This is an optimization exercise on Yosys and OpenROAD, whose aim is small area, not a production implementation. At most, simulation tests tie the RTL to the original design; equivalence was not proved. Not every run is shown, and edits may drop behaviour that the tests do not exercise. The RTL of runs 2 and 6 was laid out without a check of its function.

run_1/layer_met3.png
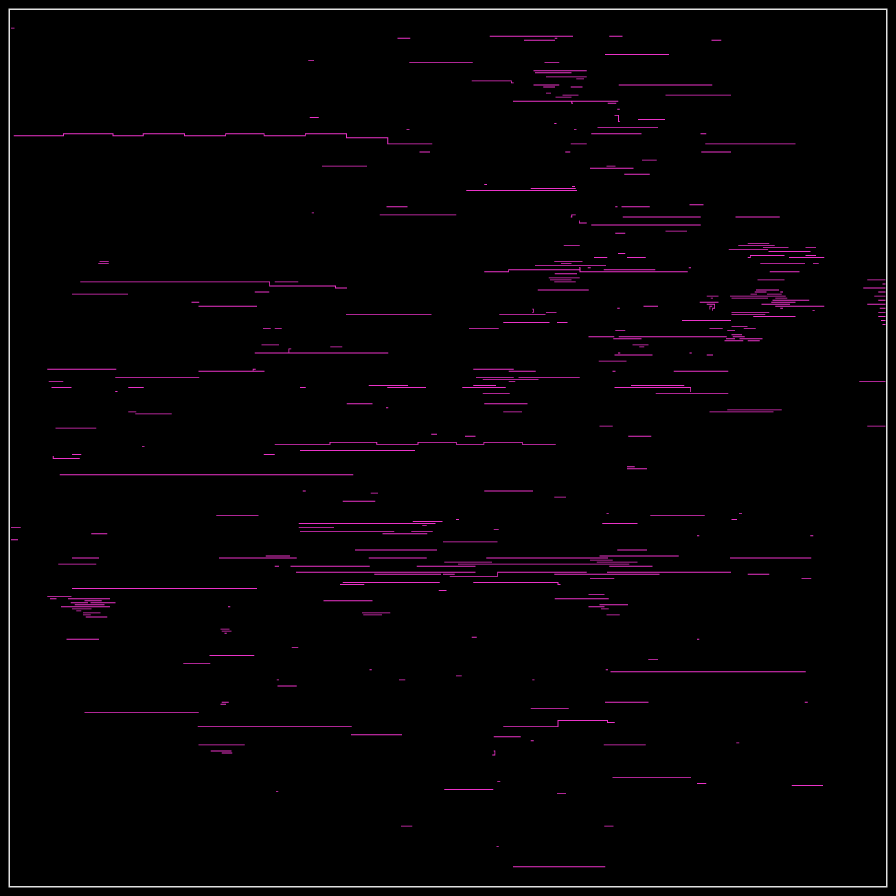
run_1/by_instance.png
The bar under the picture is 100 um long. Other sequential cells in the stronger gray, the rest of the logic in the fainter gray.
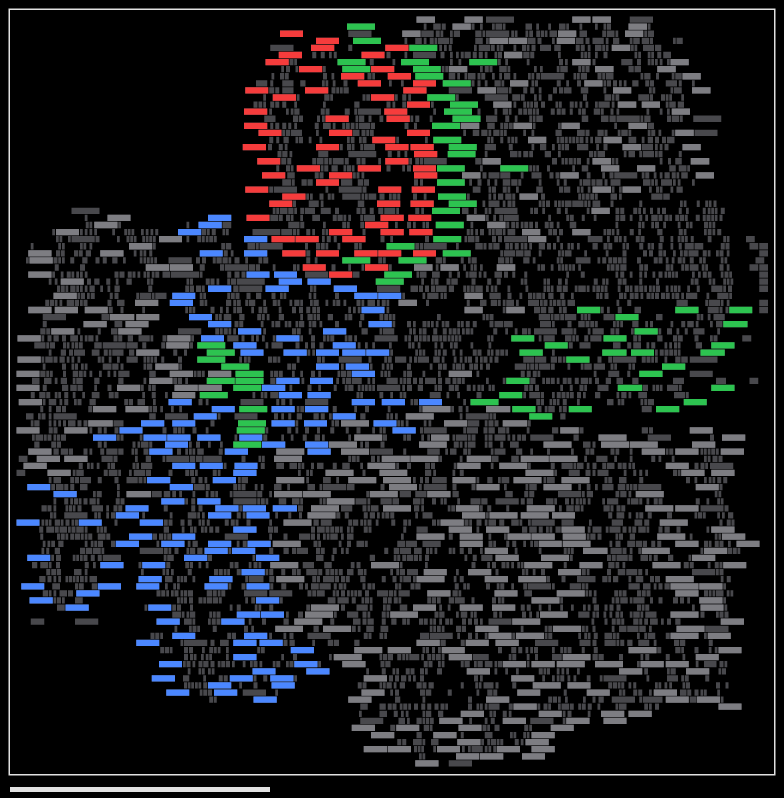
run_1/layout.png
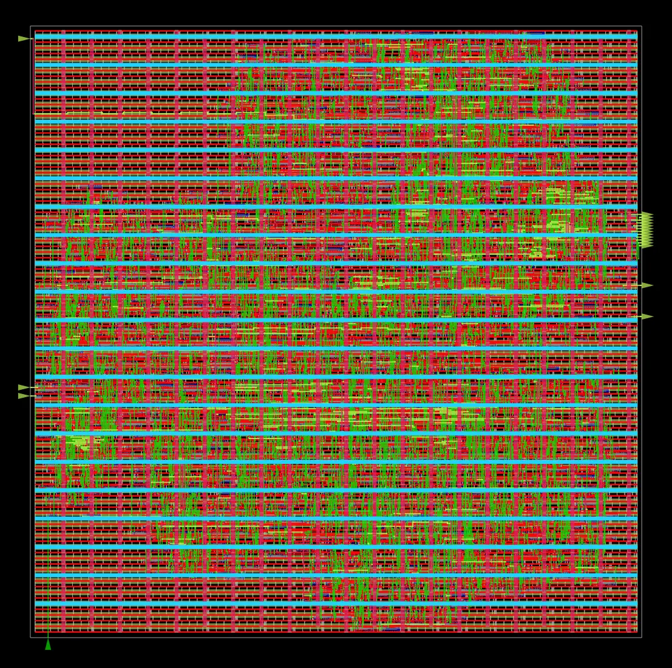
==> run.sh <==
#!/bin/bash
# synth_recipe.tcl (not shown) runs the flow's synth.tcl, then flattens the netlist and writes it again
# the make line also repeats each setting of config.mk as NAME=value (left out here)
make -C /OpenROAD-flow-scripts/flow DESIGN_CONFIG=/design/flow/config.mk WORK_HOME=/design/flow/orfs CLKGATE_MAP_FILE= SYNTH_SCRIPT=/design/flow/synth_recipe.tcl finish
==> config.mk <==
export PLATFORM = sky130hd
export DESIGN_NAME = main
export DESIGN_NICKNAME = main
export VERILOG_FILES = /design/flow/design.v
export SDC_FILE = /design/flow/constraint.sdc
export NUM_CORES = 8
export LEC_CHECK = 0
export ABC_AREA = 1
export CAP_MARGIN = 20
export CORE_MARGIN = 2
export CORE_UTILIZATION = 40
export SLEW_MARGIN = 20
==> constraint.sdc <==
create_clock -name core_clock -period 150.0 [get_ports {clk_100M}]
set_input_delay 30.0000 -clock core_clock [delete_from_list [all_inputs] [get_ports {clk_100M}]]
set_output_delay 30.0000 -clock core_clock [all_outputs]
set_load 0.01 [all_outputs]
==> design.v <==
`timescale 10 ns/1 ns
module div(
  input clk,
  input ld_b,            
  input start,           
  input busy,
  input [4:0] step,
  input low,
  input [19:0] mc,
  input [27:0] fhigh,
  output reg [31:0] dec
);
localparam [27:0] FREQ_NUM = 28'd500_000;
reg mode_low;
reg [18:0] rem;        
reg [19:0] dvs;        
wire abit = FREQ_NUM[5'd27 - step];
wire [19:0] r = {rem, abit};
wire qb = r > dvs;
wire [19:0] diff = r - dvs;
wire bit_in = mode_low ? qb : rem[18];
always @(posedge clk) begin
    if (start) begin
        mode_low <= low;
        if (low)
            rem <= 0;
        else begin
            rem <= fhigh[27:9];
            dvs[19:11] <= fhigh[8:0];
        end
    end
    else if (ld_b)
        dvs <= mc;
    else if (busy) begin
        if (mode_low)
            rem <= qb ? diff[18:0] : r[18:0];
        else begin
            rem <= {rem[17:0], dvs[19]};
            dvs <= {dvs[18:0], 1'b0};
        end
    end
end
reg [31:0] adj;
integer i;
always @(*) begin
    for (i = 0; i < 8; i = i + 1)
        adj[4*i +: 4] = (dec[4*i +: 4] > 4'd4) ? dec[4*i +: 4] + 4'd3 : dec[4*i +: 4];
end
always @(posedge clk) begin
    if (start)
        dec <= 0;
    else if (busy)
        dec <= {adj[30:0], bit_in};
end
endmodule
`timescale 10 ns/1 ns
module frequency
(
  input clk, rst,
  input sig,             
  input rise,            
  input clk_1Hz,
  input gate_pulse,
  output reg [27:0] fhigh,
  output reg [19:0] mc,
  output reg low,
  output reg [6:0] duty
);
reg [31:0] counter;
always @(posedge clk or negedge rst) begin
    if (!rst) begin
        counter <= 0;
        mc <= 0;
    end
    else if (rise) begin
        mc <= {|counter[31:19], counter[18:0]};
        counter <= 0;
    end
    else
        counter <= counter + 1;
end
reg last_1Hz;
reg [27:0] freq_count;
always @(posedge clk or negedge rst) begin
    if (!rst) begin
        freq_count <= 0;
        last_1Hz <= 0;
        fhigh <= 0;
    end
    else if (rise) begin
        if (!last_1Hz & clk_1Hz) begin
            fhigh <= freq_count;
            freq_count <= 0;
        end
        else
            freq_count <= freq_count + 1;
        last_1Hz <= clk_1Hz;
    end
end
reg low_ok;
wire high_ok = (fhigh <= 28'd1000);
always @(posedge clk or negedge rst) begin
    if (!rst) begin
        low_ok <= 0;
        low <= 1;
    end
    else begin
        low_ok <= (mc >= 20'd500);
        low <= low ? low_ok : high_ok;
    end
end
reg [12:0] cnt;
reg [6:0] quo;
wire [6:0] quo_inc = quo + 1;
reg [12:0] lim;    
always @(*) begin
    casez (quo)
        7'b??????0: lim = 13'd4999;
        7'b?????01: lim = 13'd5000;
        7'b????011: lim = 13'd5002;
        7'b???0111: lim = 13'd5006;
        7'b??01111: lim = 13'd5014;
        7'b?011111: lim = 13'd5030;
        default:    lim = 13'd5062;
    endcase
end
always @(posedge clk or negedge rst) begin
    if (!rst) begin
        cnt <= 0;
        quo <= 0;
        duty <= 0;
    end
    else if (gate_pulse) begin
        duty <= quo;
        cnt <= 0;
        quo <= 0;
    end
    else if (sig) begin
        if (cnt == lim) begin
            cnt <= lim - 13'd4998;
            quo <= quo_inc;
        end
        else
            cnt <= cnt + 1;
    end
end
endmodule
`timescale 10 ns/1 ns
module bin2dec(
    input [6:0] bin,
    output reg [7:0] number
);
always @(*) begin
    case (bin)
        7'd0: number = 8'h00;
        7'd1: number = 8'h01;
        7'd2: number = 8'h02;
        7'd3: number = 8'h03;
        7'd4: number = 8'h04;
        7'd5: number = 8'h05;
        7'd6: number = 8'h06;
        7'd7: number = 8'h07;
        7'd8: number = 8'h08;
        7'd9: number = 8'h09;
        7'd10: number = 8'h10;
        7'd11: number = 8'h11;
        7'd12: number = 8'h12;
        7'd13: number = 8'h13;
        7'd14: number = 8'h14;
        7'd15: number = 8'h15;
        7'd16: number = 8'h16;
        7'd17: number = 8'h17;
        7'd18: number = 8'h18;
        7'd19: number = 8'h19;
        7'd20: number = 8'h20;
        7'd21: number = 8'h21;
        7'd22: number = 8'h22;
        7'd23: number = 8'h23;
        7'd24: number = 8'h24;
        7'd25: number = 8'h25;
        7'd26: number = 8'h26;
        7'd27: number = 8'h27;
        7'd28: number = 8'h28;
        7'd29: number = 8'h29;
        7'd30: number = 8'h30;
        7'd31: number = 8'h31;
        7'd32: number = 8'h32;
        7'd33: number = 8'h33;
        7'd34: number = 8'h34;
        7'd35: number = 8'h35;
        7'd36: number = 8'h36;
        7'd37: number = 8'h37;
        7'd38: number = 8'h38;
        7'd39: number = 8'h39;
        7'd40: number = 8'h40;
        7'd41: number = 8'h41;
        7'd42: number = 8'h42;
        7'd43: number = 8'h43;
        7'd44: number = 8'h44;
        7'd45: number = 8'h45;
        7'd46: number = 8'h46;
        7'd47: number = 8'h47;
        7'd48: number = 8'h48;
        7'd49: number = 8'h49;
        7'd50: number = 8'h50;
        7'd51: number = 8'h51;
        7'd52: number = 8'h52;
        7'd53: number = 8'h53;
        7'd54: number = 8'h54;
        7'd55: number = 8'h55;
        7'd56: number = 8'h56;
        7'd57: number = 8'h57;
        7'd58: number = 8'h58;
        7'd59: number = 8'h59;
        7'd60: number = 8'h60;
        7'd61: number = 8'h61;
        7'd62: number = 8'h62;
        7'd63: number = 8'h63;
        7'd64: number = 8'h64;
        7'd65: number = 8'h65;
        7'd66: number = 8'h66;
        7'd67: number = 8'h67;
        7'd68: number = 8'h68;
        7'd69: number = 8'h69;
        7'd70: number = 8'h70;
        7'd71: number = 8'h71;
        7'd72: number = 8'h72;
        7'd73: number = 8'h73;
        7'd74: number = 8'h74;
        7'd75: number = 8'h75;
        7'd76: number = 8'h76;
        7'd77: number = 8'h77;
        7'd78: number = 8'h78;
        7'd79: number = 8'h79;
        7'd80: number = 8'h80;
        7'd81: number = 8'h81;
        7'd82: number = 8'h82;
        7'd83: number = 8'h83;
        7'd84: number = 8'h84;
        7'd85: number = 8'h85;
        7'd86: number = 8'h86;
        7'd87: number = 8'h87;
        7'd88: number = 8'h88;
        7'd89: number = 8'h89;
        7'd90: number = 8'h90;
        7'd91: number = 8'h91;
        7'd92: number = 8'h92;
        7'd93: number = 8'h93;
        7'd94: number = 8'h94;
        7'd95: number = 8'h95;
        7'd96: number = 8'h96;
        7'd97: number = 8'h97;
        7'd98: number = 8'h98;
        7'd99: number = 8'h99;
        7'd100: number = 8'h00;
        7'd101: number = 8'h01;
        7'd102: number = 8'h02;
        7'd103: number = 8'h03;
        7'd104: number = 8'h04;
        7'd105: number = 8'h05;
        7'd106: number = 8'h06;
        7'd107: number = 8'h07;
        7'd108: number = 8'h08;
        7'd109: number = 8'h09;
        7'd110: number = 8'h10;
        7'd111: number = 8'h11;
        7'd112: number = 8'h12;
        7'd113: number = 8'h13;
        7'd114: number = 8'h14;
        7'd115: number = 8'h15;
        7'd116: number = 8'h16;
        7'd117: number = 8'h17;
        7'd118: number = 8'h18;
        7'd119: number = 8'h19;
        7'd120: number = 8'h20;
        7'd121: number = 8'h21;
        7'd122: number = 8'h22;
        7'd123: number = 8'h23;
        7'd124: number = 8'h24;
        7'd125: number = 8'h25;
        7'd126: number = 8'h26;
        7'd127: number = 8'h27;
    endcase
end
endmodule
`timescale 10 ns/1 ns
module time_difference(
    input clk,
    input rst,
    input rise0,
    input rise1,
    output reg [31:0] differ
);
reg count_en, last_en;
always @(posedge clk or negedge rst) begin
    if (!rst) begin
        count_en <= 0;
        last_en <= 0;
    end
    else begin
        if (rise0)
            count_en <= 1;
        else if (rise1)
            count_en <= 0;
        last_en <= count_en;
    end
end
reg [32:0] counter;
wire wrap = (counter == 33'h1_3421_7727);
reg [32:0] inc;
reg c;
integer i;
always @(*) begin
    c = 1;
    for (i = 0; i < 8; i = i + 1) begin
        if (c) begin
            if (counter[4*i +: 4] == 4'd9)
                inc[4*i +: 4] = 0;
            else begin
                inc[4*i +: 4] = counter[4*i +: 4] + 1;
                c = 0;
            end
        end
        else
            inc[4*i +: 4] = counter[4*i +: 4];
    end
    inc[32] = counter[32] ^ c;
end
always @(posedge clk or negedge rst) begin
    if (!rst) begin
        differ <= 0;
        counter <= 0;
    end
    else if (last_en && !count_en) begin
        differ <= counter[31:0];
        counter <= 0;
    end
    else if (count_en)
        counter <= wrap ? 33'd0 : inc;
end
endmodule
`timescale 10 ns/1 ns
module RAM_set(
    input [4:0] code,
    input [2:0] col,
    input [2:0] line,
    output pix
);
reg [7:0] bits;
always @(*) begin
    case ({code, col})
        {5'd0, 3'd1}: bits = 8'b00111110;   
        {5'd0, 3'd2}: bits = 8'b01010001;   
        {5'd0, 3'd3}: bits = 8'b01001001;   
        {5'd0, 3'd4}: bits = 8'b01000101;   
        {5'd0, 3'd5}: bits = 8'b00111110;   
        {5'd1, 3'd2}: bits = 8'b01000010;   
        {5'd1, 3'd3}: bits = 8'b01111111;   
        {5'd1, 3'd4}: bits = 8'b01000000;   
        {5'd2, 3'd1}: bits = 8'b01000010;   
        {5'd2, 3'd2}: bits = 8'b01100001;   
        {5'd2, 3'd3}: bits = 8'b01010001;   
        {5'd2, 3'd4}: bits = 8'b01001001;   
        {5'd2, 3'd5}: bits = 8'b01000110;   
        {5'd3, 3'd1}: bits = 8'b00100010;   
        {5'd3, 3'd2}: bits = 8'b01000001;   
        {5'd3, 3'd3}: bits = 8'b01001001;   
        {5'd3, 3'd4}: bits = 8'b01001001;   
        {5'd3, 3'd5}: bits = 8'b00110110;   
        {5'd4, 3'd1}: bits = 8'b00011000;   
        {5'd4, 3'd2}: bits = 8'b00010100;   
        {5'd4, 3'd3}: bits = 8'b00010010;   
        {5'd4, 3'd4}: bits = 8'b01111111;   
        {5'd4, 3'd5}: bits = 8'b00010000;   
        {5'd5, 3'd1}: bits = 8'b00100111;   
        {5'd5, 3'd2}: bits = 8'b01000101;   
        {5'd5, 3'd3}: bits = 8'b01000101;   
        {5'd5, 3'd4}: bits = 8'b01000101;   
        {5'd5, 3'd5}: bits = 8'b00111001;   
        {5'd6, 3'd1}: bits = 8'b00111110;   
        {5'd6, 3'd2}: bits = 8'b01001001;   
        {5'd6, 3'd3}: bits = 8'b01001001;   
        {5'd6, 3'd4}: bits = 8'b01001001;   
        {5'd6, 3'd5}: bits = 8'b00110010;   
        {5'd7, 3'd1}: bits = 8'b01100001;   
        {5'd7, 3'd2}: bits = 8'b00010001;   
        {5'd7, 3'd3}: bits = 8'b00001001;   
        {5'd7, 3'd4}: bits = 8'b00000101;   
        {5'd7, 3'd5}: bits = 8'b00000011;   
        {5'd8, 3'd1}: bits = 8'b00110110;   
        {5'd8, 3'd2}: bits = 8'b01001001;   
        {5'd8, 3'd3}: bits = 8'b01001001;   
        {5'd8, 3'd4}: bits = 8'b01001001;   
        {5'd8, 3'd5}: bits = 8'b00110110;   
        {5'd9, 3'd1}: bits = 8'b00100110;   
        {5'd9, 3'd2}: bits = 8'b01001001;   
        {5'd9, 3'd3}: bits = 8'b01001001;   
        {5'd9, 3'd4}: bits = 8'b01001001;   
        {5'd9, 3'd5}: bits = 8'b00111110;   
        {5'd10, 3'd1}: bits = 8'b01111111;   
        {5'd10, 3'd2}: bits = 8'b00001001;   
        {5'd10, 3'd3}: bits = 8'b00001001;   
        {5'd10, 3'd4}: bits = 8'b00001001;   
        {5'd10, 3'd5}: bits = 8'b00000001;   
        {5'd11, 3'd2}: bits = 8'b00110110;   
        {5'd11, 3'd3}: bits = 8'b00110110;   
        {5'd12, 3'd1}: bits = 8'b01111111;   
        {5'd12, 3'd2}: bits = 8'b00001000;   
        {5'd12, 3'd3}: bits = 8'b00001000;   
        {5'd12, 3'd4}: bits = 8'b00001000;   
        {5'd12, 3'd5}: bits = 8'b01111111;   
        {5'd13, 3'd1}: bits = 8'b01100001;   
        {5'd13, 3'd2}: bits = 8'b01010001;   
        {5'd13, 3'd3}: bits = 8'b01001001;   
        {5'd13, 3'd4}: bits = 8'b01000101;   
        {5'd13, 3'd5}: bits = 8'b01000011;   
        {5'd14, 3'd1}: bits = 8'b01111111;   
        {5'd14, 3'd2}: bits = 8'b01000001;   
        {5'd14, 3'd3}: bits = 8'b01000001;   
        {5'd14, 3'd4}: bits = 8'b01000001;   
        {5'd14, 3'd5}: bits = 8'b00111110;   
        {5'd15, 3'd1}: bits = 8'b00111111;   
        {5'd15, 3'd2}: bits = 8'b01000000;   
        {5'd15, 3'd3}: bits = 8'b01000000;   
        {5'd15, 3'd4}: bits = 8'b01000000;   
        {5'd15, 3'd5}: bits = 8'b00111111;   
        {5'd16, 3'd1}: bits = 8'b00000001;   
        {5'd16, 3'd2}: bits = 8'b00000001;   
        {5'd16, 3'd3}: bits = 8'b01111111;   
        {5'd16, 3'd4}: bits = 8'b00000001;   
        {5'd16, 3'd5}: bits = 8'b00000001;   
        {5'd17, 3'd1}: bits = 8'b00000011;   
        {5'd17, 3'd2}: bits = 8'b00000100;   
        {5'd17, 3'd3}: bits = 8'b01111000;   
        {5'd17, 3'd4}: bits = 8'b00000100;   
        {5'd17, 3'd5}: bits = 8'b00000011;   
        {5'd18, 3'd1}: bits = 8'b01111111;   
        {5'd18, 3'd2}: bits = 8'b01000000;   
        {5'd18, 3'd3}: bits = 8'b01000000;   
        {5'd18, 3'd4}: bits = 8'b01000000;   
        {5'd18, 3'd5}: bits = 8'b01000000;   
        {5'd19, 3'd1}: bits = 8'b00100110;   
        {5'd19, 3'd2}: bits = 8'b01001001;   
        {5'd19, 3'd3}: bits = 8'b01001001;   
        {5'd19, 3'd4}: bits = 8'b01001001;   
        {5'd19, 3'd5}: bits = 8'b00110010;   
        default: bits = 8'b0;
    endcase
end
assign pix = bits[line];
endmodule
`timescale 10 ns/1 ns
module vga_char_display(
    input clk,
    input rst,
    input [31:0] f_0,
    input [6:0] duty_0,
    input [31:0] f_1,
    input [6:0] duty_1,
    input [31:0] differ,
    output st_a,
    output st_b,
    output st_c,
    output [3:0] r,
    output [3:0] g,
    output [3:0] b,
    output reg hs,
    output reg vs
);
reg [1:0] ph;
always @(posedge clk or negedge rst) begin
    if (!rst)
        ph <= 0;
    else
        ph <= ph + 1;
end
wire ce_25M = (ph == 2'd0);
reg [6:0] hg;
reg [2:0] hc;
reg [5:0] vg;
reg [3:0] vl;
wire h_sync = (hg < 7'd14) | ((hg == 7'd14) & (hc <= 3'd2));    
wire h_last = (hg == 7'd114) & (hc == 3'd6);                    
wire h_first = (hg == 7'd0) & (hc == 3'd5);                     
wire v_sync = (vg == 6'd0) & (vl <= 4'd4);                      
wire v_last = (vg == 6'd58) & (vl == 4'd5);                     
always @(posedge clk or negedge rst) begin
    if (!rst) begin
        hg <= 0;
        hc <= 3'd5;
        hs <= 0;
    end
    else if (ce_25M) begin
        if (h_last) begin
            hg <= 0;
            hc <= 3'd5;
        end
        else begin
            hs <= ~h_sync;
            if (hc == 3'd6) begin
                hc <= 0;
                hg <= hg + 1;
            end
            else
                hc <= hc + 1;
        end
    end
end
wire hs_fall = ce_25M & hs & h_sync;
always @(posedge clk or negedge rst) begin
    if (!rst) begin
        vg <= 0;
        vl <= 4'd3;
        vs <= 0;
    end
    else if (hs_fall) begin
        if (v_last) begin
            vg <= 0;
            vl <= 4'd3;
        end
        else begin
            vs <= ~v_sync;
            if (vl == 4'd8) begin
                vl <= 0;
                vg <= vg + 1;
            end
            else
                vl <= vl + 1;
        end
    end
end
wire at_wrap = h_first & hs & v_last;      
assign st_a = ce_25M & h_last & v_last;
assign st_b = at_wrap & (ph == 2'd1);
assign st_c = at_wrap & (ph == 2'd3);
reg shown;
reg [6:0] duty_0_s, duty_1_s;
reg [31:0] differ_s;
always @(posedge clk or negedge rst) begin
    if (!rst)
        shown <= 0;
    else if (st_b)
        shown <= 1;
end
always @(posedge clk) begin
    if (st_b) begin
        duty_0_s <= duty_0;
        duty_1_s <= duty_1;
    end
    if (st_c)
        differ_s <= differ;
end
wire [2:0] row = vg[2:0] - 3'd6;           
wire in_row = (vg >= 6'd30) & (vg <= 6'd34) & (vl != 4'd8);
wire [6:0] ci7 = hg - 7'd66;
wire [3:0] ci = ci7[3:0];
wire in_col = (hg >= 7'd66) & (hg <= 7'd77);
wire [7:0] duty_dec;
bin2dec B2D(
    .bin(row[1] ? duty_1_s : duty_0_s),
    .number(duty_dec)
);
reg [31:0] num;
always @(*) begin
    case (row)
        3'd0: num = f_0;
        3'd2: num = f_1;
        default: num = differ_s;
    endcase
end
wire [3:0] digit_v = num[4*(4'd9 - ci) +: 4];
wire [3:0] digit = shown ? digit_v : 4'd0;
wire [3:0] ddigit = shown ? (ci[0] ? duty_dec[7:4] : duty_dec[3:0]) : 4'd0;
reg [4:0] code;
always @(*) begin
    code = 5'd31;
    if (row[0]) begin    
        case (ci)
            4'd0: code = 5'd14;
            4'd1: code = 5'd15;
            4'd2: code = 5'd16;
            4'd3: code = 5'd17;
            4'd4: code = 5'd11;
            4'd5: code = {1'b0, ddigit};
            4'd6: code = {1'b0, ddigit};
            default: code = 5'd31;
        endcase
    end
    else begin           
        case (ci)
            4'd0: code = row[2] ? 5'd14 : 5'd10;
            4'd1: code = 5'd11;
            4'd10: code = row[2] ? 5'd18 : 5'd12;
            4'd11: code = row[2] ? 5'd19 : 5'd13;
            default: code = {1'b0, digit};
        endcase
    end
end
wire pix;
RAM_set CG(
    .code(code),
    .col(hc),
    .line(vl[2:0]),
    .pix(pix)
);
reg lit;
always @(posedge clk or negedge rst) begin
    if (!rst)
        lit <= 0;
    else if (ce_25M)
        lit <= pix & in_row & in_col;
end
assign r = {4{lit}};
assign g = {4{lit}};
assign b = {4{lit}};
endmodule
`timescale 10 ns/1 ns
module main
(
  input clk_100M,
  input rst,
  input sign_in_0,
  input sign_in_1,
  output [3:0] r,
  output [3:0] g,
  output [3:0] b,
  output hs,
  output vs
);
reg [17:0] clk_count;
reg clk_1Hz;
always @(posedge clk_100M or negedge rst) begin
    if (!rst) begin
        clk_count <= 0;
        clk_1Hz <= 1;
    end
    else if (clk_count == 18'd249_999) begin
        clk_count <= 0;
        clk_1Hz <= ~clk_1Hz;
    end
    else
        clk_count <= clk_count + 1;
end
wire gate_pulse = clk_1Hz & (clk_count == 18'd1);
reg s0_d1, s0_d2, s1_d1, s1_d2;
always @(posedge clk_100M or negedge rst) begin
    if (!rst) begin
        s0_d1 <= 0;
        s0_d2 <= 1;
        s1_d1 <= 0;
        s1_d2 <= 1;
    end
    else begin
        s0_d1 <= sign_in_0;
        s0_d2 <= s0_d1;
        s1_d1 <= sign_in_1;
        s1_d2 <= s1_d1;
    end
end
wire rise_0 = s0_d1 & ~s0_d2;
wire rise_1 = s1_d1 & ~s1_d2;
wire st_a, st_b, st_c;
wire [27:0] fhigh_0, fhigh_1;
wire [19:0] mc_0, mc_1;
wire low_0, low_1;
wire [6:0] duty_0, duty_1;
frequency FreQ_0(
    .clk(clk_100M),
    .rst(rst),
    .sig(s0_d1),
    .rise(rise_0),
    .clk_1Hz(clk_1Hz),
    .gate_pulse(gate_pulse),
    .fhigh(fhigh_0),
    .mc(mc_0),
    .low(low_0),
    .duty(duty_0)
);
frequency FreQ_1(
    .clk(clk_100M),
    .rst(rst),
    .sig(s1_d1),
    .rise(rise_1),
    .clk_1Hz(clk_1Hz),
    .gate_pulse(gate_pulse),
    .fhigh(fhigh_1),
    .mc(mc_1),
    .low(low_1),
    .duty(duty_1)
);
wire [31:0] differ;
time_difference P_D(
    .clk(clk_100M),
    .rst(rst),
    .rise0(rise_0),
    .rise1(rise_1),
    .differ(differ)
);
reg [4:0] step;
wire busy = ~(step[4] & step[3] & step[2]);
always @(posedge clk_100M or negedge rst) begin
    if (!rst)
        step <= 5'd28;
    else if (st_b)
        step <= 0;
    else if (busy)
        step <= step + 1;
end
wire [31:0] f_0_s, f_1_s;
div CV_0(
    .clk(clk_100M),
    .ld_b(st_a),
    .start(st_b),
    .busy(busy),
    .step(step),
    .low(low_0),
    .mc(mc_0),
    .fhigh(fhigh_0),
    .dec(f_0_s)
);
div CV_1(
    .clk(clk_100M),
    .ld_b(st_a),
    .start(st_b),
    .busy(busy),
    .step(step),
    .low(low_1),
    .mc(mc_1),
    .fhigh(fhigh_1),
    .dec(f_1_s)
);
vga_char_display VGA(
    .clk(clk_100M),
    .rst(rst),
    .f_0(f_0_s),
    .duty_0(duty_0),
    .f_1(f_1_s),
    .duty_1(duty_1),
    .differ(differ),
    .st_a(st_a),
    .st_b(st_b),
    .st_c(st_c),
    .r(r),
    .g(g),
    .b(b),
    .hs(hs),
    .vs(vs)
);
endmodule
==> impl_metrics.tcl, run 1 <==
set metrics [dict create \
    grt_max_degree 157 \
    inv_count 663 \
    worstSetupPathDepth 1 \
    critPathLaunchType "flop" \
    clk_latency_ns 0.63 \
    dp_slack_ns 118.28 \
    drcViolationCount 0 \
    crit_path_top_delay_cell "clkdlybuf4s50_1" \
    diodes 0 \
    drt_iter0_markers 2062 \
    nFlopsAndLatches 587 \
    synth_nets 4399 \
    drive_above_1_share_pct 6.27 \
    dp.final_hpwl_um 58200 \
    overflow 0 \
    multi_input_area_share_pct 41.5 \
    ant_nets 0 \
    reg2reg_from "VGA.vg[1]" \
    hp-start "s1_d1" \
    wl_per_cell_um 15.4 \
    drv_cap 0 \
    firstDrtPassIters 5 \
    num_tap_cells 1080 \
    grt_pass1_vias 26900 \
    postCtsHoldBufs 0 \
    critPathRequiredTime_ns 120.00 \
    multi_input_cells 2879 \
    syn_area_per_cell_um2 7.87 \
    clk_pin_slew_ns 0.06 \
    buffer_area_share_pct 1.10 \
    clk_share_pct 6.60 \
    grt_use_total_pct 19.4 \
    core_um2 83300 \
    io_buffers 17 \
    critical-path-max-stage-delay_ns 0.61 \
    skew_ns 0.0268 \
    critPathBufInv 1 \
    netlist_instances 4257 \
    min_to "s1_d2" \
    r2r_cells 21 \
    netlist_area_um2 33500 \
    worstReg2RegEnd "VGA.lit" \
    cp-startpoint "VGA.lit" \
    cts_buffer_depth 3 \
    ys_types 72 \
    grt_pass1_wl_um 139000 \
    crit_type "reg -> out" \
    fin_crit_sh_pct 21.2 \
    num_vias 28100 \
    path_max_fanout 13 \
    cts_root_buf "clkbuf_16" \
    r2r_setup_slack_ns 144.77 \
    multiInputGateArea_um2 15400 \
    cts_post_setup_buffers_inserted 0 \
    seq_area_frac_synth_pct 44.8 \
    fmax_mhz 31.5 \
    sh_seq_area_pct 40.4 \
    final_nets 4391 \
    yosys_warnings 7 \
    crit_chain "clkdlybuf4s50_1" \
    hold_viol_final 0 \
    fillers 8356 \
    register_area_um2 15000 \
    clkSinkCount 587 \
    rsz0062_at_grt "no" \
    period_needed_ns 31.76 \
    synth-async-reset-ratio_pct 67.6 \
    start_util_pct 40.2 \
    htreeDepth 3 \
    cts_made_buffers 73 \
    endpoint "g[0]" \
    via_per_inst 5.21 \
    maxSlewViolCount 0 \
    gp_congestion 0.867 \
    hold_slack_ns 0.435 \
    worst_path_dominant_cell_family "buffers and inverters" \
    n_all_buffers 45 \
    synth-seq-cells 587 \
    outcome "no timing/DRC/antenna violations" \
    place_area_um2 34700 \
    whs_path_depth 0 \
    clkbuf_count 91 \
    die_w_um 293 \
    synth-main-ff-cell "dfrtp_1" \
    finalWorstSetupSlack_ns 118.24 \
    placed_cells 5253 \
    worstPathArrival_ns 1.76 \
    setup_viol 0 \
    max-slew-margin-rel_pct 34.6 \
    layout_commonest_cell "nand2_1" \
    cts.repair.resized 0 \
    mostFrequentLayoutCells "871 x nand2_1, 638 x inv_1, 413 x o21ai_0" \
    worst_pin_slew_ns 0.977 \
    endpoint_kind "output pin" \
    die_h_um 293 \
    finalSetupTns_ns 0 \
    antenna_found_initial 1 \
    synth_edf_count 126 \
    top_area_cell_class "multi-input combinational cells" \
    cts_tree "yes" \
    worst_hold_path_type "reg -> reg" \
    areaGrowthSynthToFinish_pct 10.9 \
]
-- layer_met3.png (at the start) --
wire length on this layer: 3950 um
main direction: horizontal
longest straight run: 98.0 um
nets with wire on the layer: 222
total routed wirelength: 83000 um
GR Util met3: 2.47%

-- by_instance.png (at the start) --
legend:
  blue:
    scope: FreQ_0
    sequential_cells: 138
  red:
    scope: P_D
    sequential_cells: 67
    where: top middle
  green:
    scope: VGA
    sequential_cells: 72
not colored: 310
total die area: 86100 um^2
fin cells: 5388
Final Util: 44.6%

-- layout.png (at the start) --
IO Pins: 18
Final Cell Area: 37100 um^2
Cell Rows: 106

==> run 1: worst reg2reg max path, delay by kind of cell, from the launching register on <==
family / cells / cell delay, ns
adder cells (fa/ha/maj): 1 / 0.55
AND/OR/NAND/NOR: 19 / 3.66
buffers and inverters: 1 / 0.16
flip-flops: 1 / 0.81
==> run 1: registers in the layout, summed over array words and instances, names as in the netlist, 13 cells and up <==
register	count
CV_0.dec	32
CV_0.dvs	20
CV_0.rem	19
CV_1.dec	32
CV_1.dvs	20
CV_1.rem	19
FreQ_0.cnt	13
FreQ_0.counter	32
FreQ_0.fhigh	28
FreQ_0.freq_count	28
FreQ_0.mc	20
FreQ_1.cnt	13
FreQ_1.counter	32
FreQ_1.fhigh	28
FreQ_1.freq_count	28
FreQ_1.mc	20
P_D.counter	33
P_D.differ	32
VGA.differ_s	32
clk_count	18
==> run 1: cell usage after synthesis (15+ instances only) <==
cell / n / area share [%]
nand2_1: 872 / 9.8
inv_1: 638 / 7.2
o21ai_0: 413 / 6.2
dfrtp_1: 385 / 29
nor2_1: 338 / 3.8
nand3_1: 246 / 3.7
a21oi_1: 201 / 3.0
ha_1: 136 / 5.1
edfxtp_1: 126 / 11
nor3_1: 114 / 1.7
clkbuf_1: 84 / 0.94
xor2_1: 81 / 2.1
dfxtp_1: 64 / 3.8
nand4_1: 64 / 1.2
o211ai_1: 59 / 1.3
o22ai_1: 48 / 0.90
nor4_1: 47 / 0.88
o221ai_1: 30 / 0.78
a31oi_1: 24 / 0.45
buf_4: 19 / 0.43
nand2_2: 19 / 0.35
a211oi_1: 18 / 0.40
buf_2: 18 / 0.27
o21ai_1: 17 / 0.25
inv_2: 16 / 0.18
nor2_2: 15 / 0.28
==> run 1: kinds of logic after synthesis <==
logic type / after synthesis / share of synthesized area (%)
and+or+nand+nor: 1778 / 23.4
AOI/OAI and AO/OA: 869 / 14.8
buffers and inverters: 791 / 9.33
DFF: 587 / 44.8
adders and majority gates: 138 / 5.20
xor gates and xnor gates: 93 / 2.43
muxes: 1 / 0.0336
==> run 1: layer usage <==
metal  global-route usage (%)  wire, um  vias to the layer above
li1                         -         -                    14200
met1                     28.0     40800                    13200
met2                     30.4     36500                      616
met3                     2.47      3950                      120
met4                     5.90      1780                        0
met5                        0         0                        -
run_1/io_fan.png
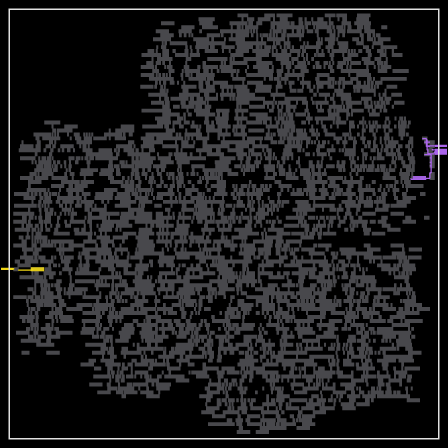

## Run 2: files that changed since run 1, shown whole
removed: run.sh
==> design.v <==
`timescale 10 ns/1 ns
module div(
  input clk,
  input start,           
  input busy,
  input [4:0] step,
  input low,
  input [19:0] mc,
  input [27:0] fhigh,
  output reg [31:0] dec
);
localparam [27:0] FREQ_NUM = 28'd500_000;
reg mode_low;
reg [18:0] rem;        
reg [19:0] dvs;        
wire abit = FREQ_NUM[5'd27 - step];
wire [19:0] r = {rem, abit};
reg [19:0] diff;
reg nb;
integer k;
always @(*) begin
    nb = 1'b1;
    for (k = 0; k < 20; k = k + 1) begin
        diff[k] = r[k] ^ ~dvs[k] ^ nb;
        nb = (r[k] & ~dvs[k]) | (r[k] & nb) | (~dvs[k] & nb);
    end
end
wire qb = nb & (|diff);
wire bit_in = mode_low ? qb : rem[18];
always @(posedge clk) begin
    if (start)
        mode_low <= low;
    if (start)
        rem <= low ? 19'd0 : fhigh[27:9];
    else if (mode_low)
        rem <= qb ? diff[18:0] : r[18:0];
    else
        rem <= {rem[17:0], dvs[19]};
    if (start)
        dvs[19:11] <= low ? mc[19:11] : fhigh[8:0];
    else if (!mode_low)
        dvs[19:11] <= {dvs[18:11], 1'b0};
    if (start)
        dvs[10:0] <= mc[10:0];
end
reg [31:0] adj;
integer i;
always @(*) begin
    for (i = 0; i < 8; i = i + 1)
        adj[4*i +: 4] = (dec[4*i +: 4] > 4'd4) ? dec[4*i +: 4] + 4'd3 : dec[4*i +: 4];
end
always @(posedge clk) begin
    if (start)
        dec <= 0;
    else if (busy)
        dec <= {adj[30:0], bit_in};
end
endmodule
`timescale 10 ns/1 ns
module frequency
(
  input clk, rst,
  input sig,             
  input rise,            
  input clk_1Hz,
  input gate_pulse,
  output [27:0] fhigh_nx,      
  output reg [19:0] mc,
  output low_nx,               
  output [6:0] duty_nx         
);
function [31:0] inc(input [31:0] x, input ci);
    integer i;
    reg c;
    begin
        c = ci;
        for (i = 0; i < 32; i = i + 1) begin
            inc[i] = x[i] ^ c;
            c = c & x[i];
        end
    end
endfunction
reg [31:0] counter;
wire [31:0] counter_inc = inc(counter, 1'b1);
always @(posedge clk or negedge rst) begin
    if (!rst)
        counter <= 0;
    else
        counter <= rise ? 32'd0 : counter_inc;
end
always @(posedge clk or negedge rst) begin
    if (!rst)
        mc <= 0;
    else if (rise)
        mc <= {|counter[31:19], counter[18:0]};
end
reg last_1Hz;
reg [27:0] freq_count;
wire gate_edge = rise & ~last_1Hz & clk_1Hz;
wire [27:0] freq_count_inc = inc({4'd0, freq_count}, rise);
always @(posedge clk or negedge rst) begin
    if (!rst) begin
        freq_count <= 0;
        last_1Hz <= 0;
    end
    else begin
        freq_count <= gate_edge ? 28'd0 : freq_count_inc;
        if (rise)
            last_1Hz <= clk_1Hz;
    end
end
reg [27:0] fhigh;
assign fhigh_nx = gate_edge ? freq_count : fhigh;
always @(posedge clk or negedge rst) begin
    if (!rst)
        fhigh <= 0;
    else
        fhigh <= fhigh_nx;
end
reg low_ok;
reg low;
wire mc_ge_500 = (|mc[19:9]) | (&mc[8:4] & (mc[3] | mc[2]));
wire fh_le_1000 = ~(|fhigh[27:10]) &
                  ~(&fhigh[9:5] & (fhigh[4] | fhigh[3] & (|fhigh[2:0])));
assign low_nx = low ? low_ok : fh_le_1000;
always @(posedge clk or negedge rst) begin
    if (!rst) begin
        low_ok <= 0;
        low <= 1;
    end
    else begin
        low_ok <= mc_ge_500;
        low <= low_nx;
    end
end
reg [12:0] cnt;
reg [6:0] quo;
reg [12:0] lim;    
reg [6:0] base;    
always @(*) begin
    casez (quo)
        7'b??????0: begin base = 7'd1;  lim = 13'd4999; end
        7'b?????01: begin base = 7'd2;  lim = 13'd5000; end
        7'b????011: begin base = 7'd4;  lim = 13'd5002; end
        7'b???0111: begin base = 7'd8;  lim = 13'd5006; end
        7'b??01111: begin base = 7'd16; lim = 13'd5014; end
        7'b?011111: begin base = 7'd32; lim = 13'd5030; end
        default:    begin base = 7'd64; lim = 13'd5062; end
    endcase
end
wire hit = sig & (cnt == lim);
wire [12:0] cnt_inc = inc({19'd0, cnt}, sig);
wire [6:0] quo_inc = inc({25'd0, quo}, hit);
reg [6:0] duty;
assign duty_nx = gate_pulse ? quo : duty;
always @(posedge clk) begin
    duty <= duty_nx;
    cnt <= gate_pulse ? 13'd0 : hit ? {6'd0, base} : cnt_inc;
    quo <= gate_pulse ? 7'd0 : quo_inc;
end
endmodule
`timescale 10 ns/1 ns
module bin2dec(
    input [6:0] bin,
    output [7:0] number
);
reg [18:0] t;
integer i;
always @(*) begin
    t = {12'd0, bin};
    for (i = 0; i < 7; i = i + 1) begin
        if (t[10:7] > 4'd4)
            t[10:7] = t[10:7] + 4'd3;
        if (t[14:11] > 4'd4)
            t[14:11] = t[14:11] + 4'd3;
        t = t << 1;
    end
end
assign number = t[14:7];
endmodule
`timescale 10 ns/1 ns
module time_difference(
    input clk,
    input rst,
    input rise0,
    input rise1,
    output reg [31:0] differ
);
reg count_en, last_en;
always @(posedge clk or negedge rst) begin
    if (!rst) begin
        count_en <= 0;
        last_en <= 0;
    end
    else begin
        if (rise0)
            count_en <= 1;
        else if (rise1)
            count_en <= 0;
        last_en <= count_en;
    end
end
reg [32:0] counter;
wire wrap = (counter == 33'h1_3421_7727);
reg [32:0] inc;
reg c;
integer i;
always @(*) begin
    c = count_en;
    for (i = 0; i < 8; i = i + 1) begin
        inc[4*i]   = counter[4*i] ^ c;
        inc[4*i+1] = counter[4*i+1] ^ (c & counter[4*i]);
        inc[4*i+2] = counter[4*i+2] ^ (c & counter[4*i] & counter[4*i+1]);
        inc[4*i+3] = counter[4*i+3] ^ (c & counter[4*i] & counter[4*i+1] & counter[4*i+2]);
        if (c & counter[4*i] & counter[4*i+3]) begin    
            inc[4*i +: 4] = 4'd0;
            c = 1'b1;
        end
        else
            c = 1'b0;
    end
    inc[32] = counter[32] ^ c;
end
wire capture = last_en & ~count_en;
always @(posedge clk or negedge rst) begin
    if (!rst)
        counter <= 0;
    else
        counter <= (capture | (count_en & wrap)) ? 33'd0 : inc;
end
always @(posedge clk or negedge rst) begin
    if (!rst)
        differ <= 0;
    else if (capture)
        differ <= counter[31:0];
end
endmodule
`timescale 10 ns/1 ns
module RAM_set(
    input [4:0] code,
    input [2:0] col,
    input [2:0] line,
    output pix
);
reg [7:0] bits;
always @(*) begin
    case ({code, col})
        {5'd0, 3'd1}: bits = 8'b00111110;   
        {5'd0, 3'd2}: bits = 8'b01010001;   
        {5'd0, 3'd3}: bits = 8'b01001001;   
        {5'd0, 3'd4}: bits = 8'b01000101;   
        {5'd0, 3'd5}: bits = 8'b00111110;   
        {5'd1, 3'd2}: bits = 8'b01000010;   
        {5'd1, 3'd3}: bits = 8'b01111111;   
        {5'd1, 3'd4}: bits = 8'b01000000;   
        {5'd2, 3'd1}: bits = 8'b01000010;   
        {5'd2, 3'd2}: bits = 8'b01100001;   
        {5'd2, 3'd3}: bits = 8'b01010001;   
        {5'd2, 3'd4}: bits = 8'b01001001;   
        {5'd2, 3'd5}: bits = 8'b01000110;   
        {5'd3, 3'd1}: bits = 8'b00100010;   
        {5'd3, 3'd2}: bits = 8'b01000001;   
        {5'd3, 3'd3}: bits = 8'b01001001;   
        {5'd3, 3'd4}: bits = 8'b01001001;   
        {5'd3, 3'd5}: bits = 8'b00110110;   
        {5'd4, 3'd1}: bits = 8'b00011000;   
        {5'd4, 3'd2}: bits = 8'b00010100;   
        {5'd4, 3'd3}: bits = 8'b00010010;   
        {5'd4, 3'd4}: bits = 8'b01111111;   
        {5'd4, 3'd5}: bits = 8'b00010000;   
        {5'd5, 3'd1}: bits = 8'b00100111;   
        {5'd5, 3'd2}: bits = 8'b01000101;   
        {5'd5, 3'd3}: bits = 8'b01000101;   
        {5'd5, 3'd4}: bits = 8'b01000101;   
        {5'd5, 3'd5}: bits = 8'b00111001;   
        {5'd6, 3'd1}: bits = 8'b00111110;   
        {5'd6, 3'd2}: bits = 8'b01001001;   
        {5'd6, 3'd3}: bits = 8'b01001001;   
        {5'd6, 3'd4}: bits = 8'b01001001;   
        {5'd6, 3'd5}: bits = 8'b00110010;   
        {5'd7, 3'd1}: bits = 8'b01100001;   
        {5'd7, 3'd2}: bits = 8'b00010001;   
        {5'd7, 3'd3}: bits = 8'b00001001;   
        {5'd7, 3'd4}: bits = 8'b00000101;   
        {5'd7, 3'd5}: bits = 8'b00000011;   
        {5'd8, 3'd1}: bits = 8'b00110110;   
        {5'd8, 3'd2}: bits = 8'b01001001;   
        {5'd8, 3'd3}: bits = 8'b01001001;   
        {5'd8, 3'd4}: bits = 8'b01001001;   
        {5'd8, 3'd5}: bits = 8'b00110110;   
        {5'd9, 3'd1}: bits = 8'b00100110;   
        {5'd9, 3'd2}: bits = 8'b01001001;   
        {5'd9, 3'd3}: bits = 8'b01001001;   
        {5'd9, 3'd4}: bits = 8'b01001001;   
        {5'd9, 3'd5}: bits = 8'b00111110;   
        {5'd10, 3'd1}: bits = 8'b01111111;   
        {5'd10, 3'd2}: bits = 8'b00001001;   
        {5'd10, 3'd3}: bits = 8'b00001001;   
        {5'd10, 3'd4}: bits = 8'b00001001;   
        {5'd10, 3'd5}: bits = 8'b00000001;   
        {5'd11, 3'd2}: bits = 8'b00110110;   
        {5'd11, 3'd3}: bits = 8'b00110110;   
        {5'd12, 3'd1}: bits = 8'b01111111;   
        {5'd12, 3'd2}: bits = 8'b00001000;   
        {5'd12, 3'd3}: bits = 8'b00001000;   
        {5'd12, 3'd4}: bits = 8'b00001000;   
        {5'd12, 3'd5}: bits = 8'b01111111;   
        {5'd13, 3'd1}: bits = 8'b01100001;   
        {5'd13, 3'd2}: bits = 8'b01010001;   
        {5'd13, 3'd3}: bits = 8'b01001001;   
        {5'd13, 3'd4}: bits = 8'b01000101;   
        {5'd13, 3'd5}: bits = 8'b01000011;   
        {5'd14, 3'd1}: bits = 8'b01111111;   
        {5'd14, 3'd2}: bits = 8'b01000001;   
        {5'd14, 3'd3}: bits = 8'b01000001;   
        {5'd14, 3'd4}: bits = 8'b01000001;   
        {5'd14, 3'd5}: bits = 8'b00111110;   
        {5'd15, 3'd1}: bits = 8'b00111111;   
        {5'd15, 3'd2}: bits = 8'b01000000;   
        {5'd15, 3'd3}: bits = 8'b01000000;   
        {5'd15, 3'd4}: bits = 8'b01000000;   
        {5'd15, 3'd5}: bits = 8'b00111111;   
        {5'd16, 3'd1}: bits = 8'b00000001;   
        {5'd16, 3'd2}: bits = 8'b00000001;   
        {5'd16, 3'd3}: bits = 8'b01111111;   
        {5'd16, 3'd4}: bits = 8'b00000001;   
        {5'd16, 3'd5}: bits = 8'b00000001;   
        {5'd17, 3'd1}: bits = 8'b00000011;   
        {5'd17, 3'd2}: bits = 8'b00000100;   
        {5'd17, 3'd3}: bits = 8'b01111000;   
        {5'd17, 3'd4}: bits = 8'b00000100;   
        {5'd17, 3'd5}: bits = 8'b00000011;   
        {5'd18, 3'd1}: bits = 8'b01111111;   
        {5'd18, 3'd2}: bits = 8'b01000000;   
        {5'd18, 3'd3}: bits = 8'b01000000;   
        {5'd18, 3'd4}: bits = 8'b01000000;   
        {5'd18, 3'd5}: bits = 8'b01000000;   
        {5'd19, 3'd1}: bits = 8'b00100110;   
        {5'd19, 3'd2}: bits = 8'b01001001;   
        {5'd19, 3'd3}: bits = 8'b01001001;   
        {5'd19, 3'd4}: bits = 8'b01001001;   
        {5'd19, 3'd5}: bits = 8'b00110010;   
        default: bits = 8'b0;
    endcase
end
assign pix = bits[line];
endmodule
`timescale 10 ns/1 ns
module vga_char_display(
    input clk,
    input rst,
    input [31:0] f_0,
    input [6:0] duty_0,
    input [31:0] f_1,
    input [6:0] duty_1,
    input [31:0] differ,
    output st_a,
    output st_c,
    output [3:0] r,
    output [3:0] g,
    output [3:0] b,
    output reg hs,
    output reg vs
);
function [7:0] inc8(input [7:0] x);
    integer i;
    reg c;
    begin
        c = 1'b1;
        for (i = 0; i < 8; i = i + 1) begin
            inc8[i] = x[i] ^ c;
            c = c & x[i];
        end
    end
endfunction
reg [1:0] ph;
always @(posedge clk or negedge rst) begin
    if (!rst)
        ph <= 0;
    else
        ph <= {ph[1] ^ ph[0], ~ph[0]};
end
wire ce_25M = (ph == 2'd0);
reg [6:0] hg;
reg [2:0] hc;
reg [5:0] vg;
reg [3:0] vl;
wire h_sync = (hg >= 7'd126) | (hg < 7'd12) | ((hg == 7'd12) & (hc <= 3'd2));  
wire h_last = (hg == 7'd112) & (hc == 3'd6);                    
wire h_first = (hg == 7'd126) & (hc == 3'd5);                   
wire v_sync = (vg == 6'd2) & (vl <= 4'd4);                      
wire v_last = (vg == 6'd60) & (vl == 4'd5);                     
always @(posedge clk or negedge rst) begin
    if (!rst) begin
        hg <= 7'd126;
        hc <= 3'd5;
        hs <= 0;
    end
    else if (ce_25M) begin
        if (h_last) begin
            hg <= 7'd126;
            hc <= 3'd5;
        end
        else begin
            hs <= ~h_sync;
            if (hc == 3'd6) begin
                hc <= 0;
                hg <= inc8({1'b0, hg});
            end
            else
                hc <= inc8({5'd0, hc});
        end
    end
end
wire hs_fall = ce_25M & hs & h_sync;
always @(posedge clk or negedge rst) begin
    if (!rst) begin
        vg <= 6'd2;
        vl <= 4'd3;
        vs <= 0;
    end
    else if (hs_fall) begin
        if (v_last) begin
            vg <= 6'd2;
            vl <= 4'd3;
        end
        else begin
            vs <= ~v_sync;
            if (vl == 4'd8) begin
                vl <= 0;
                vg <= inc8({2'b0, vg});
            end
            else
                vl <= inc8({4'd0, vl});
        end
    end
end
wire at_wrap = h_first & hs & v_last;      
assign st_a = ce_25M & h_last & v_last;
assign st_c = at_wrap & (ph == 2'd3);
reg shown;
reg [6:0] duty_0_s, duty_1_s;
reg [31:0] differ_s;
always @(posedge clk or negedge rst) begin
    if (!rst)
        shown <= 0;
    else if (st_a)
        shown <= 1;
end
always @(posedge clk) begin
    if (st_a) begin
        duty_0_s <= duty_0;
        duty_1_s <= duty_1;
    end
    if (st_c)
        differ_s <= differ;
end
wire [2:0] row = vg[2:0];
wire in_row = (vg[5:3] == 3'b100) & (vg[2:0] <= 3'd4) & (vl != 4'd8);
wire [3:0] ci = hg[3:0];
wire in_col = (hg[6:4] == 3'b100) & (hg[3:0] <= 4'd11);
wire [7:0] duty_dec;
bin2dec B2D(
    .bin(row[1] ? duty_1_s : duty_0_s),
    .number(duty_dec)
);
reg [31:0] num;
always @(*) begin
    case (row)
        3'd0: num = f_0;
        3'd2: num = f_1;
        default: num = differ_s;
    endcase
end
reg [3:0] digit_v;
always @(*) begin
    case (ci)
        4'd2: digit_v = num[31:28];
        4'd3: digit_v = num[27:24];
        4'd4: digit_v = num[23:20];
        4'd5: digit_v = num[19:16];
        4'd6: digit_v = num[15:12];
        4'd7: digit_v = num[11:8];
        4'd8: digit_v = num[7:4];
        default: digit_v = num[3:0];
    endcase
end
wire [3:0] digit = shown ? digit_v : 4'd0;
wire [3:0] ddigit = shown ? (ci[0] ? duty_dec[7:4] : duty_dec[3:0]) : 4'd0;
reg [4:0] code;
always @(*) begin
    code = 5'd31;
    if (row[0]) begin    
        case (ci)
            4'd0: code = 5'd14;
            4'd1: code = 5'd15;
            4'd2: code = 5'd16;
            4'd3: code = 5'd17;
            4'd4: code = 5'd11;
            4'd5: code = {1'b0, ddigit};
            4'd6: code = {1'b0, ddigit};
            default: code = 5'd31;
        endcase
    end
    else begin           
        case (ci)
            4'd0: code = row[2] ? 5'd14 : 5'd10;
            4'd1: code = 5'd11;
            4'd10: code = row[2] ? 5'd18 : 5'd12;
            4'd11: code = row[2] ? 5'd19 : 5'd13;
            default: code = {1'b0, digit};
        endcase
    end
end
wire pix;
RAM_set CG(
    .code(code),
    .col(hc),
    .line(vl[2:0]),
    .pix(pix)
);
reg lit;
always @(posedge clk or negedge rst) begin
    if (!rst)
        lit <= 0;
    else if (ce_25M)
        lit <= pix & in_row & in_col;
end
assign r = {4{lit}};
assign g = {4{lit}};
assign b = {4{lit}};
endmodule
`timescale 10 ns/1 ns
module main
(
  input clk_100M,
  input rst,
  input sign_in_0,
  input sign_in_1,
  output [3:0] r,
  output [3:0] g,
  output [3:0] b,
  output hs,
  output vs
);
function [31:0] inc(input [31:0] x, input ci);
    integer i;
    reg c;
    begin
        c = ci;
        for (i = 0; i < 32; i = i + 1) begin
            inc[i] = x[i] ^ c;
            c = c & x[i];
        end
    end
endfunction
reg [17:0] clk_count;
reg clk_1Hz;
wire gate_end = (clk_count == 18'd159_553);
always @(posedge clk_100M or negedge rst) begin
    if (!rst) begin
        clk_count <= 0;
        clk_1Hz <= 1;
    end
    else begin
        clk_count <= gate_end ? 18'd0 : {clk_count[16:0], ~(clk_count[17] ^ clk_count[10])};
        if (gate_end)
            clk_1Hz <= ~clk_1Hz;
    end
end
wire gate_pulse = clk_1Hz & (clk_count == 18'd1);
reg s0_d1, s0_d2, s1_d1, s1_d2;
always @(posedge clk_100M or negedge rst) begin
    if (!rst) begin
        s0_d1 <= 0;
        s0_d2 <= 1;
        s1_d1 <= 0;
        s1_d2 <= 1;
    end
    else begin
        s0_d1 <= sign_in_0;
        s0_d2 <= s0_d1;
        s1_d1 <= sign_in_1;
        s1_d2 <= s1_d1;
    end
end
wire rise_0 = s0_d1 & ~s0_d2;
wire rise_1 = s1_d1 & ~s1_d2;
wire st_a, st_c;
wire [27:0] fhigh_0, fhigh_1;
wire [19:0] mc_0, mc_1;
wire low_0, low_1;
wire [6:0] duty_0, duty_1;    
frequency FreQ_0(
    .clk(clk_100M),
    .rst(rst),
    .sig(s0_d1),
    .rise(rise_0),
    .clk_1Hz(clk_1Hz),
    .gate_pulse(gate_pulse),
    .fhigh_nx(fhigh_0),
    .mc(mc_0),
    .low_nx(low_0),
    .duty_nx(duty_0)
);
frequency FreQ_1(
    .clk(clk_100M),
    .rst(rst),
    .sig(s1_d1),
    .rise(rise_1),
    .clk_1Hz(clk_1Hz),
    .gate_pulse(gate_pulse),
    .fhigh_nx(fhigh_1),
    .mc(mc_1),
    .low_nx(low_1),
    .duty_nx(duty_1)
);
wire [31:0] differ;
time_difference P_D(
    .clk(clk_100M),
    .rst(rst),
    .rise0(rise_0),
    .rise1(rise_1),
    .differ(differ)
);
reg [4:0] step;
wire busy = ~(step[4] & step[3] & step[2]);
wire [4:0] step_inc = inc({27'd0, step}, busy);
always @(posedge clk_100M or negedge rst) begin
    if (!rst)
        step <= 5'd28;
    else
        step <= st_a ? 5'd0 : step_inc;
end
wire [31:0] f_0_s, f_1_s;
div CV_0(
    .clk(clk_100M),
    .start(st_a),
    .busy(busy),
    .step(step),
    .low(low_0),
    .mc(mc_0),
    .fhigh(fhigh_0),
    .dec(f_0_s)
);
div CV_1(
    .clk(clk_100M),
    .start(st_a),
    .busy(busy),
    .step(step),
    .low(low_1),
    .mc(mc_1),
    .fhigh(fhigh_1),
    .dec(f_1_s)
);
vga_char_display VGA(
    .clk(clk_100M),
    .rst(rst),
    .f_0(f_0_s),
    .duty_0(duty_0),
    .f_1(f_1_s),
    .duty_1(duty_1),
    .differ(differ),
    .st_a(st_a),
    .st_c(st_c),
    .r(r),
    .g(g),
    .b(b),
    .hs(hs),
    .vs(vs)
);
endmodule
==> flow/run.sh <==
#!/bin/bash
# Layout flow: the standard flow (standard.sh), with one change: the
# synthesis maps the logic with an area-oriented ABC script (abc_area.script
# here) in place of ORFS's, which buffers and upsizes for speed. Everything
# else, including the registers the synthesis makes, is the standard flow's.
set -euo pipefail
here=$(pwd)
rm -rf "$here/scripts_own"
mkdir -p "$here/scripts_own"
cp -r "$FLOW_HOME/scripts/." "$here/scripts_own/"
cp "$here/flow/abc_area.script" "$here/scripts_own/abc_area.script"
export SCRIPTS_DIR="$here/scripts_own"
bash standard.sh synth > "$here/synth.log" 2>&1
bash standard.sh > "$here/layout.log" 2>&1
==> flow/abc_area.script <==
strash
dch -f
amap
==> standard.sh <==
#!/bin/bash
# synth_recipe.tcl (not shown) runs the flow's synth.tcl, then flattens the netlist and writes it again
# the make line also repeats each setting of config.mk as NAME=value (left out here)
make -C /OpenROAD-flow-scripts/flow DESIGN_CONFIG=/design/flow/config.mk WORK_HOME=/design/flow/orfs CLKGATE_MAP_FILE= SYNTH_SCRIPT=/design/flow/synth_recipe.tcl "${@:-finish}"
==> config.mk <==
export PLATFORM = sky130hd
export DESIGN_NAME = main
export DESIGN_NICKNAME = main
export VERILOG_FILES = /design/flow/design.v
export SDC_FILE = /design/flow/constraint.sdc
export NUM_CORES = 8
export LEC_CHECK = 0
export ABC_AREA = 1
export CAP_MARGIN = 20
export CORE_MARGIN = 2
export CORE_UTILIZATION = 40
export CTS_BUF_LIST = sky130_fd_sc_hd__clkbuf_8
export CTS_CLUSTER_DIAMETER = 80
export CTS_CLUSTER_SIZE = 16
export SLEW_MARGIN = 20
run_2/io_fan.png
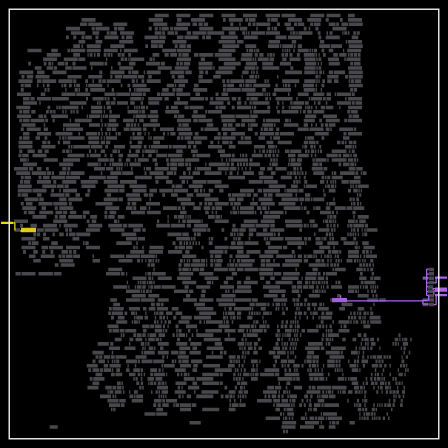
legend:
  purple:
    port: g
    direction: output
    end_cells: 1
    buffers: 4
    wire: 115 um
  yellow:
    port: sign_in_0
    direction: input
    end_cells: 1
    buffers: 1
    wire: 9.40 um
IO Port Bufs: 17

run_2/layer_met3.png
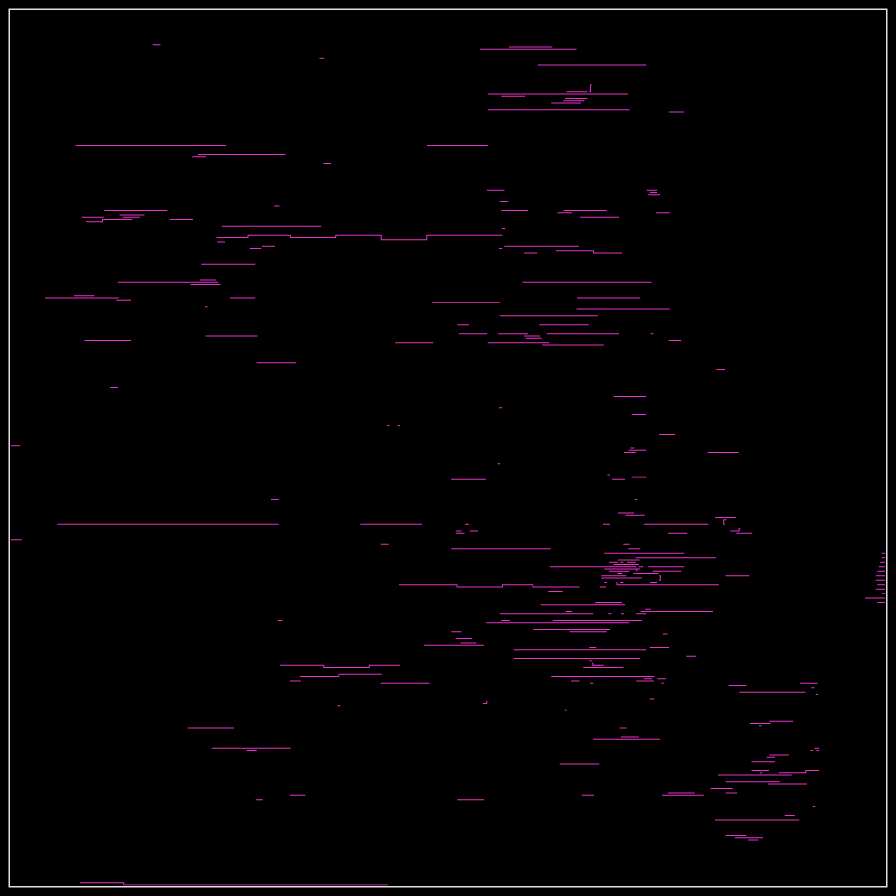
GR Util met3: 2.13%
via count: 19500
total routed wirelength: 58200 um

run_2/layout.png
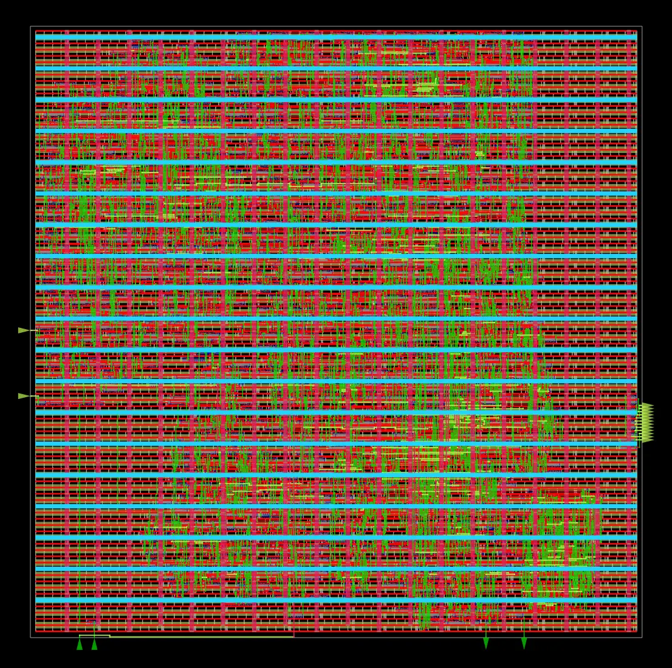
total die area: 70700 um^2
Cell Rows: 96
fin cells: 3557

==> run 2 against run 1 <==
Net effect:
- register-to-register slack worse by 7.2 ns
- sequential cell count stayed put
- still clean
- critical endpoint is now r[2]
- clock-buffer cell count decreased by 45
- cell area decreased by 20%
- routed wire length is 30% lower
- critical path type unchanged
==> impl_metrics.tcl, run 2 <==
set metrics [dict create \
    dp_slack_ns 117.73 \
    start_util_pct 40.2 \
    outcome "no timing/DRC/antenna violations" \
    critPathBufInv 1 \
    core_um2 68200 \
    crit_path_top_delay_cell "clkdlybuf4s50_1" \
    cts_made_buffers 43 \
    ys_types 49 \
    syn_area_per_cell_um2 10.7 \
    grt_use_total_pct 16.8 \
    worst_hold_path_type "reg -> reg" \
    seq_area_frac_synth_pct 52.4 \
    grt_pass1_vias 19400 \
    synth_nets 2854 \
    synth-async-reset-ratio_pct 58.4 \
    yosys.area.top_type "dfrtp_1" \
    drt_iter0_markers 1486 \
    layout_commonest_cell "dfrtp_1" \
    fin_crit_sh_pct 21.2 \
    final_util_pct 43.6 \
    synth_edf_count 88 \
    overflow 0 \
    fillers 6393 \
    hold_viol_final 0 \
    yosys-top-cells-count "324 x dfrtp_1, 322 x clkinv_1, 282 x nor2_1" \
    cts_root_buf "clkbuf_8" \
    worstPathArrival_ns 1.83 \
    cts_post_setup_buffers_inserted 0 \
    drcViolationCount 0 \
    clk_pin_slew_ns 0.11 \
    synthTopCellsByArea "dfrtp_1 30%, dfxtp_1 11%, ha_1 11%, edfxtp_1 9.6%, clkinv_1 4.4%" \
    via_per_inst 5.47 \
    period_needed_ns 31.83 \
    largest_reg_flops 33 \
    io_pins 18 \
    drive_above_1_share_pct 4.34 \
    die_h_um 266 \
    finalSetupTns_ns 0 \
    critPathLaunchType "flop" \
    mostFrequentLayoutCells "324 x dfrtp_1, 320 x clkinv_1, 280 x nor2_1" \
    maxSlewViolCount 0 \
    worst_path_dominant_cell_family "buffers and inverters" \
    fmax_mhz 31.4 \
    top_register "P_D.counter" \
    firstDrtPassIters 7 \
    critical-path-max-stage-delay_ns 0.61 \
    crit_chain "clkdlybuf4s50_1" \
    r2r_setup_slack_ns 137.58 \
    netlist_instances 2567 \
    worst_pin_slew_ns 0.953 \
    skew_ns 0.0255 \
    clkSinkCount 587 \
    setup_viol 0 \
    clk_latency_ns 0.66 \
    critPathRequiredTime_ns 120.00 \
    cts_tree "yes" \
    endpoint_kind "output pin" \
    htreeDepth 2 \
    areaGrowthSynthToFinish_pct 8.39 \
    yosysTopAreaCellShare_pct 29.6 \
    final_nets 2926 \
    synth-main-ff-cell "dfrtp_1" \
    die_w_um 266 \
    path_max_fanout 13 \
    netlist_area_um2 27400 \
    cts.repair.resized 0 \
    crit_type "reg -> out" \
    postCtsHoldBufs 0 \
    antenna_found_initial 1 \
    ant_nets 0 \
    finalWorstSetupSlack_ns 118.17 \
    drv_cap 0 \
    gp_congestion 0.888 \
    wl_per_cell_um 16.4 \
    yosys_warnings 7 \
    dp.final_hpwl_um 40700 \
    synth.most_common_cell "dfrtp_1" \
    grt_pass1_wl_um 98900 \
    rsz0062_at_grt "no" \
    max-slew-margin-rel_pct 36.4 \
    cts_buffer_depth 3 \
    synth-seq-cells 587 \
    grt_max_degree 184 \
]
-- run 2: cell types whose count changed after synthesis, moves of 92 or more --
cell and change:
nand3_1 -230, ha_1 +109, inv_1 -638, clkinv_1 +316, nand2_1 -786, a21oi_1 -94, nor2b_1 +136, o22a_1 +93
dfxtp_1 +92, o22ai_1 +124, o21ai_0 -297
-- run 2: worst paths after layout --
path | startpoint | cells past startpoint | to
max | VGA.lit | 1 | r[2]
min | clk_count[4] | 0 | clk_count[5]
max reg2reg | step[2] | 34 | CV_0.rem[11]
min reg2reg | clk_count[4] | 0 | clk_count[5]
max in group asynchronous | rst | 3 | FreQ_0.fhigh[22]
min in group asynchronous | rst | 1 | FreQ_1.counter[26]
-- run 2: final cells by class --
class	count	area [um^2]	area share, %
antenna	1	2.50	0.00842
timing repair buffer	48	444	1.49
multi-input combinational	1637	11800	39.7
sequential	587	14400	48.3
tap	882	1100	3.71
clock buffer	46	633	2.13
clock inverter	34	173	0.581
inverter	322	1210	4.07
-- run 2: stage by stage --
step                      instances  hold WS (ns)  cell area (um^2)
after floorplan                2567         0.385             27400
after global placement         3474         0.352             28900
after detailed placement       3475         0.359             28900
after CTS                      3555         0.384             29700
after global routing           3557         0.399             29700
final                          3557         0.378             29700
-- run 2: metal layers --
layer / wire length [um] / global-route usage [%]
met1: 27300 / 23.4
met2: 27300 / 27.8
met3: 2380 / 2.13
met4: 1300 / 4.31
met5: 0 / 0
-- run 2: logic make-up (layout without fill, tap and decap cells) --
logic type,count (synthesis),in the layout,share of synthesized area [%]
simple gates,682,682,12.1
compound gates,669,669,16.6
flops,587,587,52.4
buf+inv,343,450,4.86
fa+ha+maj,283,283,13.9
xor+xnor,3,3,0.0958
other cells,0,1,0
run_2/by_instance.png
The bar under the picture is 100 um long. Other sequential cells in the stronger gray, the rest of the logic in the fainter gray.
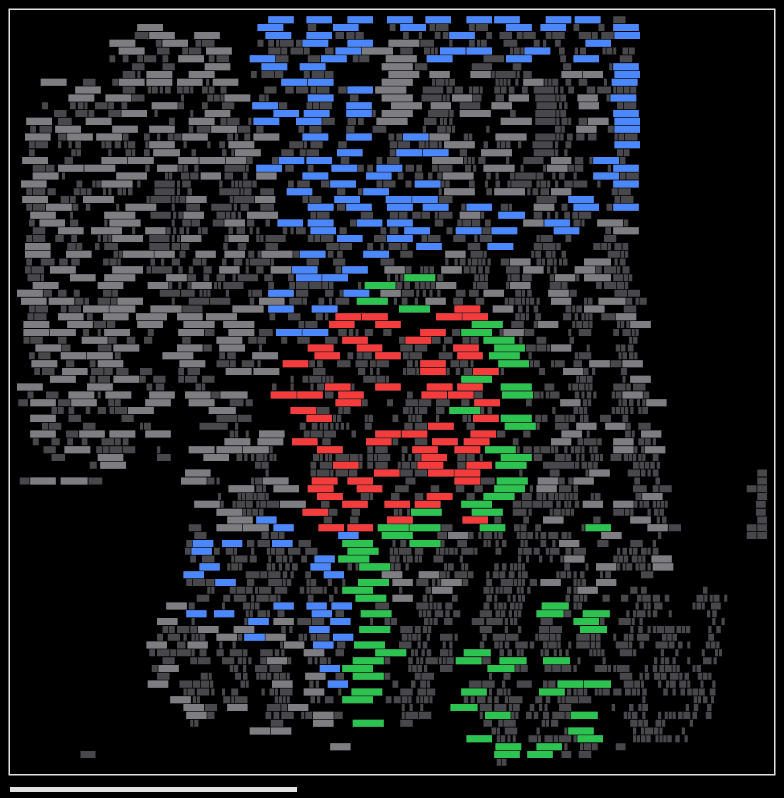

==> inputs of run 3 (changes only) <==
--- a/design.v
+++ b/design.v
@@ -2,16 +2,61 @@
 module div(
   input clk,
-  input start,           
-  input busy,
-  input [4:0] step,
-  input low,
-  input [19:0] mc,
-  input [27:0] fhigh,
+  input rst,
+  input st_a,
+  input st_c,
+  input low_0,             
+  input low_1,
+  input [19:0] mc_0,       
+  input [19:0] mc_1,
+  input [27:0] fh_0,       
+  input [27:0] fh_1,
+  input [6:0] duty_0,      
+  input [6:0] duty_1,
+  input [26:0] differ,     
+  input conv,              
+  input [2:0] row,         
+  input shown,             
   output reg [31:0] dec
 );
 localparam [27:0] FREQ_NUM = 28'd500_000;
-reg mode_low;
-reg [18:0] rem;        
-reg [19:0] dvs;        
+function [31:0] inc(input [31:0] x, input ci);
+    integer i;
+    reg c;
+    begin
+        c = ci;
+        for (i = 0; i < 32; i = i + 1) begin
+            inc[i] = x[i] ^ c;
+            c = c & x[i];
+        end
+    end
+endfunction
+reg [4:0] step;
+wire last = (step == 5'd27);
+always @(posedge clk or negedge rst) begin
+    if (!rst)
+        step <= 0;
+    else
+        step <= (st_a | last) ? 5'd0 : inc({27'd0, step}, 1'b1);
+end
+reg [1:0] dstate;
+reg mode_0, mode_1;
+always @(posedge clk or negedge rst) begin
+    if (!rst)
+        dstate <= 2'd2;
+    else if (st_a)
+        dstate <= 2'd0;
+    else if (last & ~dstate[1])
+        dstate <= {dstate[0], ~dstate[0]};
+end
+always @(posedge clk) begin
+    if (st_a) begin
+        mode_0 <= low_0;
+        mode_1 <= low_1;
+    end
+end
+wire div_0 = (dstate == 2'd0) & mode_0;
+wire div_1 = (dstate == 2'd1) & mode_1;
+reg [18:0] rem;
+reg [19:0] dvs;
 wire abit = FREQ_NUM[5'd27 - step];
 wire [19:0] r = {rem, abit};
@@ -26,22 +71,38 @@
     end
 end
-wire qb = nb & (|diff);
-wire bit_in = mode_low ? qb : rem[18];
+wire qb = (div_0 | div_1) & nb & (|diff);
+reg [27:0] s0, s1, s2;
+reg [6:0] s3, s4;
+wire next_div = last & (dstate == 2'd0);
 always @(posedge clk) begin
-    if (start)
-        mode_low <= low;
-    if (start)
-        rem <= low ? 19'd0 : fhigh[27:9];
-    else if (mode_low)
-        rem <= qb ? diff[18:0] : r[18:0];
-    else
-        rem <= {rem[17:0], dvs[19]};
-    if (start)
-        dvs[19:11] <= low ? mc[19:11] : fhigh[8:0];
-    else if (!mode_low)
-        dvs[19:11] <= {dvs[18:11], 1'b0};
-    if (start)
-        dvs[10:0] <= mc[10:0];
+    rem <= (st_a | next_div) ? 19'd0 : qb ? diff[18:0] : r[18:0];
+    if (st_a)
+        dvs <= mc_0;
+    else if (next_div)
+        dvs <= {s1[18:0], s1[27]};       
+    s0 <= st_a ? fh_0 : {s0[26:0], div_0 ? qb : s0[27]};
+    s1 <= st_a ? (low_1 ? {8'd0, mc_1} : fh_1) : {s1[26:0], div_1 ? qb : s1[27]};
+    s2 <= st_c ? {differ[24:0], 1'b0, differ[26:25]} : {s2[26:0], s2[27]};
+    s3 <= st_a ? duty_0 : {s3[5:0], s3[6]};
+    s4 <= st_a ? duty_1 : {s4[5:0], s4[6]};
 end
+reg cbusy;
+always @(posedge clk or negedge rst) begin
+    if (!rst)
+        cbusy <= 0;
+    else if (last)
+        cbusy <= conv;
+end
+reg src;
+always @(*) begin
+    case (row)
+        3'd0: src = s0[27];
+        3'd1: src = (step >= 5'd21) & s3[6];
+        3'd2: src = s1[27];
+        3'd3: src = (step >= 5'd21) & s4[6];
+        default: src = s2[27];
+    endcase
+end
+wire bit_in = shown & src;
 reg [31:0] adj;
 integer i;
@@ -51,8 +112,6 @@
 end
 always @(posedge clk) begin
-    if (start)
-        dec <= 0;
-    else if (busy)
-        dec <= {adj[30:0], bit_in};
+    if (cbusy)
+        dec <= (step == 5'd0) ? {31'd0, bit_in} : {adj[30:0], bit_in};
 end
 endmodule
@@ -161,22 +220,4 @@
 endmodule
 `timescale 10 ns/1 ns
-module bin2dec(
-    input [6:0] bin,
-    output [7:0] number
-);
-reg [18:0] t;
-integer i;
-always @(*) begin
-    t = {12'd0, bin};
-    for (i = 0; i < 7; i = i + 1) begin
-        if (t[10:7] > 4'd4)
-            t[10:7] = t[10:7] + 4'd3;
-        if (t[14:11] > 4'd4)
-            t[14:11] = t[14:11] + 4'd3;
-        t = t << 1;
-    end
-end
-assign number = t[14:7];
-endmodule
 `timescale 10 ns/1 ns
 module time_difference(
@@ -185,5 +226,5 @@
     input rise0,
     input rise1,
-    output reg [31:0] differ
+    output reg [26:0] differ
 );
 reg count_en, last_en;
@@ -201,24 +242,14 @@
     end
 end
-reg [32:0] counter;
-wire wrap = (counter == 33'h1_3421_7727);
-reg [32:0] inc;
+reg [26:0] counter;
+reg [26:0] inc;
 reg c;
 integer i;
 always @(*) begin
     c = count_en;
-    for (i = 0; i < 8; i = i + 1) begin
-        inc[4*i]   = counter[4*i] ^ c;
-        inc[4*i+1] = counter[4*i+1] ^ (c & counter[4*i]);
-        inc[4*i+2] = counter[4*i+2] ^ (c & counter[4*i] & counter[4*i+1]);
-        inc[4*i+3] = counter[4*i+3] ^ (c & counter[4*i] & counter[4*i+1] & counter[4*i+2]);
-        if (c & counter[4*i] & counter[4*i+3]) begin    
-            inc[4*i +: 4] = 4'd0;
-            c = 1'b1;
-        end
-        else
-            c = 1'b0;
+    for (i = 0; i < 27; i = i + 1) begin
+        inc[i] = counter[i] ^ c;
+        c = c & counter[i];
     end
-    inc[32] = counter[32] ^ c;
 end
 wire capture = last_en & ~count_en;
@@ -227,5 +258,5 @@
         counter <= 0;
     else
-        counter <= (capture | (count_en & wrap)) ? 33'd0 : inc;
+        counter <= capture ? 27'd0 : inc;
 end
 always @(posedge clk or negedge rst) begin
@@ -233,5 +264,5 @@
         differ <= 0;
     else if (capture)
-        differ <= counter[31:0];
+        differ <= counter;
 end
 endmodule
@@ -350,11 +381,10 @@
     input clk,
     input rst,
-    input [31:0] f_0,
-    input [6:0] duty_0,
-    input [31:0] f_1,
-    input [6:0] duty_1,
-    input [31:0] differ,
+    input [31:0] dec,      
     output st_a,
     output st_c,
+    output reg shown,      
+    output conv,           
+    output [2:0] row,      
     output [3:0] r,
     output [3:0] g,
@@ -439,7 +469,4 @@
 assign st_a = ce_25M & h_last & v_last;
 assign st_c = at_wrap & (ph == 2'd3);
-reg shown;
-reg [6:0] duty_0_s, duty_1_s;
-reg [31:0] differ_s;
 always @(posedge clk or negedge rst) begin
     if (!rst)
@@ -448,44 +475,22 @@
         shown <= 1;
 end
-always @(posedge clk) begin
-    if (st_a) begin
-        duty_0_s <= duty_0;
-        duty_1_s <= duty_1;
-    end
-    if (st_c)
-        differ_s <= differ;
-end
-wire [2:0] row = vg[2:0];
+assign conv = ~hg[6] & ~hg[5];             
+assign row = vg[2:0];
 wire in_row = (vg[5:3] == 3'b100) & (vg[2:0] <= 3'd4) & (vl != 4'd8);
 wire [3:0] ci = hg[3:0];
 wire in_col = (hg[6:4] == 3'b100) & (hg[3:0] <= 4'd11);
-wire [7:0] duty_dec;
-bin2dec B2D(
-    .bin(row[1] ? duty_1_s : duty_0_s),
-    .number(duty_dec)
-);
-reg [31:0] num;
-always @(*) begin
-    case (row)
-        3'd0: num = f_0;
-        3'd2: num = f_1;
-        default: num = differ_s;
-    endcase
-end
-reg [3:0] digit_v;
+reg [3:0] digit;
 always @(*) begin
     case (ci)
-        4'd2: digit_v = num[31:28];
-        4'd3: digit_v = num[27:24];
-        4'd4: digit_v = num[23:20];
-        4'd5: digit_v = num[19:16];
-        4'd6: digit_v = num[15:12];
-        4'd7: digit_v = num[11:8];
-        4'd8: digit_v = num[7:4];
-        default: digit_v = num[3:0];
+        4'd2: digit = dec[31:28];
+        4'd3: digit = dec[27:24];
+        4'd4: digit = dec[23:20];
+        4'd5: digit = row[0] ? dec[7:4] : dec[19:16];
+        4'd6: digit = row[0] ? dec[3:0] : dec[15:12];
+        4'd7: digit = dec[11:8];
+        4'd8: digit = dec[7:4];
+        default: digit = dec[3:0];
     endcase
 end
-wire [3:0] digit = shown ? digit_v : 4'd0;
-wire [3:0] ddigit = shown ? (ci[0] ? duty_dec[7:4] : duty_dec[3:0]) : 4'd0;
 reg [4:0] code;
 always @(*) begin
@@ -498,6 +503,6 @@
             4'd3: code = 5'd17;
             4'd4: code = 5'd11;
-            4'd5: code = {1'b0, ddigit};
-            4'd6: code = {1'b0, ddigit};
+            4'd5: code = {1'b0, digit};
+            4'd6: code = {1'b0, digit};
             default: code = 5'd31;
         endcase
@@ -544,15 +549,4 @@
   output vs
 );
-function [31:0] inc(input [31:0] x, input ci);
-    integer i;
-    reg c;
-    begin
-        c = ci;
-        for (i = 0; i < 32; i = i + 1) begin
-            inc[i] = x[i] ^ c;
-            c = c & x[i];
-        end
-    end
-endfunction
 reg [17:0] clk_count;
 reg clk_1Hz;
@@ -587,9 +581,8 @@
 wire rise_0 = s0_d1 & ~s0_d2;
 wire rise_1 = s1_d1 & ~s1_d2;
-wire st_a, st_c;
 wire [27:0] fhigh_0, fhigh_1;
 wire [19:0] mc_0, mc_1;
 wire low_0, low_1;
-wire [6:0] duty_0, duty_1;    
+wire [6:0] duty_0, duty_1;
 frequency FreQ_0(
     .clk(clk_100M),
@@ -616,5 +609,5 @@
     .duty_nx(duty_1)
 );
-wire [31:0] differ;
+wire [26:0] differ;
 time_difference P_D(
     .clk(clk_100M),
@@ -624,44 +617,35 @@
     .differ(differ)
 );
-reg [4:0] step;
-wire busy = ~(step[4] & step[3] & step[2]);
-wire [4:0] step_inc = inc({27'd0, step}, busy);
-always @(posedge clk_100M or negedge rst) begin
-    if (!rst)
-        step <= 5'd28;
-    else
-        step <= st_a ? 5'd0 : step_inc;
-end
-wire [31:0] f_0_s, f_1_s;
-div CV_0(
-    .clk(clk_100M),
-    .start(st_a),
-    .busy(busy),
-    .step(step),
-    .low(low_0),
-    .mc(mc_0),
-    .fhigh(fhigh_0),
-    .dec(f_0_s)
-);
-div CV_1(
-    .clk(clk_100M),
-    .start(st_a),
-    .busy(busy),
-    .step(step),
-    .low(low_1),
-    .mc(mc_1),
-    .fhigh(fhigh_1),
-    .dec(f_1_s)
-);
-vga_char_display VGA(
+wire st_a, st_c, shown, conv;
+wire [2:0] row;
+wire [31:0] dec;
+div CV(
     .clk(clk_100M),
     .rst(rst),
-    .f_0(f_0_s),
+    .st_a(st_a),
+    .st_c(st_c),
+    .low_0(low_0),
+    .low_1(low_1),
+    .mc_0(mc_0),
+    .mc_1(mc_1),
+    .fh_0(fhigh_0),
+    .fh_1(fhigh_1),
     .duty_0(duty_0),
-    .f_1(f_1_s),
     .duty_1(duty_1),
     .differ(differ),
+    .conv(conv),
+    .row(row),
+    .shown(shown),
+    .dec(dec)
+);
+vga_char_display VGA(
+    .clk(clk_100M),
+    .rst(rst),
+    .dec(dec),
     .st_a(st_a),
     .st_c(st_c),
+    .shown(shown),
+    .conv(conv),
+    .row(row),
     .r(r),
     .g(g),
run_3/by_instance.png
The bar under the picture is 100 um long. Other sequential cells in the stronger gray, the rest of the logic in the fainter gray.
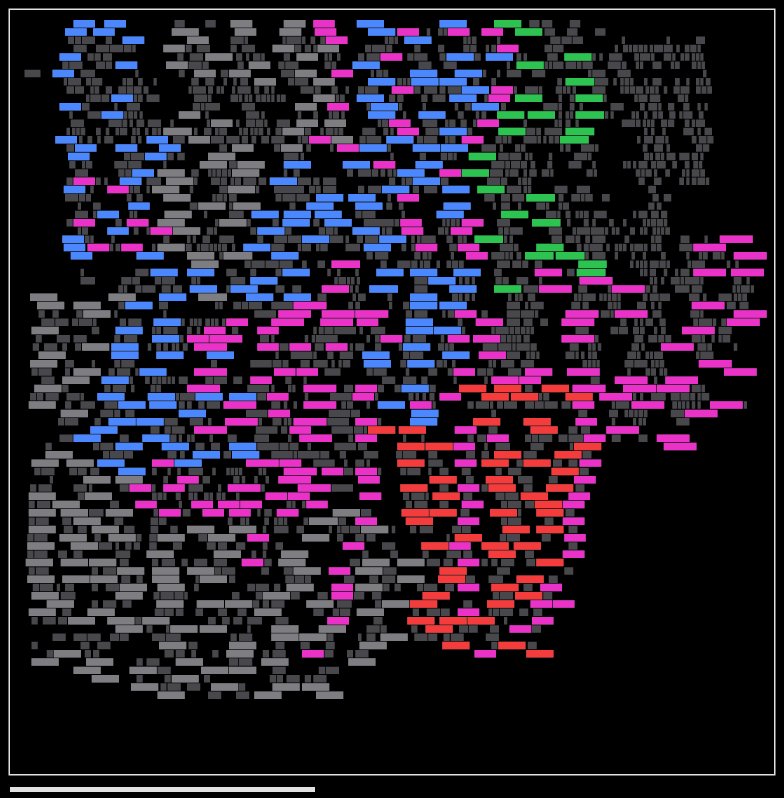
legend:
  blue:
    scope: FreQ_0
    sequential_cells: 138
  red:
    scope: P_D
    sequential_cells: 56
  green:
    scope: VGA
    sequential_cells: 26
  magenta:
    scope: CV
    sequential_cells: 179
total die area: 62800 um^2
fin cells: 3051

run_3/congestion.png
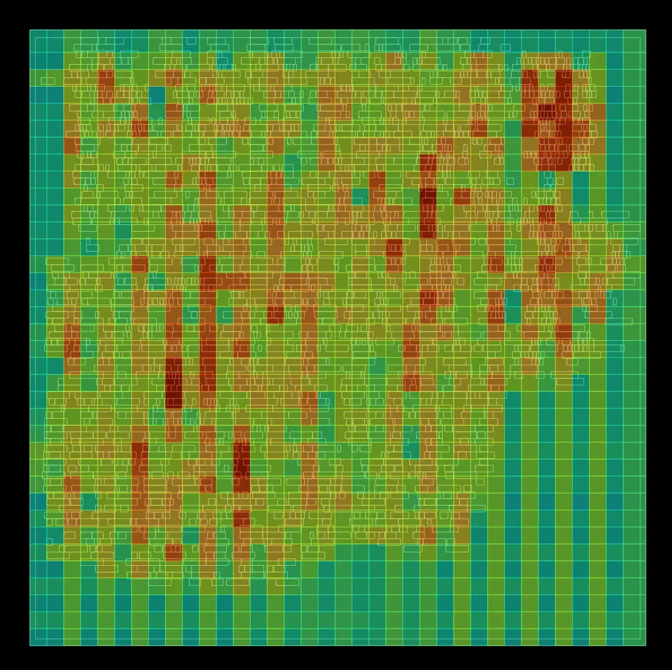
total track usage: 15.2%
gr busiest metal: met2
grt met1 use: 20.3%
GR Util met3: 1.89%

==> run 3 against run 2 <==
Net effect:
- die area down 11%
- non-clock buffer count decreased by 7
- first-iteration DRC count decreased by 42%
- sequential share of layout area grew 2.6 points
- register-to-register slack better by 0.38 ns
- utilization grew 0.20 points
- still clean
- cell area decreased by 11%
==> impl_metrics.tcl, run 3 <==
set metrics [dict create \
    num_vias 16100 \
    io_pins 18 \
    fmax_mhz 31.5 \
    areaGrowthSynthToFinish_pct 8.38 \
    clkSinkCount 560 \
    fp-row-count 90 \
    r2r_setup_slack_ns 137.96 \
    overflow 0 \
    cts_tree "yes" \
    die_w_um 251 \
    synth_nets 2428 \
    cts_made_buffers 41 \
    crit_path_top_delay_cell "clkdlybuf4s50_1" \
    syn_area_per_cell_um2 11.2 \
    grt_pass1_vias 16300 \
    dp.final_hpwl_um 32000 \
    diodes 0 \
    worst_path_dominant_cell_family "buffers and inverters" \
    synth_edf_count 54 \
    synth-async-reset-ratio_pct 59.8 \
    cts.repair.resized 0 \
    critPathLaunchType "flop" \
    synthTopCellsByArea "dfrtp_1 33%, dfxtp_1 14%, ha_1 12%, edfxtp_1 6.7%, o22a_1 4.2%" \
    fillers 5609 \
    clk_pin_slew_ns 0.10 \
    synth-main-ff-cell "dfrtp_1" \
    worst_pin_slew_ns 1.03 \
    yosys_warnings 6 \
    netlist_instances 2174 \
    top_regs "CV.dec: 32 flops, FreQ_0.counter: 32 flops, FreQ_1.counter: 32 flops" \
    via_per_inst 5.29 \
    final_nets 2491 \
    die_h_um 251 \
    netlist_area_um2 24300 \
    min_to "clk_count[5]" \
    gp_congestion 0.835 \
    yosys.area.top_type "dfrtp_1" \
    postCtsHoldBufs 0 \
    drv_cap 0 \
    dp_slack_ns 117.47 \
    core_um2 60200 \
    hold_viol_final 0 \
    grt_max_degree 129 \
    yosys-top-cells-count "318 x dfrtp_1, 231 x ha_1, 200 x clkinv_1" \
    path_max_fanout 13 \
    setup_viol 0 \
    worstSetupPathDepth 1 \
    whs_path_depth 0 \
    io_buffers 17 \
    rsz0062_at_grt "no" \
    clk_latency_ns 0.65 \
    ant_nets 0 \
    htreeDepth 2 \
    final_util_pct 43.8 \
    antenna_found_initial 0 \
    period_needed_ns 31.77 \
    drcViolationCount 0 \
    seq_area_frac_synth_pct 55.3 \
    drive_above_1_share_pct 4.32 \
    drt_wl_total_um 46900 \
    cts_post_setup_buffers_inserted 0 \
    outcome "no timing/DRC/antenna violations" \
    hp-start "clk_count[4]" \
    yosysTopAreaCellShare_pct 32.7 \
    r2r_cells 31 \
    crit_type "reg -> out" \
    fin_crit_sh_pct 21.2 \
    synth-seq-cells 560 \
    crit_chain "clkdlybuf4s50_1" \
    start_util_pct 40.4 \
    maxSlewViolCount 0 \
    finalWorstSetupSlack_ns 118.23 \
    cts_root_buf "clkbuf_8" \
    skew_ns 0.0564 \
    ys_types 55 \
    critPathBufInv 1 \
    critical-path-max-stage-delay_ns 0.61 \
    mostFrequentLayoutCells "318 x dfrtp_1, 231 x ha_1, 200 x clkinv_1" \
    wl_per_cell_um 15.4 \
    finalSetupTns_ns 0 \
    drt_iter0_markers 865 \
    critPathRequiredTime_ns 120.00 \
    worstPathArrival_ns 1.77 \
    worstReg2RegEnd "CV.rem[13]" \
    firstDrtPassIters 5 \
    endpoint_kind "output pin" \
    max-slew-margin-rel_pct 31.1 \
    reg2reg_from "CV.step[2]" \
    cts_buffer_depth 3 \
    grt_pass1_wl_um 80500 \
    layout_commonest_cell "dfrtp_1" \
    worst_hold_path_type "reg -> reg" \
    synth.most_common_cell "dfrtp_1" \
]
run_3/io_fan.png
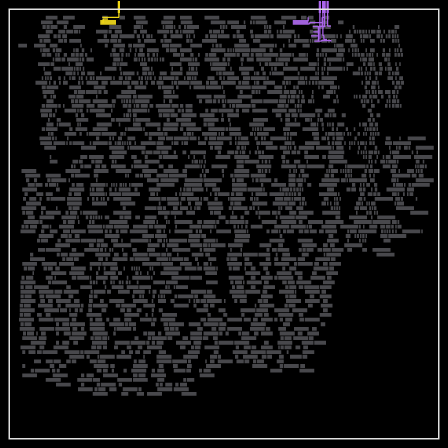

==> run 3: how the worst max path moves through the flow <==
stage	endpoint	startpoint	slack (ns)
final	g[2]	VGA.lit	118.23
after global routing	b[2]	VGA.lit	118.11
after CTS	FreQ_0.fhigh[1]	rst	118.16
after detailed placement	P_D.counter[13]	rst	117.47
after global placement	P_D.differ[12]	rst	117.54
after floorplan	b[0]	VGA.lit	119.34
==> run 3: cell families (layout without fill, tap and decap cells) <==
logic type	Yosys count	in the layout	synth area share, %
adders and majority gates	250	250	13.4
xor gates and xnor gates	2	2	0.0720
buffers and inverters	221	316	3.59
and+or+nand+nor	632	632	12.7
DFF	560	560	55.3
AOI/OAI and AO/OA	509	509	15.0
==> run 3: per-layer routing <==
layer / routed length, um / global-route usage [%] / share of wire, %
met1: 21800 / 20.3 / 46
met4: 984 / 4.04 / 2.1
met2: 22800 / 26.3 / 49
met3: 1360 / 1.89 / 2.9
met5: 0 / 0 / 0
==> run 3: layout make-up <==
class	instances	area (um^2)	area share, %
Timing Repair Buffer	41	395	1.50
Tap cell	782	978	3.71
Sequential cell	560	13400	51.0
Clock buffer	43	592	2.24
Inverter	200	751	2.85
Clock inverter	32	146	0.555
Multi-Input combinational cell	1393	10100	38.2
==> run 3: stage by stage <==
stage / hold slack, ns / cell area [um^2] / instances
final: 0.383 / 26400 / 3051
after global routing: 0.397 / 26400 / 3051
after CTS: 0.393 / 26300 / 3049
after detailed placement: 0.363 / 25600 / 2974
after global placement: 0.352 / 25600 / 2974
after floorplan: 0.385 / 24300 / 2174
run_3/layout.png
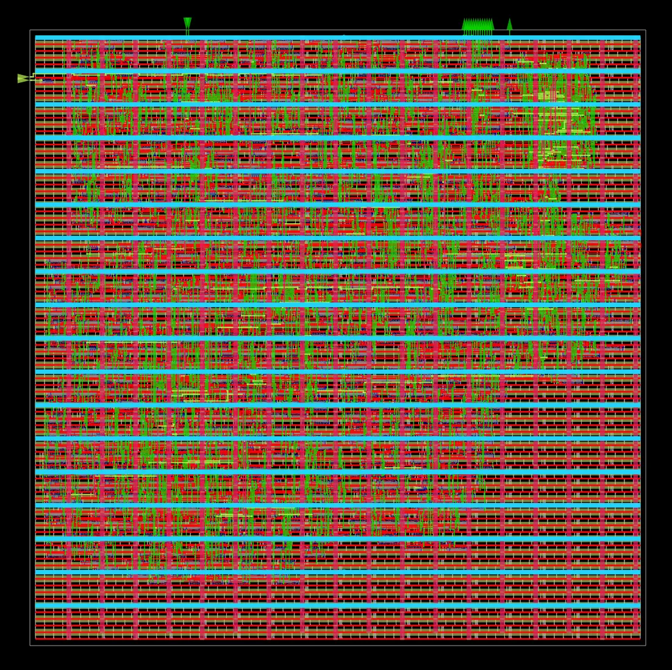

==> inputs of run 4 (changes only) <==
--- a/design.v
+++ b/design.v
@@ -33,10 +33,6 @@
 reg [4:0] step;
 wire last = (step == 5'd27);
-always @(posedge clk or negedge rst) begin
-    if (!rst)
-        step <= 0;
-    else
-        step <= (st_a | last) ? 5'd0 : inc({27'd0, step}, 1'b1);
-end
+always @(posedge clk)
+    step <= (st_a | last | ~rst) ? 5'd0 : inc({27'd0, step}, 1'b1);
 reg [1:0] dstate;
 reg mode_0, mode_1;
@@ -142,10 +138,6 @@
 reg [31:0] counter;
 wire [31:0] counter_inc = inc(counter, 1'b1);
-always @(posedge clk or negedge rst) begin
-    if (!rst)
-        counter <= 0;
-    else
-        counter <= rise ? 32'd0 : counter_inc;
-end
+always @(posedge clk)
+    counter <= (rise | ~rst) ? 32'd0 : counter_inc;
 always @(posedge clk or negedge rst) begin
     if (!rst)
@@ -158,14 +150,11 @@
 wire gate_edge = rise & ~last_1Hz & clk_1Hz;
 wire [27:0] freq_count_inc = inc({4'd0, freq_count}, rise);
+always @(posedge clk)
+    freq_count <= (gate_edge | ~rst) ? 28'd0 : freq_count_inc;
 always @(posedge clk or negedge rst) begin
-    if (!rst) begin
-        freq_count <= 0;
+    if (!rst)
         last_1Hz <= 0;
-    end
-    else begin
-        freq_count <= gate_edge ? 28'd0 : freq_count_inc;
-        if (rise)
-            last_1Hz <= clk_1Hz;
-    end
+    else if (rise)
+        last_1Hz <= clk_1Hz;
 end
 reg [27:0] fhigh;
@@ -247,5 +236,5 @@
 integer i;
 always @(*) begin
-    c = count_en;
+    c = 1'b1;
     for (i = 0; i < 27; i = i + 1) begin
         inc[i] = counter[i] ^ c;
@@ -254,10 +243,6 @@
 end
 wire capture = last_en & ~count_en;
-always @(posedge clk or negedge rst) begin
-    if (!rst)
-        counter <= 0;
-    else
-        counter <= capture ? 27'd0 : inc;
-end
+always @(posedge clk)
+    counter <= count_en ? inc : 27'd0;
 always @(posedge clk or negedge rst) begin
     if (!rst)
@@ -552,14 +537,11 @@
 reg clk_1Hz;
 wire gate_end = (clk_count == 18'd159_553);
+always @(posedge clk_100M)
+    clk_count <= (gate_end | ~rst) ? 18'd0 : {clk_count[16:0], ~(clk_count[17] ^ clk_count[10])};
 always @(posedge clk_100M or negedge rst) begin
-    if (!rst) begin
-        clk_count <= 0;
+    if (!rst)
         clk_1Hz <= 1;
-    end
-    else begin
-        clk_count <= gate_end ? 18'd0 : {clk_count[16:0], ~(clk_count[17] ^ clk_count[10])};
-        if (gate_end)
-            clk_1Hz <= ~clk_1Hz;
-    end
+    else if (gate_end)
+        clk_1Hz <= ~clk_1Hz;
 end
 wire gate_pulse = clk_1Hz & (clk_count == 18'd1);
run_4/layout.png
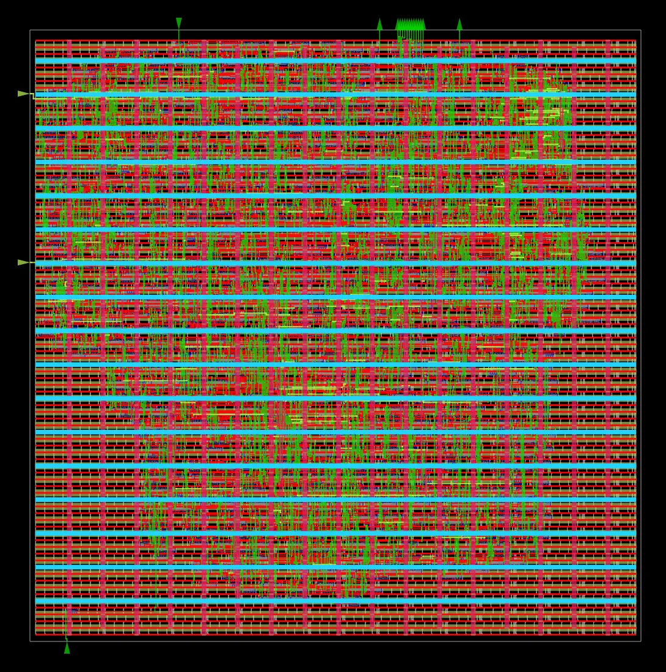
total routed wirelength: 46500 um
total die area: 60700 um^2

run_4/layer_met3.png
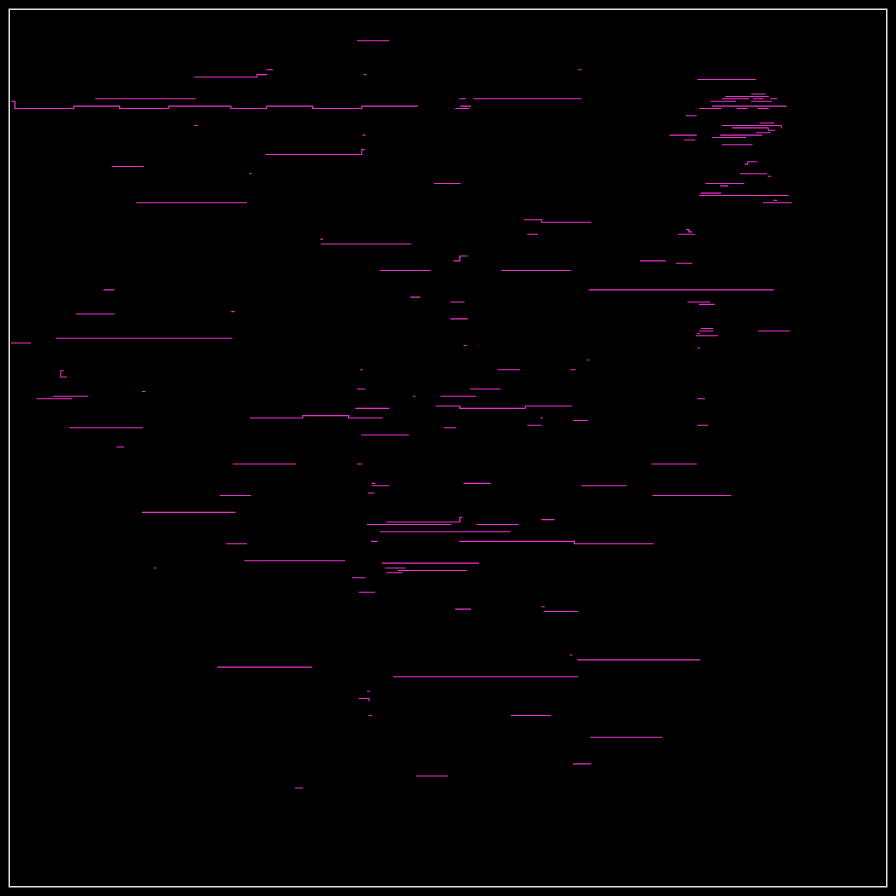
share of all routed wire: 3.3%
main direction: horizontal
nets with wire on the layer: 82
wire length on this layer: 1530 um
via count: 16300
GR Util met3: 2.12%

==> run 4 against run 3 <==
Net effect:
- still clean
- sequential share of layout area down 1.7 points
- die area down 3.4%
- setup slack worse by 0.074 ns
- synthesized cell count up 0.41%
- maximum frequency down 0.23%
- register-to-register slack about the same
- cell area down 3.2%
- routed wire length down 1.0%
- via count up 0.85%
- critical endpoint is now FreQ_0.freq_count[8]
==> impl_metrics.tcl, run 4 <==
set metrics [dict create \
    outcome "no timing/DRC/antenna violations" \
    grt_pass1_wl_um 79500 \
    cts_made_buffers 42 \
    yosys_warnings 6 \
    synth-async-reset-ratio_pct 29.5 \
    critPathLaunchType "input port" \
    worst_hold_path_type "reg -> reg" \
    worstReg2RegEnd "CV.s0[0]" \
    finalSetupTns_ns 0 \
    core_um2 57900 \
    worst_path_dominant_cell_family "buffers and inverters" \
    fp-row-count 88 \
    final_nets 2510 \
    dp.final_hpwl_um 31600 \
    yosys.area.top_type "dfxtp_1" \
    fillers 5519 \
    crit_path_top_delay_cell "buf_4" \
    grt_max_degree 148 \
    worst_pin_slew_ns 0.950 \
    die_w_um 246 \
    io_buffers 17 \
    rsz0062_at_grt "no" \
    overflow 0 \
    grt_use_total_pct 15.7 \
    crit_chain "buf_8, buf_4, buf_4, and3_1" \
    mostFrequentLayoutCells "341 x dfxtp_1, 230 x ha_1, 207 x clkinv_1" \
    drv_cap 0 \
    synth-main-ff-cell "dfxtp_1" \
    crit_type "in -> reg" \
    skew_ns 0.0497 \
    layout_commonest_cell "dfxtp_1" \
    endpoint_kind "flop" \
    cts_post_setup_buffers_inserted 0 \
    fin_crit_sh_pct 21.2 \
    yosys-top-cells-count "341 x dfxtp_1, 230 x ha_1, 207 x clkinv_1" \
    gp_congestion 0.866 \
    r2r_setup_slack_ns 137.95 \
    cts.repair.resized 0 \
    netlist_area_um2 23500 \
    areaGrowthSynthToFinish_pct 8.73 \
    r2r_cells 33 \
    hold_viol_final 0 \
    io_pins 18 \
    path_max_fanout 147 \
    setup_viol 0 \
    reg2reg_from "CV.step[2]" \
    synth.most_common_cell "dfxtp_1" \
    synth-seq-cells 560 \
    start_util_pct 40.6 \
    ys_types 53 \
    clk_latency_ns 0.64 \
    cts_root_buf "clkbuf_8" \
    die_h_um 246 \
    clkSinkCount 560 \
    drcViolationCount 0 \
    cts_tree "yes" \
    firstDrtPassIters 5 \
    antenna_found_initial 0 \
    via_per_inst 5.33 \
    synthTopCellsByArea "dfxtp_1 29%, dfrtp_1 16%, ha_1 12%, edfxtp_1 6.9%, o22a_1 4.4%" \
    htreeDepth 2 \
    drive_above_1_share_pct 4.37 \
    wl_per_cell_um 15.2 \
    postCtsHoldBufs 0 \
    fmax_mhz 31.4 \
    critPathBufInv 3 \
    ant_nets 0 \
    hp-start "P_D.count_en" \
    yosysTopAreaCellShare_pct 29.1 \
    top_regs "CV.dec: 32 flops, FreQ_0.counter: 32 flops, FreQ_1.counter: 32 flops" \
]
run_4/io_fan.png
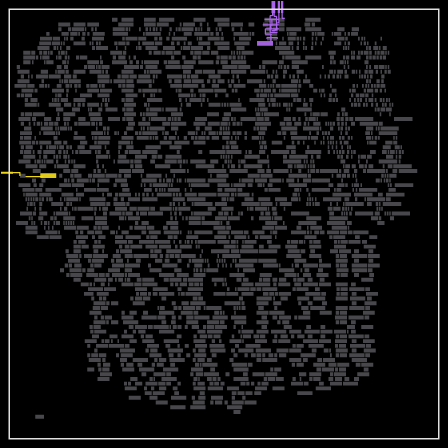
legend:
  purple:
    port: g
    direction: output
    end_cells: 1
    buffers: 4
    wire: 97.9 um
  yellow:
    port: sign_in_0
    direction: input
    end_cells: 1
    buffers: 1
    wire: 17.3 um

[run 4: cells by family (layout without fill, tap and decap cells)]
logic type                 count (synthesis)  in the layout  share of synthesized area, %
AOI/OAI and AO/OA                        518            518                          15.6
xor gates and xnor gates                   2              2                        0.0746
adders and majority gates                249            249                          13.9
and+or+nand+nor                          635            635                          13.1
buffers and inverters                    219            326                          3.69
DFF                                      560            560                          53.6
[run 4: worst max path at each step]
stage / start / depth (start not counted) / end
finish: rst / 4 / FreQ_0.freq_count[8]
global route: rst / 4 / FreQ_0.freq_count[7]
CTS: rst / 4 / FreQ_0.freq_count[8]
detailed placement: rst / 4 / FreQ_0.freq_count[0]
global placement: rst / 4 / FreQ_0.freq_count[0]
floorplan: VGA.lit / 1 / b[0]
[run 4: metal layers]
layer	up-vias	share of wire, %	GRT usage, %	wire length (um)
met3	73	3.3	2.12	1530
met5	-	0	0	0
met2	248	48	26.7	22300
li1	8145	-	-	-
met1	7818	46	20.5	21600
met4	0	2.3	5.01	1060
[run 4: worst reg2reg max path: cells and delay by family (launching register included)]
kind / cells / cell delay [ns]
buffers and inverters: 2 / 0.72
AND/OR/NAND/NOR: 5 / 0.64
AO/OA/AOI/OAI: 5 / 0.68
flip-flops: 1 / 0.50
adder cells (fa/ha/maj): 21 / 9.44
[run 4: final cells by class]
class	count	area, um^2	area share, %
Multi-Input combinational cell	1404	10100	39.4
Timing Repair Buffer	42	363	1.42
Clock buffer	44	606	2.37
Clock inverter	33	164	0.642
Tap cell	765	957	3.75
Sequential cell	560	12600	49.3
Inverter	207	777	3.04
[run 4: metrics by stage]
step / util (%) / hold slack, ns / cell area [um^2] / setup slack (ns) / std cells
after floorplan: - / 0.361 / 23500 / 119.34 / 2183
after global placement: 42.8 / 0.362 / 24800 / 117.38 / 2978
after detailed placement: 42.8 / 0.367 / 24800 / 117.32 / 2978
after CTS: 44.1 / 0.399 / 25500 / 117.99 / 3055
after global routing: 44.1 / 0.413 / 25500 / 117.75 / 3055
final: 44.1 / 0.398 / 25500 / 118.16 / 3055
run_4/placement_by_type.png
The bar under the picture is 50 um long.
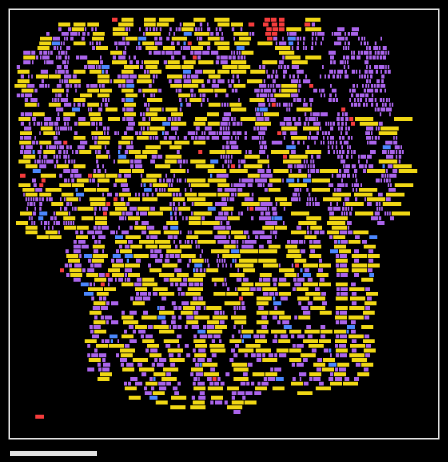

==> inputs of run 5 (changes only) <==
--- a/design.v
+++ b/design.v
@@ -16,5 +16,4 @@
   input conv,              
   input [2:0] row,         
-  input shown,             
   output reg [31:0] dec
 );
@@ -39,5 +38,5 @@
 always @(posedge clk or negedge rst) begin
     if (!rst)
-        dstate <= 2'd2;
+        dstate <= 2'd3;
     else if (st_a)
         dstate <= 2'd0;
@@ -55,5 +54,6 @@
 reg [18:0] rem;
 reg [19:0] dvs;
-wire abit = FREQ_NUM[5'd27 - step];
+localparam [27:0] NUM_REV = 28'h0485e00;
+wire abit = NUM_REV[step];
 wire [19:0] r = {rem, abit};
 reg [19:0] diff;
@@ -90,20 +90,30 @@
         cbusy <= conv;
 end
+wire late = step[4] & (step[3] | (step[2] & (step[1] | step[0])));    
 reg src;
 always @(*) begin
     case (row)
         3'd0: src = s0[27];
-        3'd1: src = (step >= 5'd21) & s3[6];
+        3'd1: src = late & s3[6];
         3'd2: src = s1[27];
-        3'd3: src = (step >= 5'd21) & s4[6];
+        3'd3: src = late & s4[6];
         default: src = s2[27];
     endcase
 end
+wire shown = ~(dstate[1] & dstate[0]);
 wire bit_in = shown & src;
+function [3:0] add3(input [3:0] d);
+    begin
+        add3[3] = d[3] | (d[2] & d[0]) | (d[2] & d[1]);
+        add3[2] = (d[3] & d[0]) | (d[2] & ~d[1] & ~d[0]);
+        add3[1] = (d[3] & ~d[0]) | (~d[2] & d[1]) | (d[1] & d[0]);
+        add3[0] = (d[3] & ~d[0]) | (~d[3] & ~d[2] & d[0]) | (d[2] & d[1] & ~d[0]);
+    end
+endfunction
 reg [31:0] adj;
 integer i;
 always @(*) begin
     for (i = 0; i < 8; i = i + 1)
-        adj[4*i +: 4] = (dec[4*i +: 4] > 4'd4) ? dec[4*i +: 4] + 4'd3 : dec[4*i +: 4];
+        adj[4*i +: 4] = add3(dec[4*i +: 4]);
 end
 always @(posedge clk) begin
@@ -369,5 +379,4 @@
     output st_a,
     output st_c,
-    output reg shown,      
     output conv,           
     output [2:0] row,      
@@ -401,13 +410,14 @@
 reg [5:0] vg;
 reg [3:0] vl;
-wire h_sync = (hg >= 7'd126) | (hg < 7'd12) | ((hg == 7'd12) & (hc <= 3'd2));  
-wire h_last = (hg == 7'd112) & (hc == 3'd6);                    
-wire h_first = (hg == 7'd126) & (hc == 3'd5);                   
-wire v_sync = (vg == 6'd2) & (vl <= 4'd4);                      
+wire h_sync = (&hg[6:1]) | (~|hg[6:4] & ~(hg[3] & hg[2])) |
+              ((hg == 7'd12) & ~hc[2] & ~hc[1]);
+wire h_last = (hg == 7'd112) & (hc == 3'd5);                    
+wire h_first = (hg == 7'd126) & (hc == 3'd4);                   
+wire v_sync = (vg == 6'd2) & ~vl[3] & ~(vl[2] & (vl[1] | vl[0]));  
 wire v_last = (vg == 6'd60) & (vl == 4'd5);                     
 always @(posedge clk or negedge rst) begin
     if (!rst) begin
         hg <= 7'd126;
-        hc <= 3'd5;
+        hc <= 3'd4;
         hs <= 0;
     end
@@ -415,5 +425,5 @@
         if (h_last) begin
             hg <= 7'd126;
-            hc <= 3'd5;
+            hc <= 3'd4;
         end
         else begin
@@ -454,15 +464,9 @@
 assign st_a = ce_25M & h_last & v_last;
 assign st_c = at_wrap & (ph == 2'd3);
-always @(posedge clk or negedge rst) begin
-    if (!rst)
-        shown <= 0;
-    else if (st_a)
-        shown <= 1;
-end
 assign conv = ~hg[6] & ~hg[5];             
 assign row = vg[2:0];
-wire in_row = (vg[5:3] == 3'b100) & (vg[2:0] <= 3'd4) & (vl != 4'd8);
+wire in_row = (vg[5:3] == 3'b100) & ~(vg[2] & (vg[1] | vg[0])) & (vl != 4'd8);
 wire [3:0] ci = hg[3:0];
-wire in_col = (hg[6:4] == 3'b100) & (hg[3:0] <= 4'd11);
+wire in_col = (hg[6:4] == 3'b100) & ~(hg[3] & hg[2]);
 reg [3:0] digit;
 always @(*) begin
@@ -510,11 +514,5 @@
     .pix(pix)
 );
-reg lit;
-always @(posedge clk or negedge rst) begin
-    if (!rst)
-        lit <= 0;
-    else if (ce_25M)
-        lit <= pix & in_row & in_col;
-end
+wire lit = pix & in_row & in_col;
 assign r = {4{lit}};
 assign g = {4{lit}};
@@ -599,5 +597,5 @@
     .differ(differ)
 );
-wire st_a, st_c, shown, conv;
+wire st_a, st_c, conv;
 wire [2:0] row;
 wire [31:0] dec;
@@ -618,5 +616,4 @@
     .conv(conv),
     .row(row),
-    .shown(shown),
     .dec(dec)
 );
@@ -627,5 +624,4 @@
     .st_a(st_a),
     .st_c(st_c),
-    .shown(shown),
     .conv(conv),
     .row(row),
==> flow/run.sh (replaced) <==
#!/bin/bash
# Layout flow: the standard flow (standard.sh) with three changes:
#  - synthesis maps the logic with an area-oriented ABC script
#    (abc_area.script here) in place of ORFS's, which buffers and upsizes
#    for speed; the registers are the standard synthesis's;
#  - the port buffers are sky130_fd_sc_hd__buf_1 cells;
#  - clock tree synthesis uses clkbuf_8 cells in clusters of up to 16 sinks
#    and inserts no dummy loads.
# Each step's full output is in synth.log and layout.log here, and ORFS's
# own logs are under orfs/logs.
set -euo pipefail
here=$(pwd)
rm -rf "$here/scripts_own"
mkdir -p "$here/scripts_own"
cp -r "$FLOW_HOME/scripts/." "$here/scripts_own/"
cp "$here/flow/abc_area.script" "$here/scripts_own/abc_area.script"
export SCRIPTS_DIR="$here/scripts_own"
bash standard.sh synth > "$here/synth.log" 2>&1
bash standard.sh \
  "BUFFER_PORTS_ARGS=-buffer_cell sky130_fd_sc_hd__buf_1" \
  "CTS_ARGS=-sink_clustering_enable -repair_clock_nets -buf_list sky130_fd_sc_hd__clkbuf_8 -sink_clustering_size 16 -sink_clustering_max_diameter 80 -dont_use_dummy_load" \
  finish > "$here/layout.log" 2>&1
run_5/placement_by_type.png
The bar under the picture is 50 um long.
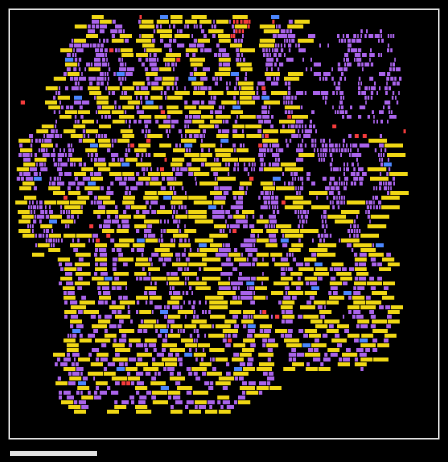
legend:
  yellow:
    class: flops
    cells: 558
  purple:
    class: combinational and other logic
    cells: 1594
  blue:
    class: clock drivers
    cells: 41
  red:
    class: other buffers and delay cells
    cells: 42
Final Cell Area: 24900 um^2
Final Util: 43.4%
Placeable Area: 57500 um^2
sequential share of cell area: 50.3%
Cell Rows: 88

run_5/congestion.png
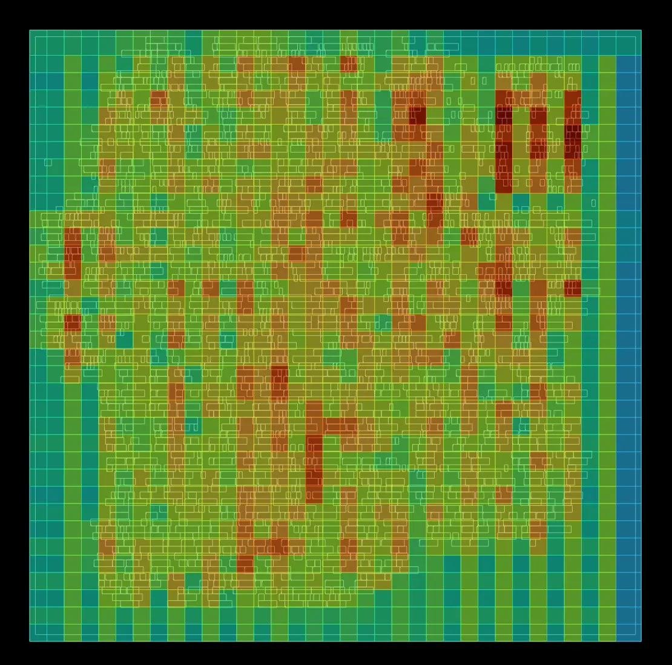
total track usage: 15.8%
GR Util met3: 2.37%
met2 GRT Util: 26.8%
grt met1 use: 21.3%

==> run 5 against run 4 <==
Net effect:
- still clean on timing, DRC and antenna
- sequential share of layout area grew 1.0 points
- global-route usage grew 0.19 points
- clock-buffer cell count shrank 3
- utilization shrank 0.72 points
- critical path type is now reg -> out
- largest cell class unchanged
==> impl_metrics.tcl, run 5 <==
set metrics [dict create \
    wl_per_cell_um 15.5 \
    clkSinkCount 558 \
    seq_area_frac_synth_pct 54.1 \
    synth-async-reset-ratio_pct 29.2 \
    layout_commonest_cell "dfxtp_1" \
    top_regs "CV.dec: 32 flops, FreQ_0.counter: 32 flops, FreQ_1.counter: 32 flops" \
    outcome "no timing/DRC/antenna violations" \
    drv_cap 0 \
    rsz0062_at_grt "no" \
    synthTopCellsByArea "dfxtp_1 29%, dfrtp_1 16%, ha_1 11%, edfxtp_1 7.0%, nor2_1 3.7%" \
    clk_pin_slew_ns 0.10 \
    overflow 0 \
    grt_pass1_vias 16100 \
    ant_nets 0 \
    busiest_layer "met2" \
    drt_wl_total_um 46400 \
    cts.repair.resized 0 \
    start_util_pct 40.3 \
    critPathLaunchType "flop" \
    antenna_found_initial 0 \
    hold_viol_final 0 \
    endpoint_kind "output pin" \
    clk_latency_ns 0.64 \
    cts_root_buf "clkbuf_8" \
    yosys-top-cells-count "341 x dfxtp_1, 227 x nor2_1, 210 x ha_1" \
    yosys_warnings 6 \
    netlist_area_um2 23200 \
    cts_post_setup_buffers_inserted 0 \
    worstPathArrival_ns 6.65 \
    synth_edf_count 54 \
    cts_buffer_depth 3 \
    syn_area_per_cell_um2 10.7 \
    skew_ns 0.0651 \
    reg2reg_from "CV.step[0]" \
    crit_type "reg -> out" \
    dp.final_hpwl_um 31600 \
    drt_iter0_markers 981 \
    dr_wl_met3_um 1340 \
    fin_crit_sh_pct 24.4 \
    synth-main-ff-cell "dfxtp_1" \
    max-slew-margin-rel_pct 31.9 \
    netlist_instances 2164 \
    synth_nets 2397 \
    wl_met1_um 22000 \
    synth.most_common_cell "dfxtp_1" \
    worst_pin_slew_ns 1.02 \
    hp-start "P_D.count_en" \
    mostFrequentLayoutCells "341 x dfxtp_1, 227 x nor2_1, 210 x ha_1" \
    setup_viol 0 \
    yosys.area.top_type "dfxtp_1" \
    critPathRequiredTime_ns 120.00 \
    maxSlewViolCount 0 \
    final_nets 2470 \
    firstDrtPassIters 5 \
    cts_made_buffers 41 \
    areaGrowthSynthToFinish_pct 7.56 \
    gp_congestion 0.843 \
    diodes 0 \
    fillers 5546 \
    met2_length_um 22300 \
    drive_above_1_share_pct 4.30 \
    ys_types 55 \
    grt_max_degree 99 \
    placed_cells 2959 \
    io_buffers 17 \
    period_needed_ns 36.65 \
    io_pins 18 \
    grt_pass1_wl_um 79900 \
    drcViolationCount 0 \
    path_max_fanout 16 \
    via_per_inst 5.30 \
    cts_tree "yes" \
    yosysTopAreaCellShare_pct 29.5 \
    synth-seq-cells 558 \
    postCtsHoldBufs 0 \
    top_layer "met4" \
    num_vias 15900 \
    finalSetupTns_ns 0 \
    fmax_mhz 27.3 \
    worst_hold_path_type "reg -> reg" \
    cp-startpoint "VGA.hg[1]" \
    htreeDepth 2 \
]
run_5/layout.png
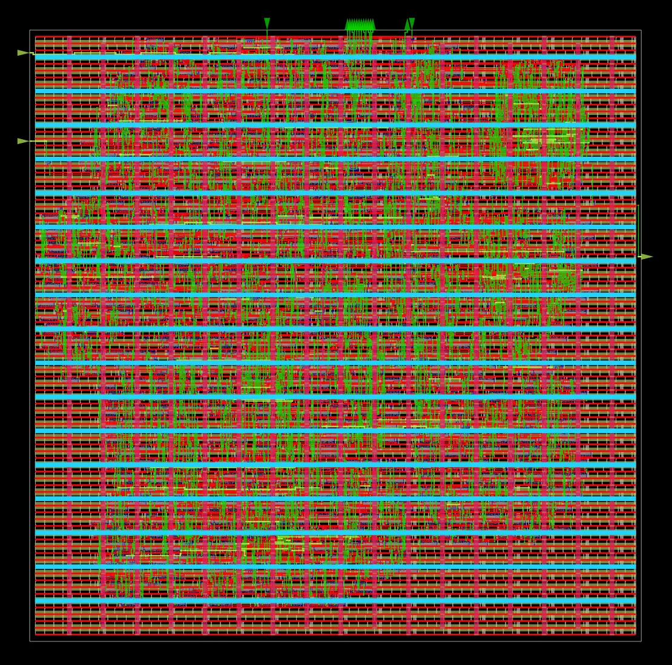
die height: 245 um
fin cells: 3000
total die area: 59900 um^2
Die X-Extent: 245 um

-- run 5: path summary, 6_finish.rpt --
check	endpoint	slack, ns	cells past startpoint
worst max-delay path	b[2]	113.35	24
worst min-delay path	P_D.last_en	0.41	0
worst max register to register	CV.rem[15]	138.41	28
worst min register to register	P_D.last_en	0.41	0
max in group asynchronous	FreQ_1.last_1Hz	118.37	3
min in group asynchronous	FreQ_0.fhigh[6]	29.45	1
-- run 5: kinds of logic (layout without fill, tap and decap cells) --
kind of cell / count (synthesis) / in the layout / share of synthesized area [%]
buf+inv: 212 / 283 / 3.63
flops: 558 / 558 / 54.1
fa+ha+maj: 229 / 229 / 13.0
xor+xnor: 1 / 1 / 0.0378
compound gates: 523 / 523 / 15.8
simple gates: 641 / 641 / 13.4
-- run 5: layout make-up --
class                      count  area (um^2)  area share (%)
timing repair buffer          42          255            1.02
tap                          765          957            3.84
clock buffer                  41          564            2.26
inverter                     200          751            3.01
sequential                   558        12500            50.3
multi-input combinational   1394         9850            39.5
-- run 5: worst max-delay path, stage by stage (launching register included) --
cell,delay [ns]
dfstp_2,0.58
clkinv_1,0.11
ha_1,0.20
clkinv_1,0.07
nor2_1,0.08
nor2_1,0.27
nand3_1,0.20
nor2_1,0.24
a21oi_1,0.12
or2_0,0.21
a41oi_1,0.22
buf_4,0.25
clkinv_1,0.42
nor2_1,0.44
nand2_1,0.12
a311oi_1,0.28
a21oi_1,0.10
o221a_1,0.22
nor3_1,0.19
a31oi_1,0.06
a221o_1,0.34
nor2b_1,0.17
nor3b_1,0.16
nor4bb_2,0.72
buf_1,0.23
-- run 5: through the flow --
step / instance area (um^2) / hold WS [ns] / setup slack [ns]
final: 24900 / 0.411 / 113.35
after global routing: 24900 / 0.440 / 112.58
after CTS: 24900 / 0.411 / 113.29
after detailed placement: 24400 / 0.387 / 114.07
after global placement: 24400 / 0.387 / 114.05
after floorplan: 23200 / 0.361 / 113.77
run_5/io_fan.png
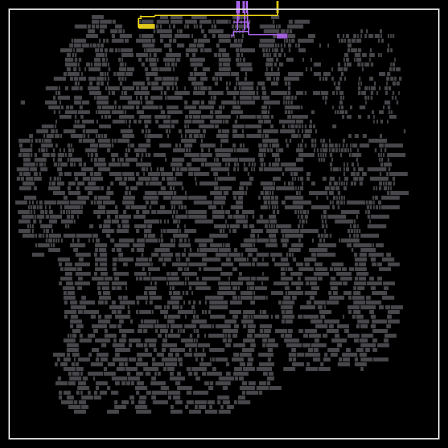

==> inputs of run 6 (changes only) <==
--- a/design.v
+++ b/design.v
@@ -45,8 +45,6 @@
 end
 always @(posedge clk) begin
-    if (st_a) begin
-        mode_0 <= low_0;
-        mode_1 <= low_1;
-    end
+    mode_0 <= (st_a & low_0) | (~st_a & mode_0);
+    mode_1 <= (st_a & low_1) | (~st_a & mode_1);
 end
 wire div_0 = (dstate == 2'd0) & mode_0;
@@ -73,8 +71,6 @@
 always @(posedge clk) begin
     rem <= (st_a | next_div) ? 19'd0 : qb ? diff[18:0] : r[18:0];
-    if (st_a)
-        dvs <= mc_0;
-    else if (next_div)
-        dvs <= {s1[18:0], s1[27]};       
+    dvs <= ({20{st_a}} & mc_0) | ({20{next_div}} & {s1[18:0], s1[27]}) |    
+           ({20{~st_a & ~next_div}} & dvs);
     s0 <= st_a ? fh_0 : {s0[26:0], div_0 ? qb : s0[27]};
     s1 <= st_a ? (low_1 ? {8'd0, mc_1} : fh_1) : {s1[26:0], div_1 ? qb : s1[27]};
@@ -118,6 +114,6 @@
 end
 always @(posedge clk) begin
-    if (cbusy)
-        dec <= (step == 5'd0) ? {31'd0, bit_in} : {adj[30:0], bit_in};
+    dec <= ({32{cbusy & (step != 5'd0)}} & {adj[30:0], 1'b0}) | {31'd0, cbusy & bit_in} |
+           ({32{~cbusy}} & dec);
 end
 endmodule
@@ -150,10 +146,7 @@
 always @(posedge clk)
     counter <= (rise | ~rst) ? 32'd0 : counter_inc;
-always @(posedge clk or negedge rst) begin
-    if (!rst)
-        mc <= 0;
-    else if (rise)
-        mc <= {|counter[31:19], counter[18:0]};
-end
+wire hold = ~rise & rst;
+always @(posedge clk)
+    mc <= ({20{rise}} & {|counter[31:19], counter[18:0]}) | ({20{hold}} & mc);
 reg last_1Hz;
 reg [27:0] freq_count;
@@ -169,11 +162,7 @@
 end
 reg [27:0] fhigh;
-assign fhigh_nx = gate_edge ? freq_count : fhigh;
-always @(posedge clk or negedge rst) begin
-    if (!rst)
-        fhigh <= 0;
-    else
-        fhigh <= fhigh_nx;
-end
+assign fhigh_nx = ({28{gate_edge}} & freq_count) | ({28{~gate_edge & rst}} & fhigh);
+always @(posedge clk)
+    fhigh <= fhigh_nx;
 reg low_ok;
 reg low;
@@ -211,5 +200,5 @@
 wire [6:0] quo_inc = inc({25'd0, quo}, hit);
 reg [6:0] duty;
-assign duty_nx = gate_pulse ? quo : duty;
+assign duty_nx = ({7{gate_pulse}} & quo) | ({7{~gate_pulse}} & duty);
 always @(posedge clk) begin
     duty <= duty_nx;
@@ -255,10 +244,6 @@
 always @(posedge clk)
     counter <= count_en ? inc : 27'd0;
-always @(posedge clk or negedge rst) begin
-    if (!rst)
-        differ <= 0;
-    else if (capture)
-        differ <= counter;
-end
+always @(posedge clk)
+    differ <= ({27{capture}} & counter) | ({27{~capture & rst}} & differ);
 endmodule
 `timescale 10 ns/1 ns
run_6/io_fan.png
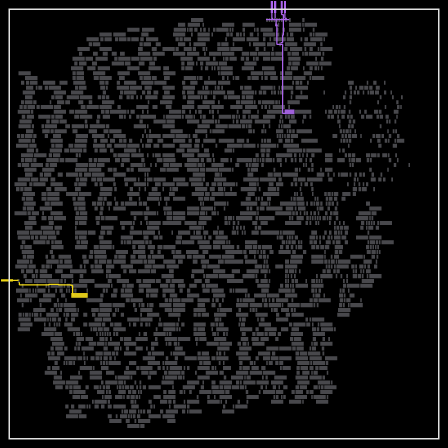
legend:
  yellow:
    port: sign_in_0
    direction: input
    end_cells: 1
    buffers: 1
    wire: 42.7 um
  purple:
    port: g
    direction: output
    end_cells: 1
    buffers: 4
    wire: 108 um

run_6/congestion.png
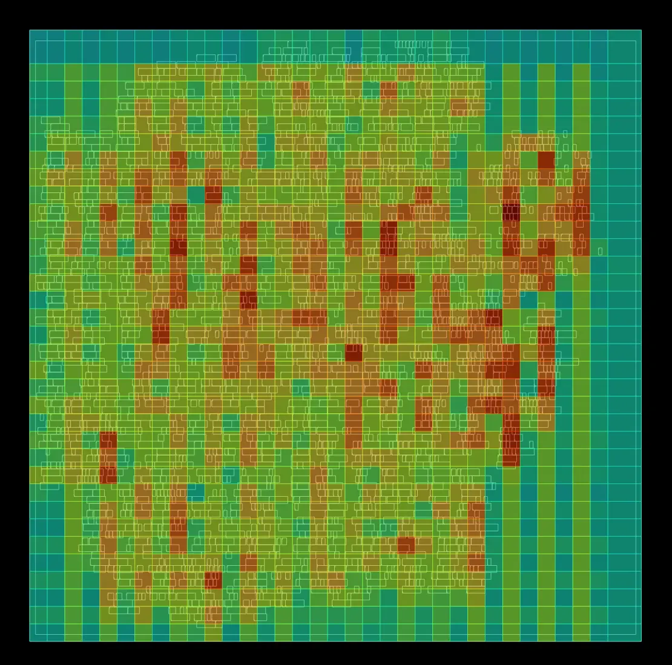
total track usage: 15.7%
Avg WL per Cell: 14.5 um
Final Util: 43.7%
GR Util met3: 2.09%

run_6/placement_by_type.png
The bar under the picture is 50 um long.
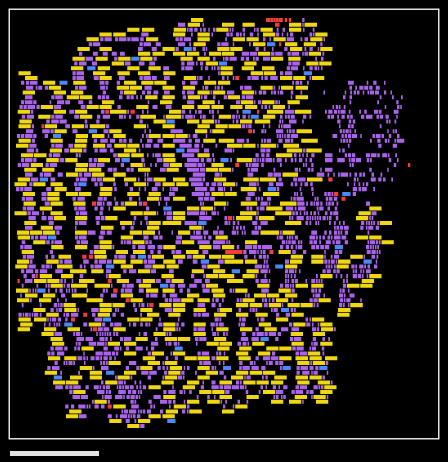
legend:
  blue:
    class: clock drivers
    cells: 42
  purple:
    class: combinational and other logic
    cells: 1690
  red:
    class: other buffers and delay cells
    cells: 40
  yellow:
    class: flops
    cells: 558
Final Cell Area: 24200 um^2
Cell Rows: 86
Placeable Area: 55300 um^2

==> run 6 against run 5 <==
Net effect:
- still clean
- maximum frequency decreased by 1.3%
- critical path depth did not move
- utilization grew 0.34 points
- global-route usage fell by 0.12 points
- non-clock buffer count decreased by 2
- die area down 3.1%
- routed wire length shrank 3.8%
- critical path type unchanged
- critical endpoint is now g[1]
- largest cell class unchanged
==> impl_metrics.tcl, run 6 <==
set metrics [dict create \
    drv_cap 0 \
    via_per_inst 5.19 \
    wl_met1_um 21200 \
    max-slew-margin-rel_pct 33.4 \
    mostFrequentLayoutCells "515 x dfxtp_1, 279 x clkinv_1, 249 x nor2_1" \
    worstReg2RegEnd "CV.s1[0]" \
    whs_path_depth 2 \
    grt_pass1_vias 15500 \
    netlist_area_um2 22500 \
    die_w_um 241 \
    synth.most_common_cell "dfxtp_1" \
    crit_path_top_delay_cell "o22ai_1" \
    cp_common_cell "clkinv_1" \
    yosys_warnings 6 \
    r2r_cells 32 \
    critPathLaunchType "flop" \
    dp.final_hpwl_um 31400 \
    firstDrtPassIters 5 \
    worst_hold_path_type "reg -> reg" \
    drt_wl_total_um 44600 \
    worstPathArrival_ns 7.14 \
    grt_pass1_wl_um 76000 \
    gp_congestion 0.865 \
    met2_length_um 20900 \
    synth-async-reset-ratio_pct 7.17 \
    grt_max_degree 108 \
    cts_buffer_depth 3 \
    finalSetupTns_ns 0 \
    antenna_found_initial 0 \
    fin_crit_sh_pct 24.8 \
    cts_tree "yes" \
    yosys-top-cells-count "515 x dfxtp_1, 279 x clkinv_1, 252 x nor2_1" \
    diodes 0 \
    hold_slack_ns 0.380 \
    dieArea_um2 58000 \
    seq_area_frac_synth_pct 50.9 \
    fmax_mhz 26.9 \
    num_vias 16000 \
    io_pins 18 \
    synthTopCellsByArea "dfxtp_1 46%, ha_1 12%, clkinv_1 4.7%, nor2b_1 4.4%, nor2_1 4.2%" \
    cts_post_setup_buffers_inserted 0 \
    critPathRequiredTime_ns 120.00 \
    hp-start "clk_count[1]" \
    top_layer "met4" \
    crit_type "reg -> out" \
    maxSlewViolCount 0 \
    fillers 5350 \
    crit_chain "clkinv_1, ha_1, clkinv_1, nor2_1, nor2_1, nand3_1, nor3_1, clkinv_1, o22ai_1, a21oi_1, o22ai_1, clkinv_1, nor2_1, o21ai_0, o21ai_0, o221ai_1, o41ai_1, nand2_1, o21ai_0, nand2_1, and2_0, nor3b_1, nor4b_2, buf_1" \
    yosysTopAreaCellShare_pct 45.9 \
    min_to "clk_count[2]" \
    worst_pin_slew_ns 0.997 \
    clk_latency_ns 0.64 \
    overflow 0 \
    die_h_um 241 \
    hold_viol_final 0 \
    synth_edf_count 3 \
    clk_pin_slew_ns 0.10 \
    drive_above_1_share_pct 3.99 \
    finalWorstSetupSlack_ns 112.86 \
    ant_nets 0 \
    period_needed_ns 37.14 \
    areaGrowthSynthToFinish_pct 7.69 \
    final_nets 2565 \
    cts_made_buffers 42 \
    place_area_um2 23600 \
    postCtsHoldBufs 0 \
    dp_slack_ns 113.64 \
    yosys.area.top_type "dfxtp_1" \
    register_area_um2 11400 \
    worst_path_dominant_cell_family "simple AND/OR/NAND/NOR gates" \
    drt_iter0_markers 961 \
    skew_ns 0.0620 \
    placed_cells 3035 \
    top_regs "FreQ_0.counter: 32 flops, FreQ_1.counter: 32 flops, CV.dec: 31 flops" \
    rsz0062_at_grt "no" \
    path_max_fanout 15 \
    ys_types 55 \
    outcome "no timing/DRC/antenna violations" \
    r2r_setup_slack_ns 137.79 \
    start_util_pct 40.6 \
    netlist_instances 2260 \
    synth-main-ff-cell "dfxtp_1" \
    endpoint_kind "output pin" \
]
==> run 6: cell count changes after synthesis, sizes merged, moves of 31 or more <==
cell,previous run,this run
nand2,106,75
o22ai,61,131
a22o,28,66
a21oi,115,84
clkinv,200,279
nor2b,53,159
dfrtp,146,23
edfxtp,54,3
o22a,89,3
dfxtp,341,515
and3,124,14
==> run 6: worst max-delay path by stage <==
stage,from,endpoint,slack [ns],depth (start not counted)
2_1_floorplan,VGA.hg[1],b[0],113.80,27
4_1_cts,VGA.hg[1],g[1],112.91,24
3_3_place_gp,VGA.hg[1],b[0],113.71,24
6_report,VGA.hg[1],g[1],112.86,24
3_5_place_dp,VGA.hg[1],g[1],113.64,24
5_1_grt,VGA.hg[1],b[2],112.10,24
==> run 6: worst reg2reg max path: cells and delay by family (launching register included) <==
| kind | cells | cell delay [ns] |
|---|---|---|
| fa+ha+maj | 21 | 9.32 |
| compound gates | 5 | 1.07 |
| buf+inv | 2 | 0.72 |
| simple gates | 4 | 0.64 |
| flops | 1 | 0.38 |
==> run 6: kinds of logic after synthesis <==
| logic type | synth area share [%] |
|---|---|
| DFF | 50.9 |
| adders and majority gates | 13.4 |
| buffers and inverters | 5.07 |
| and+or+nand+nor | 13.9 |
| AOI/OAI and AO/OA | 16.7 |
| xor gates and xnor gates | 0.0390 |
==> run 6: layout make-up <==
cell class | count | area share (%)
repair buffers | 40 | 1.07
flip-flops and latches | 558 | 47.2
well taps | 748 | 3.87
inverters | 279 | 4.33
clock buffers | 42 | 2.39
multi-input cells | 1411 | 41.1
==> run 6: per-layer routing <==
metal	vias up	GRT usage (%)
met1	7498	20.9
li1	8181	-
met4	0	4.79
met3	64	2.09
met2	245	26.6
met5	-	0

-- static timing again, ports no longer ideal --
The flow's constraints put no driver on any port. The routed layouts listed below were extracted and timed again, unchanged, in two steps.
Step 1, drivers: a clkbuf_16 drives clk_100M and a buf_2 each remaining input, both assumed.
Step 2 times the ports against the registers' clock, not the clock port: input delays grow and output delays shrink by t, the midpoint of the rising clock arrivals with the driver on.
Three values: no drivers, after step 1, after step 2; two values: the first two.
| run | shift t [ns] | setup slack, ns | cell pins on the clock port's net |
|---|---|---|---|
| run 1 | 0.677 | 118.237 / 118.173 / 118.312 | 1 |
| run 2 | 0.696 | 118.168 / 118.115 / 118.431 | 1 |
| run 3 | 0.676 | 118.230 / 118.177 / 118.270 | 1 |
| run 4 | 0.666 | 118.156 / 118.159 / 117.492 | 1 |
| run 5 | 0.657 | 113.354 / 113.301 / 113.959 | 1 |
| run 6 | 0.660 | 112.859 / 112.806 / 113.466 | 1 |
After both steps every run listed still meets setup and hold. For run 4, which loses most, drivers alone change the setup slack by +0.003 ns; drivers and shift together by -0.664 ns. The worst setup slack also covers recovery checks on asynchronous resets.
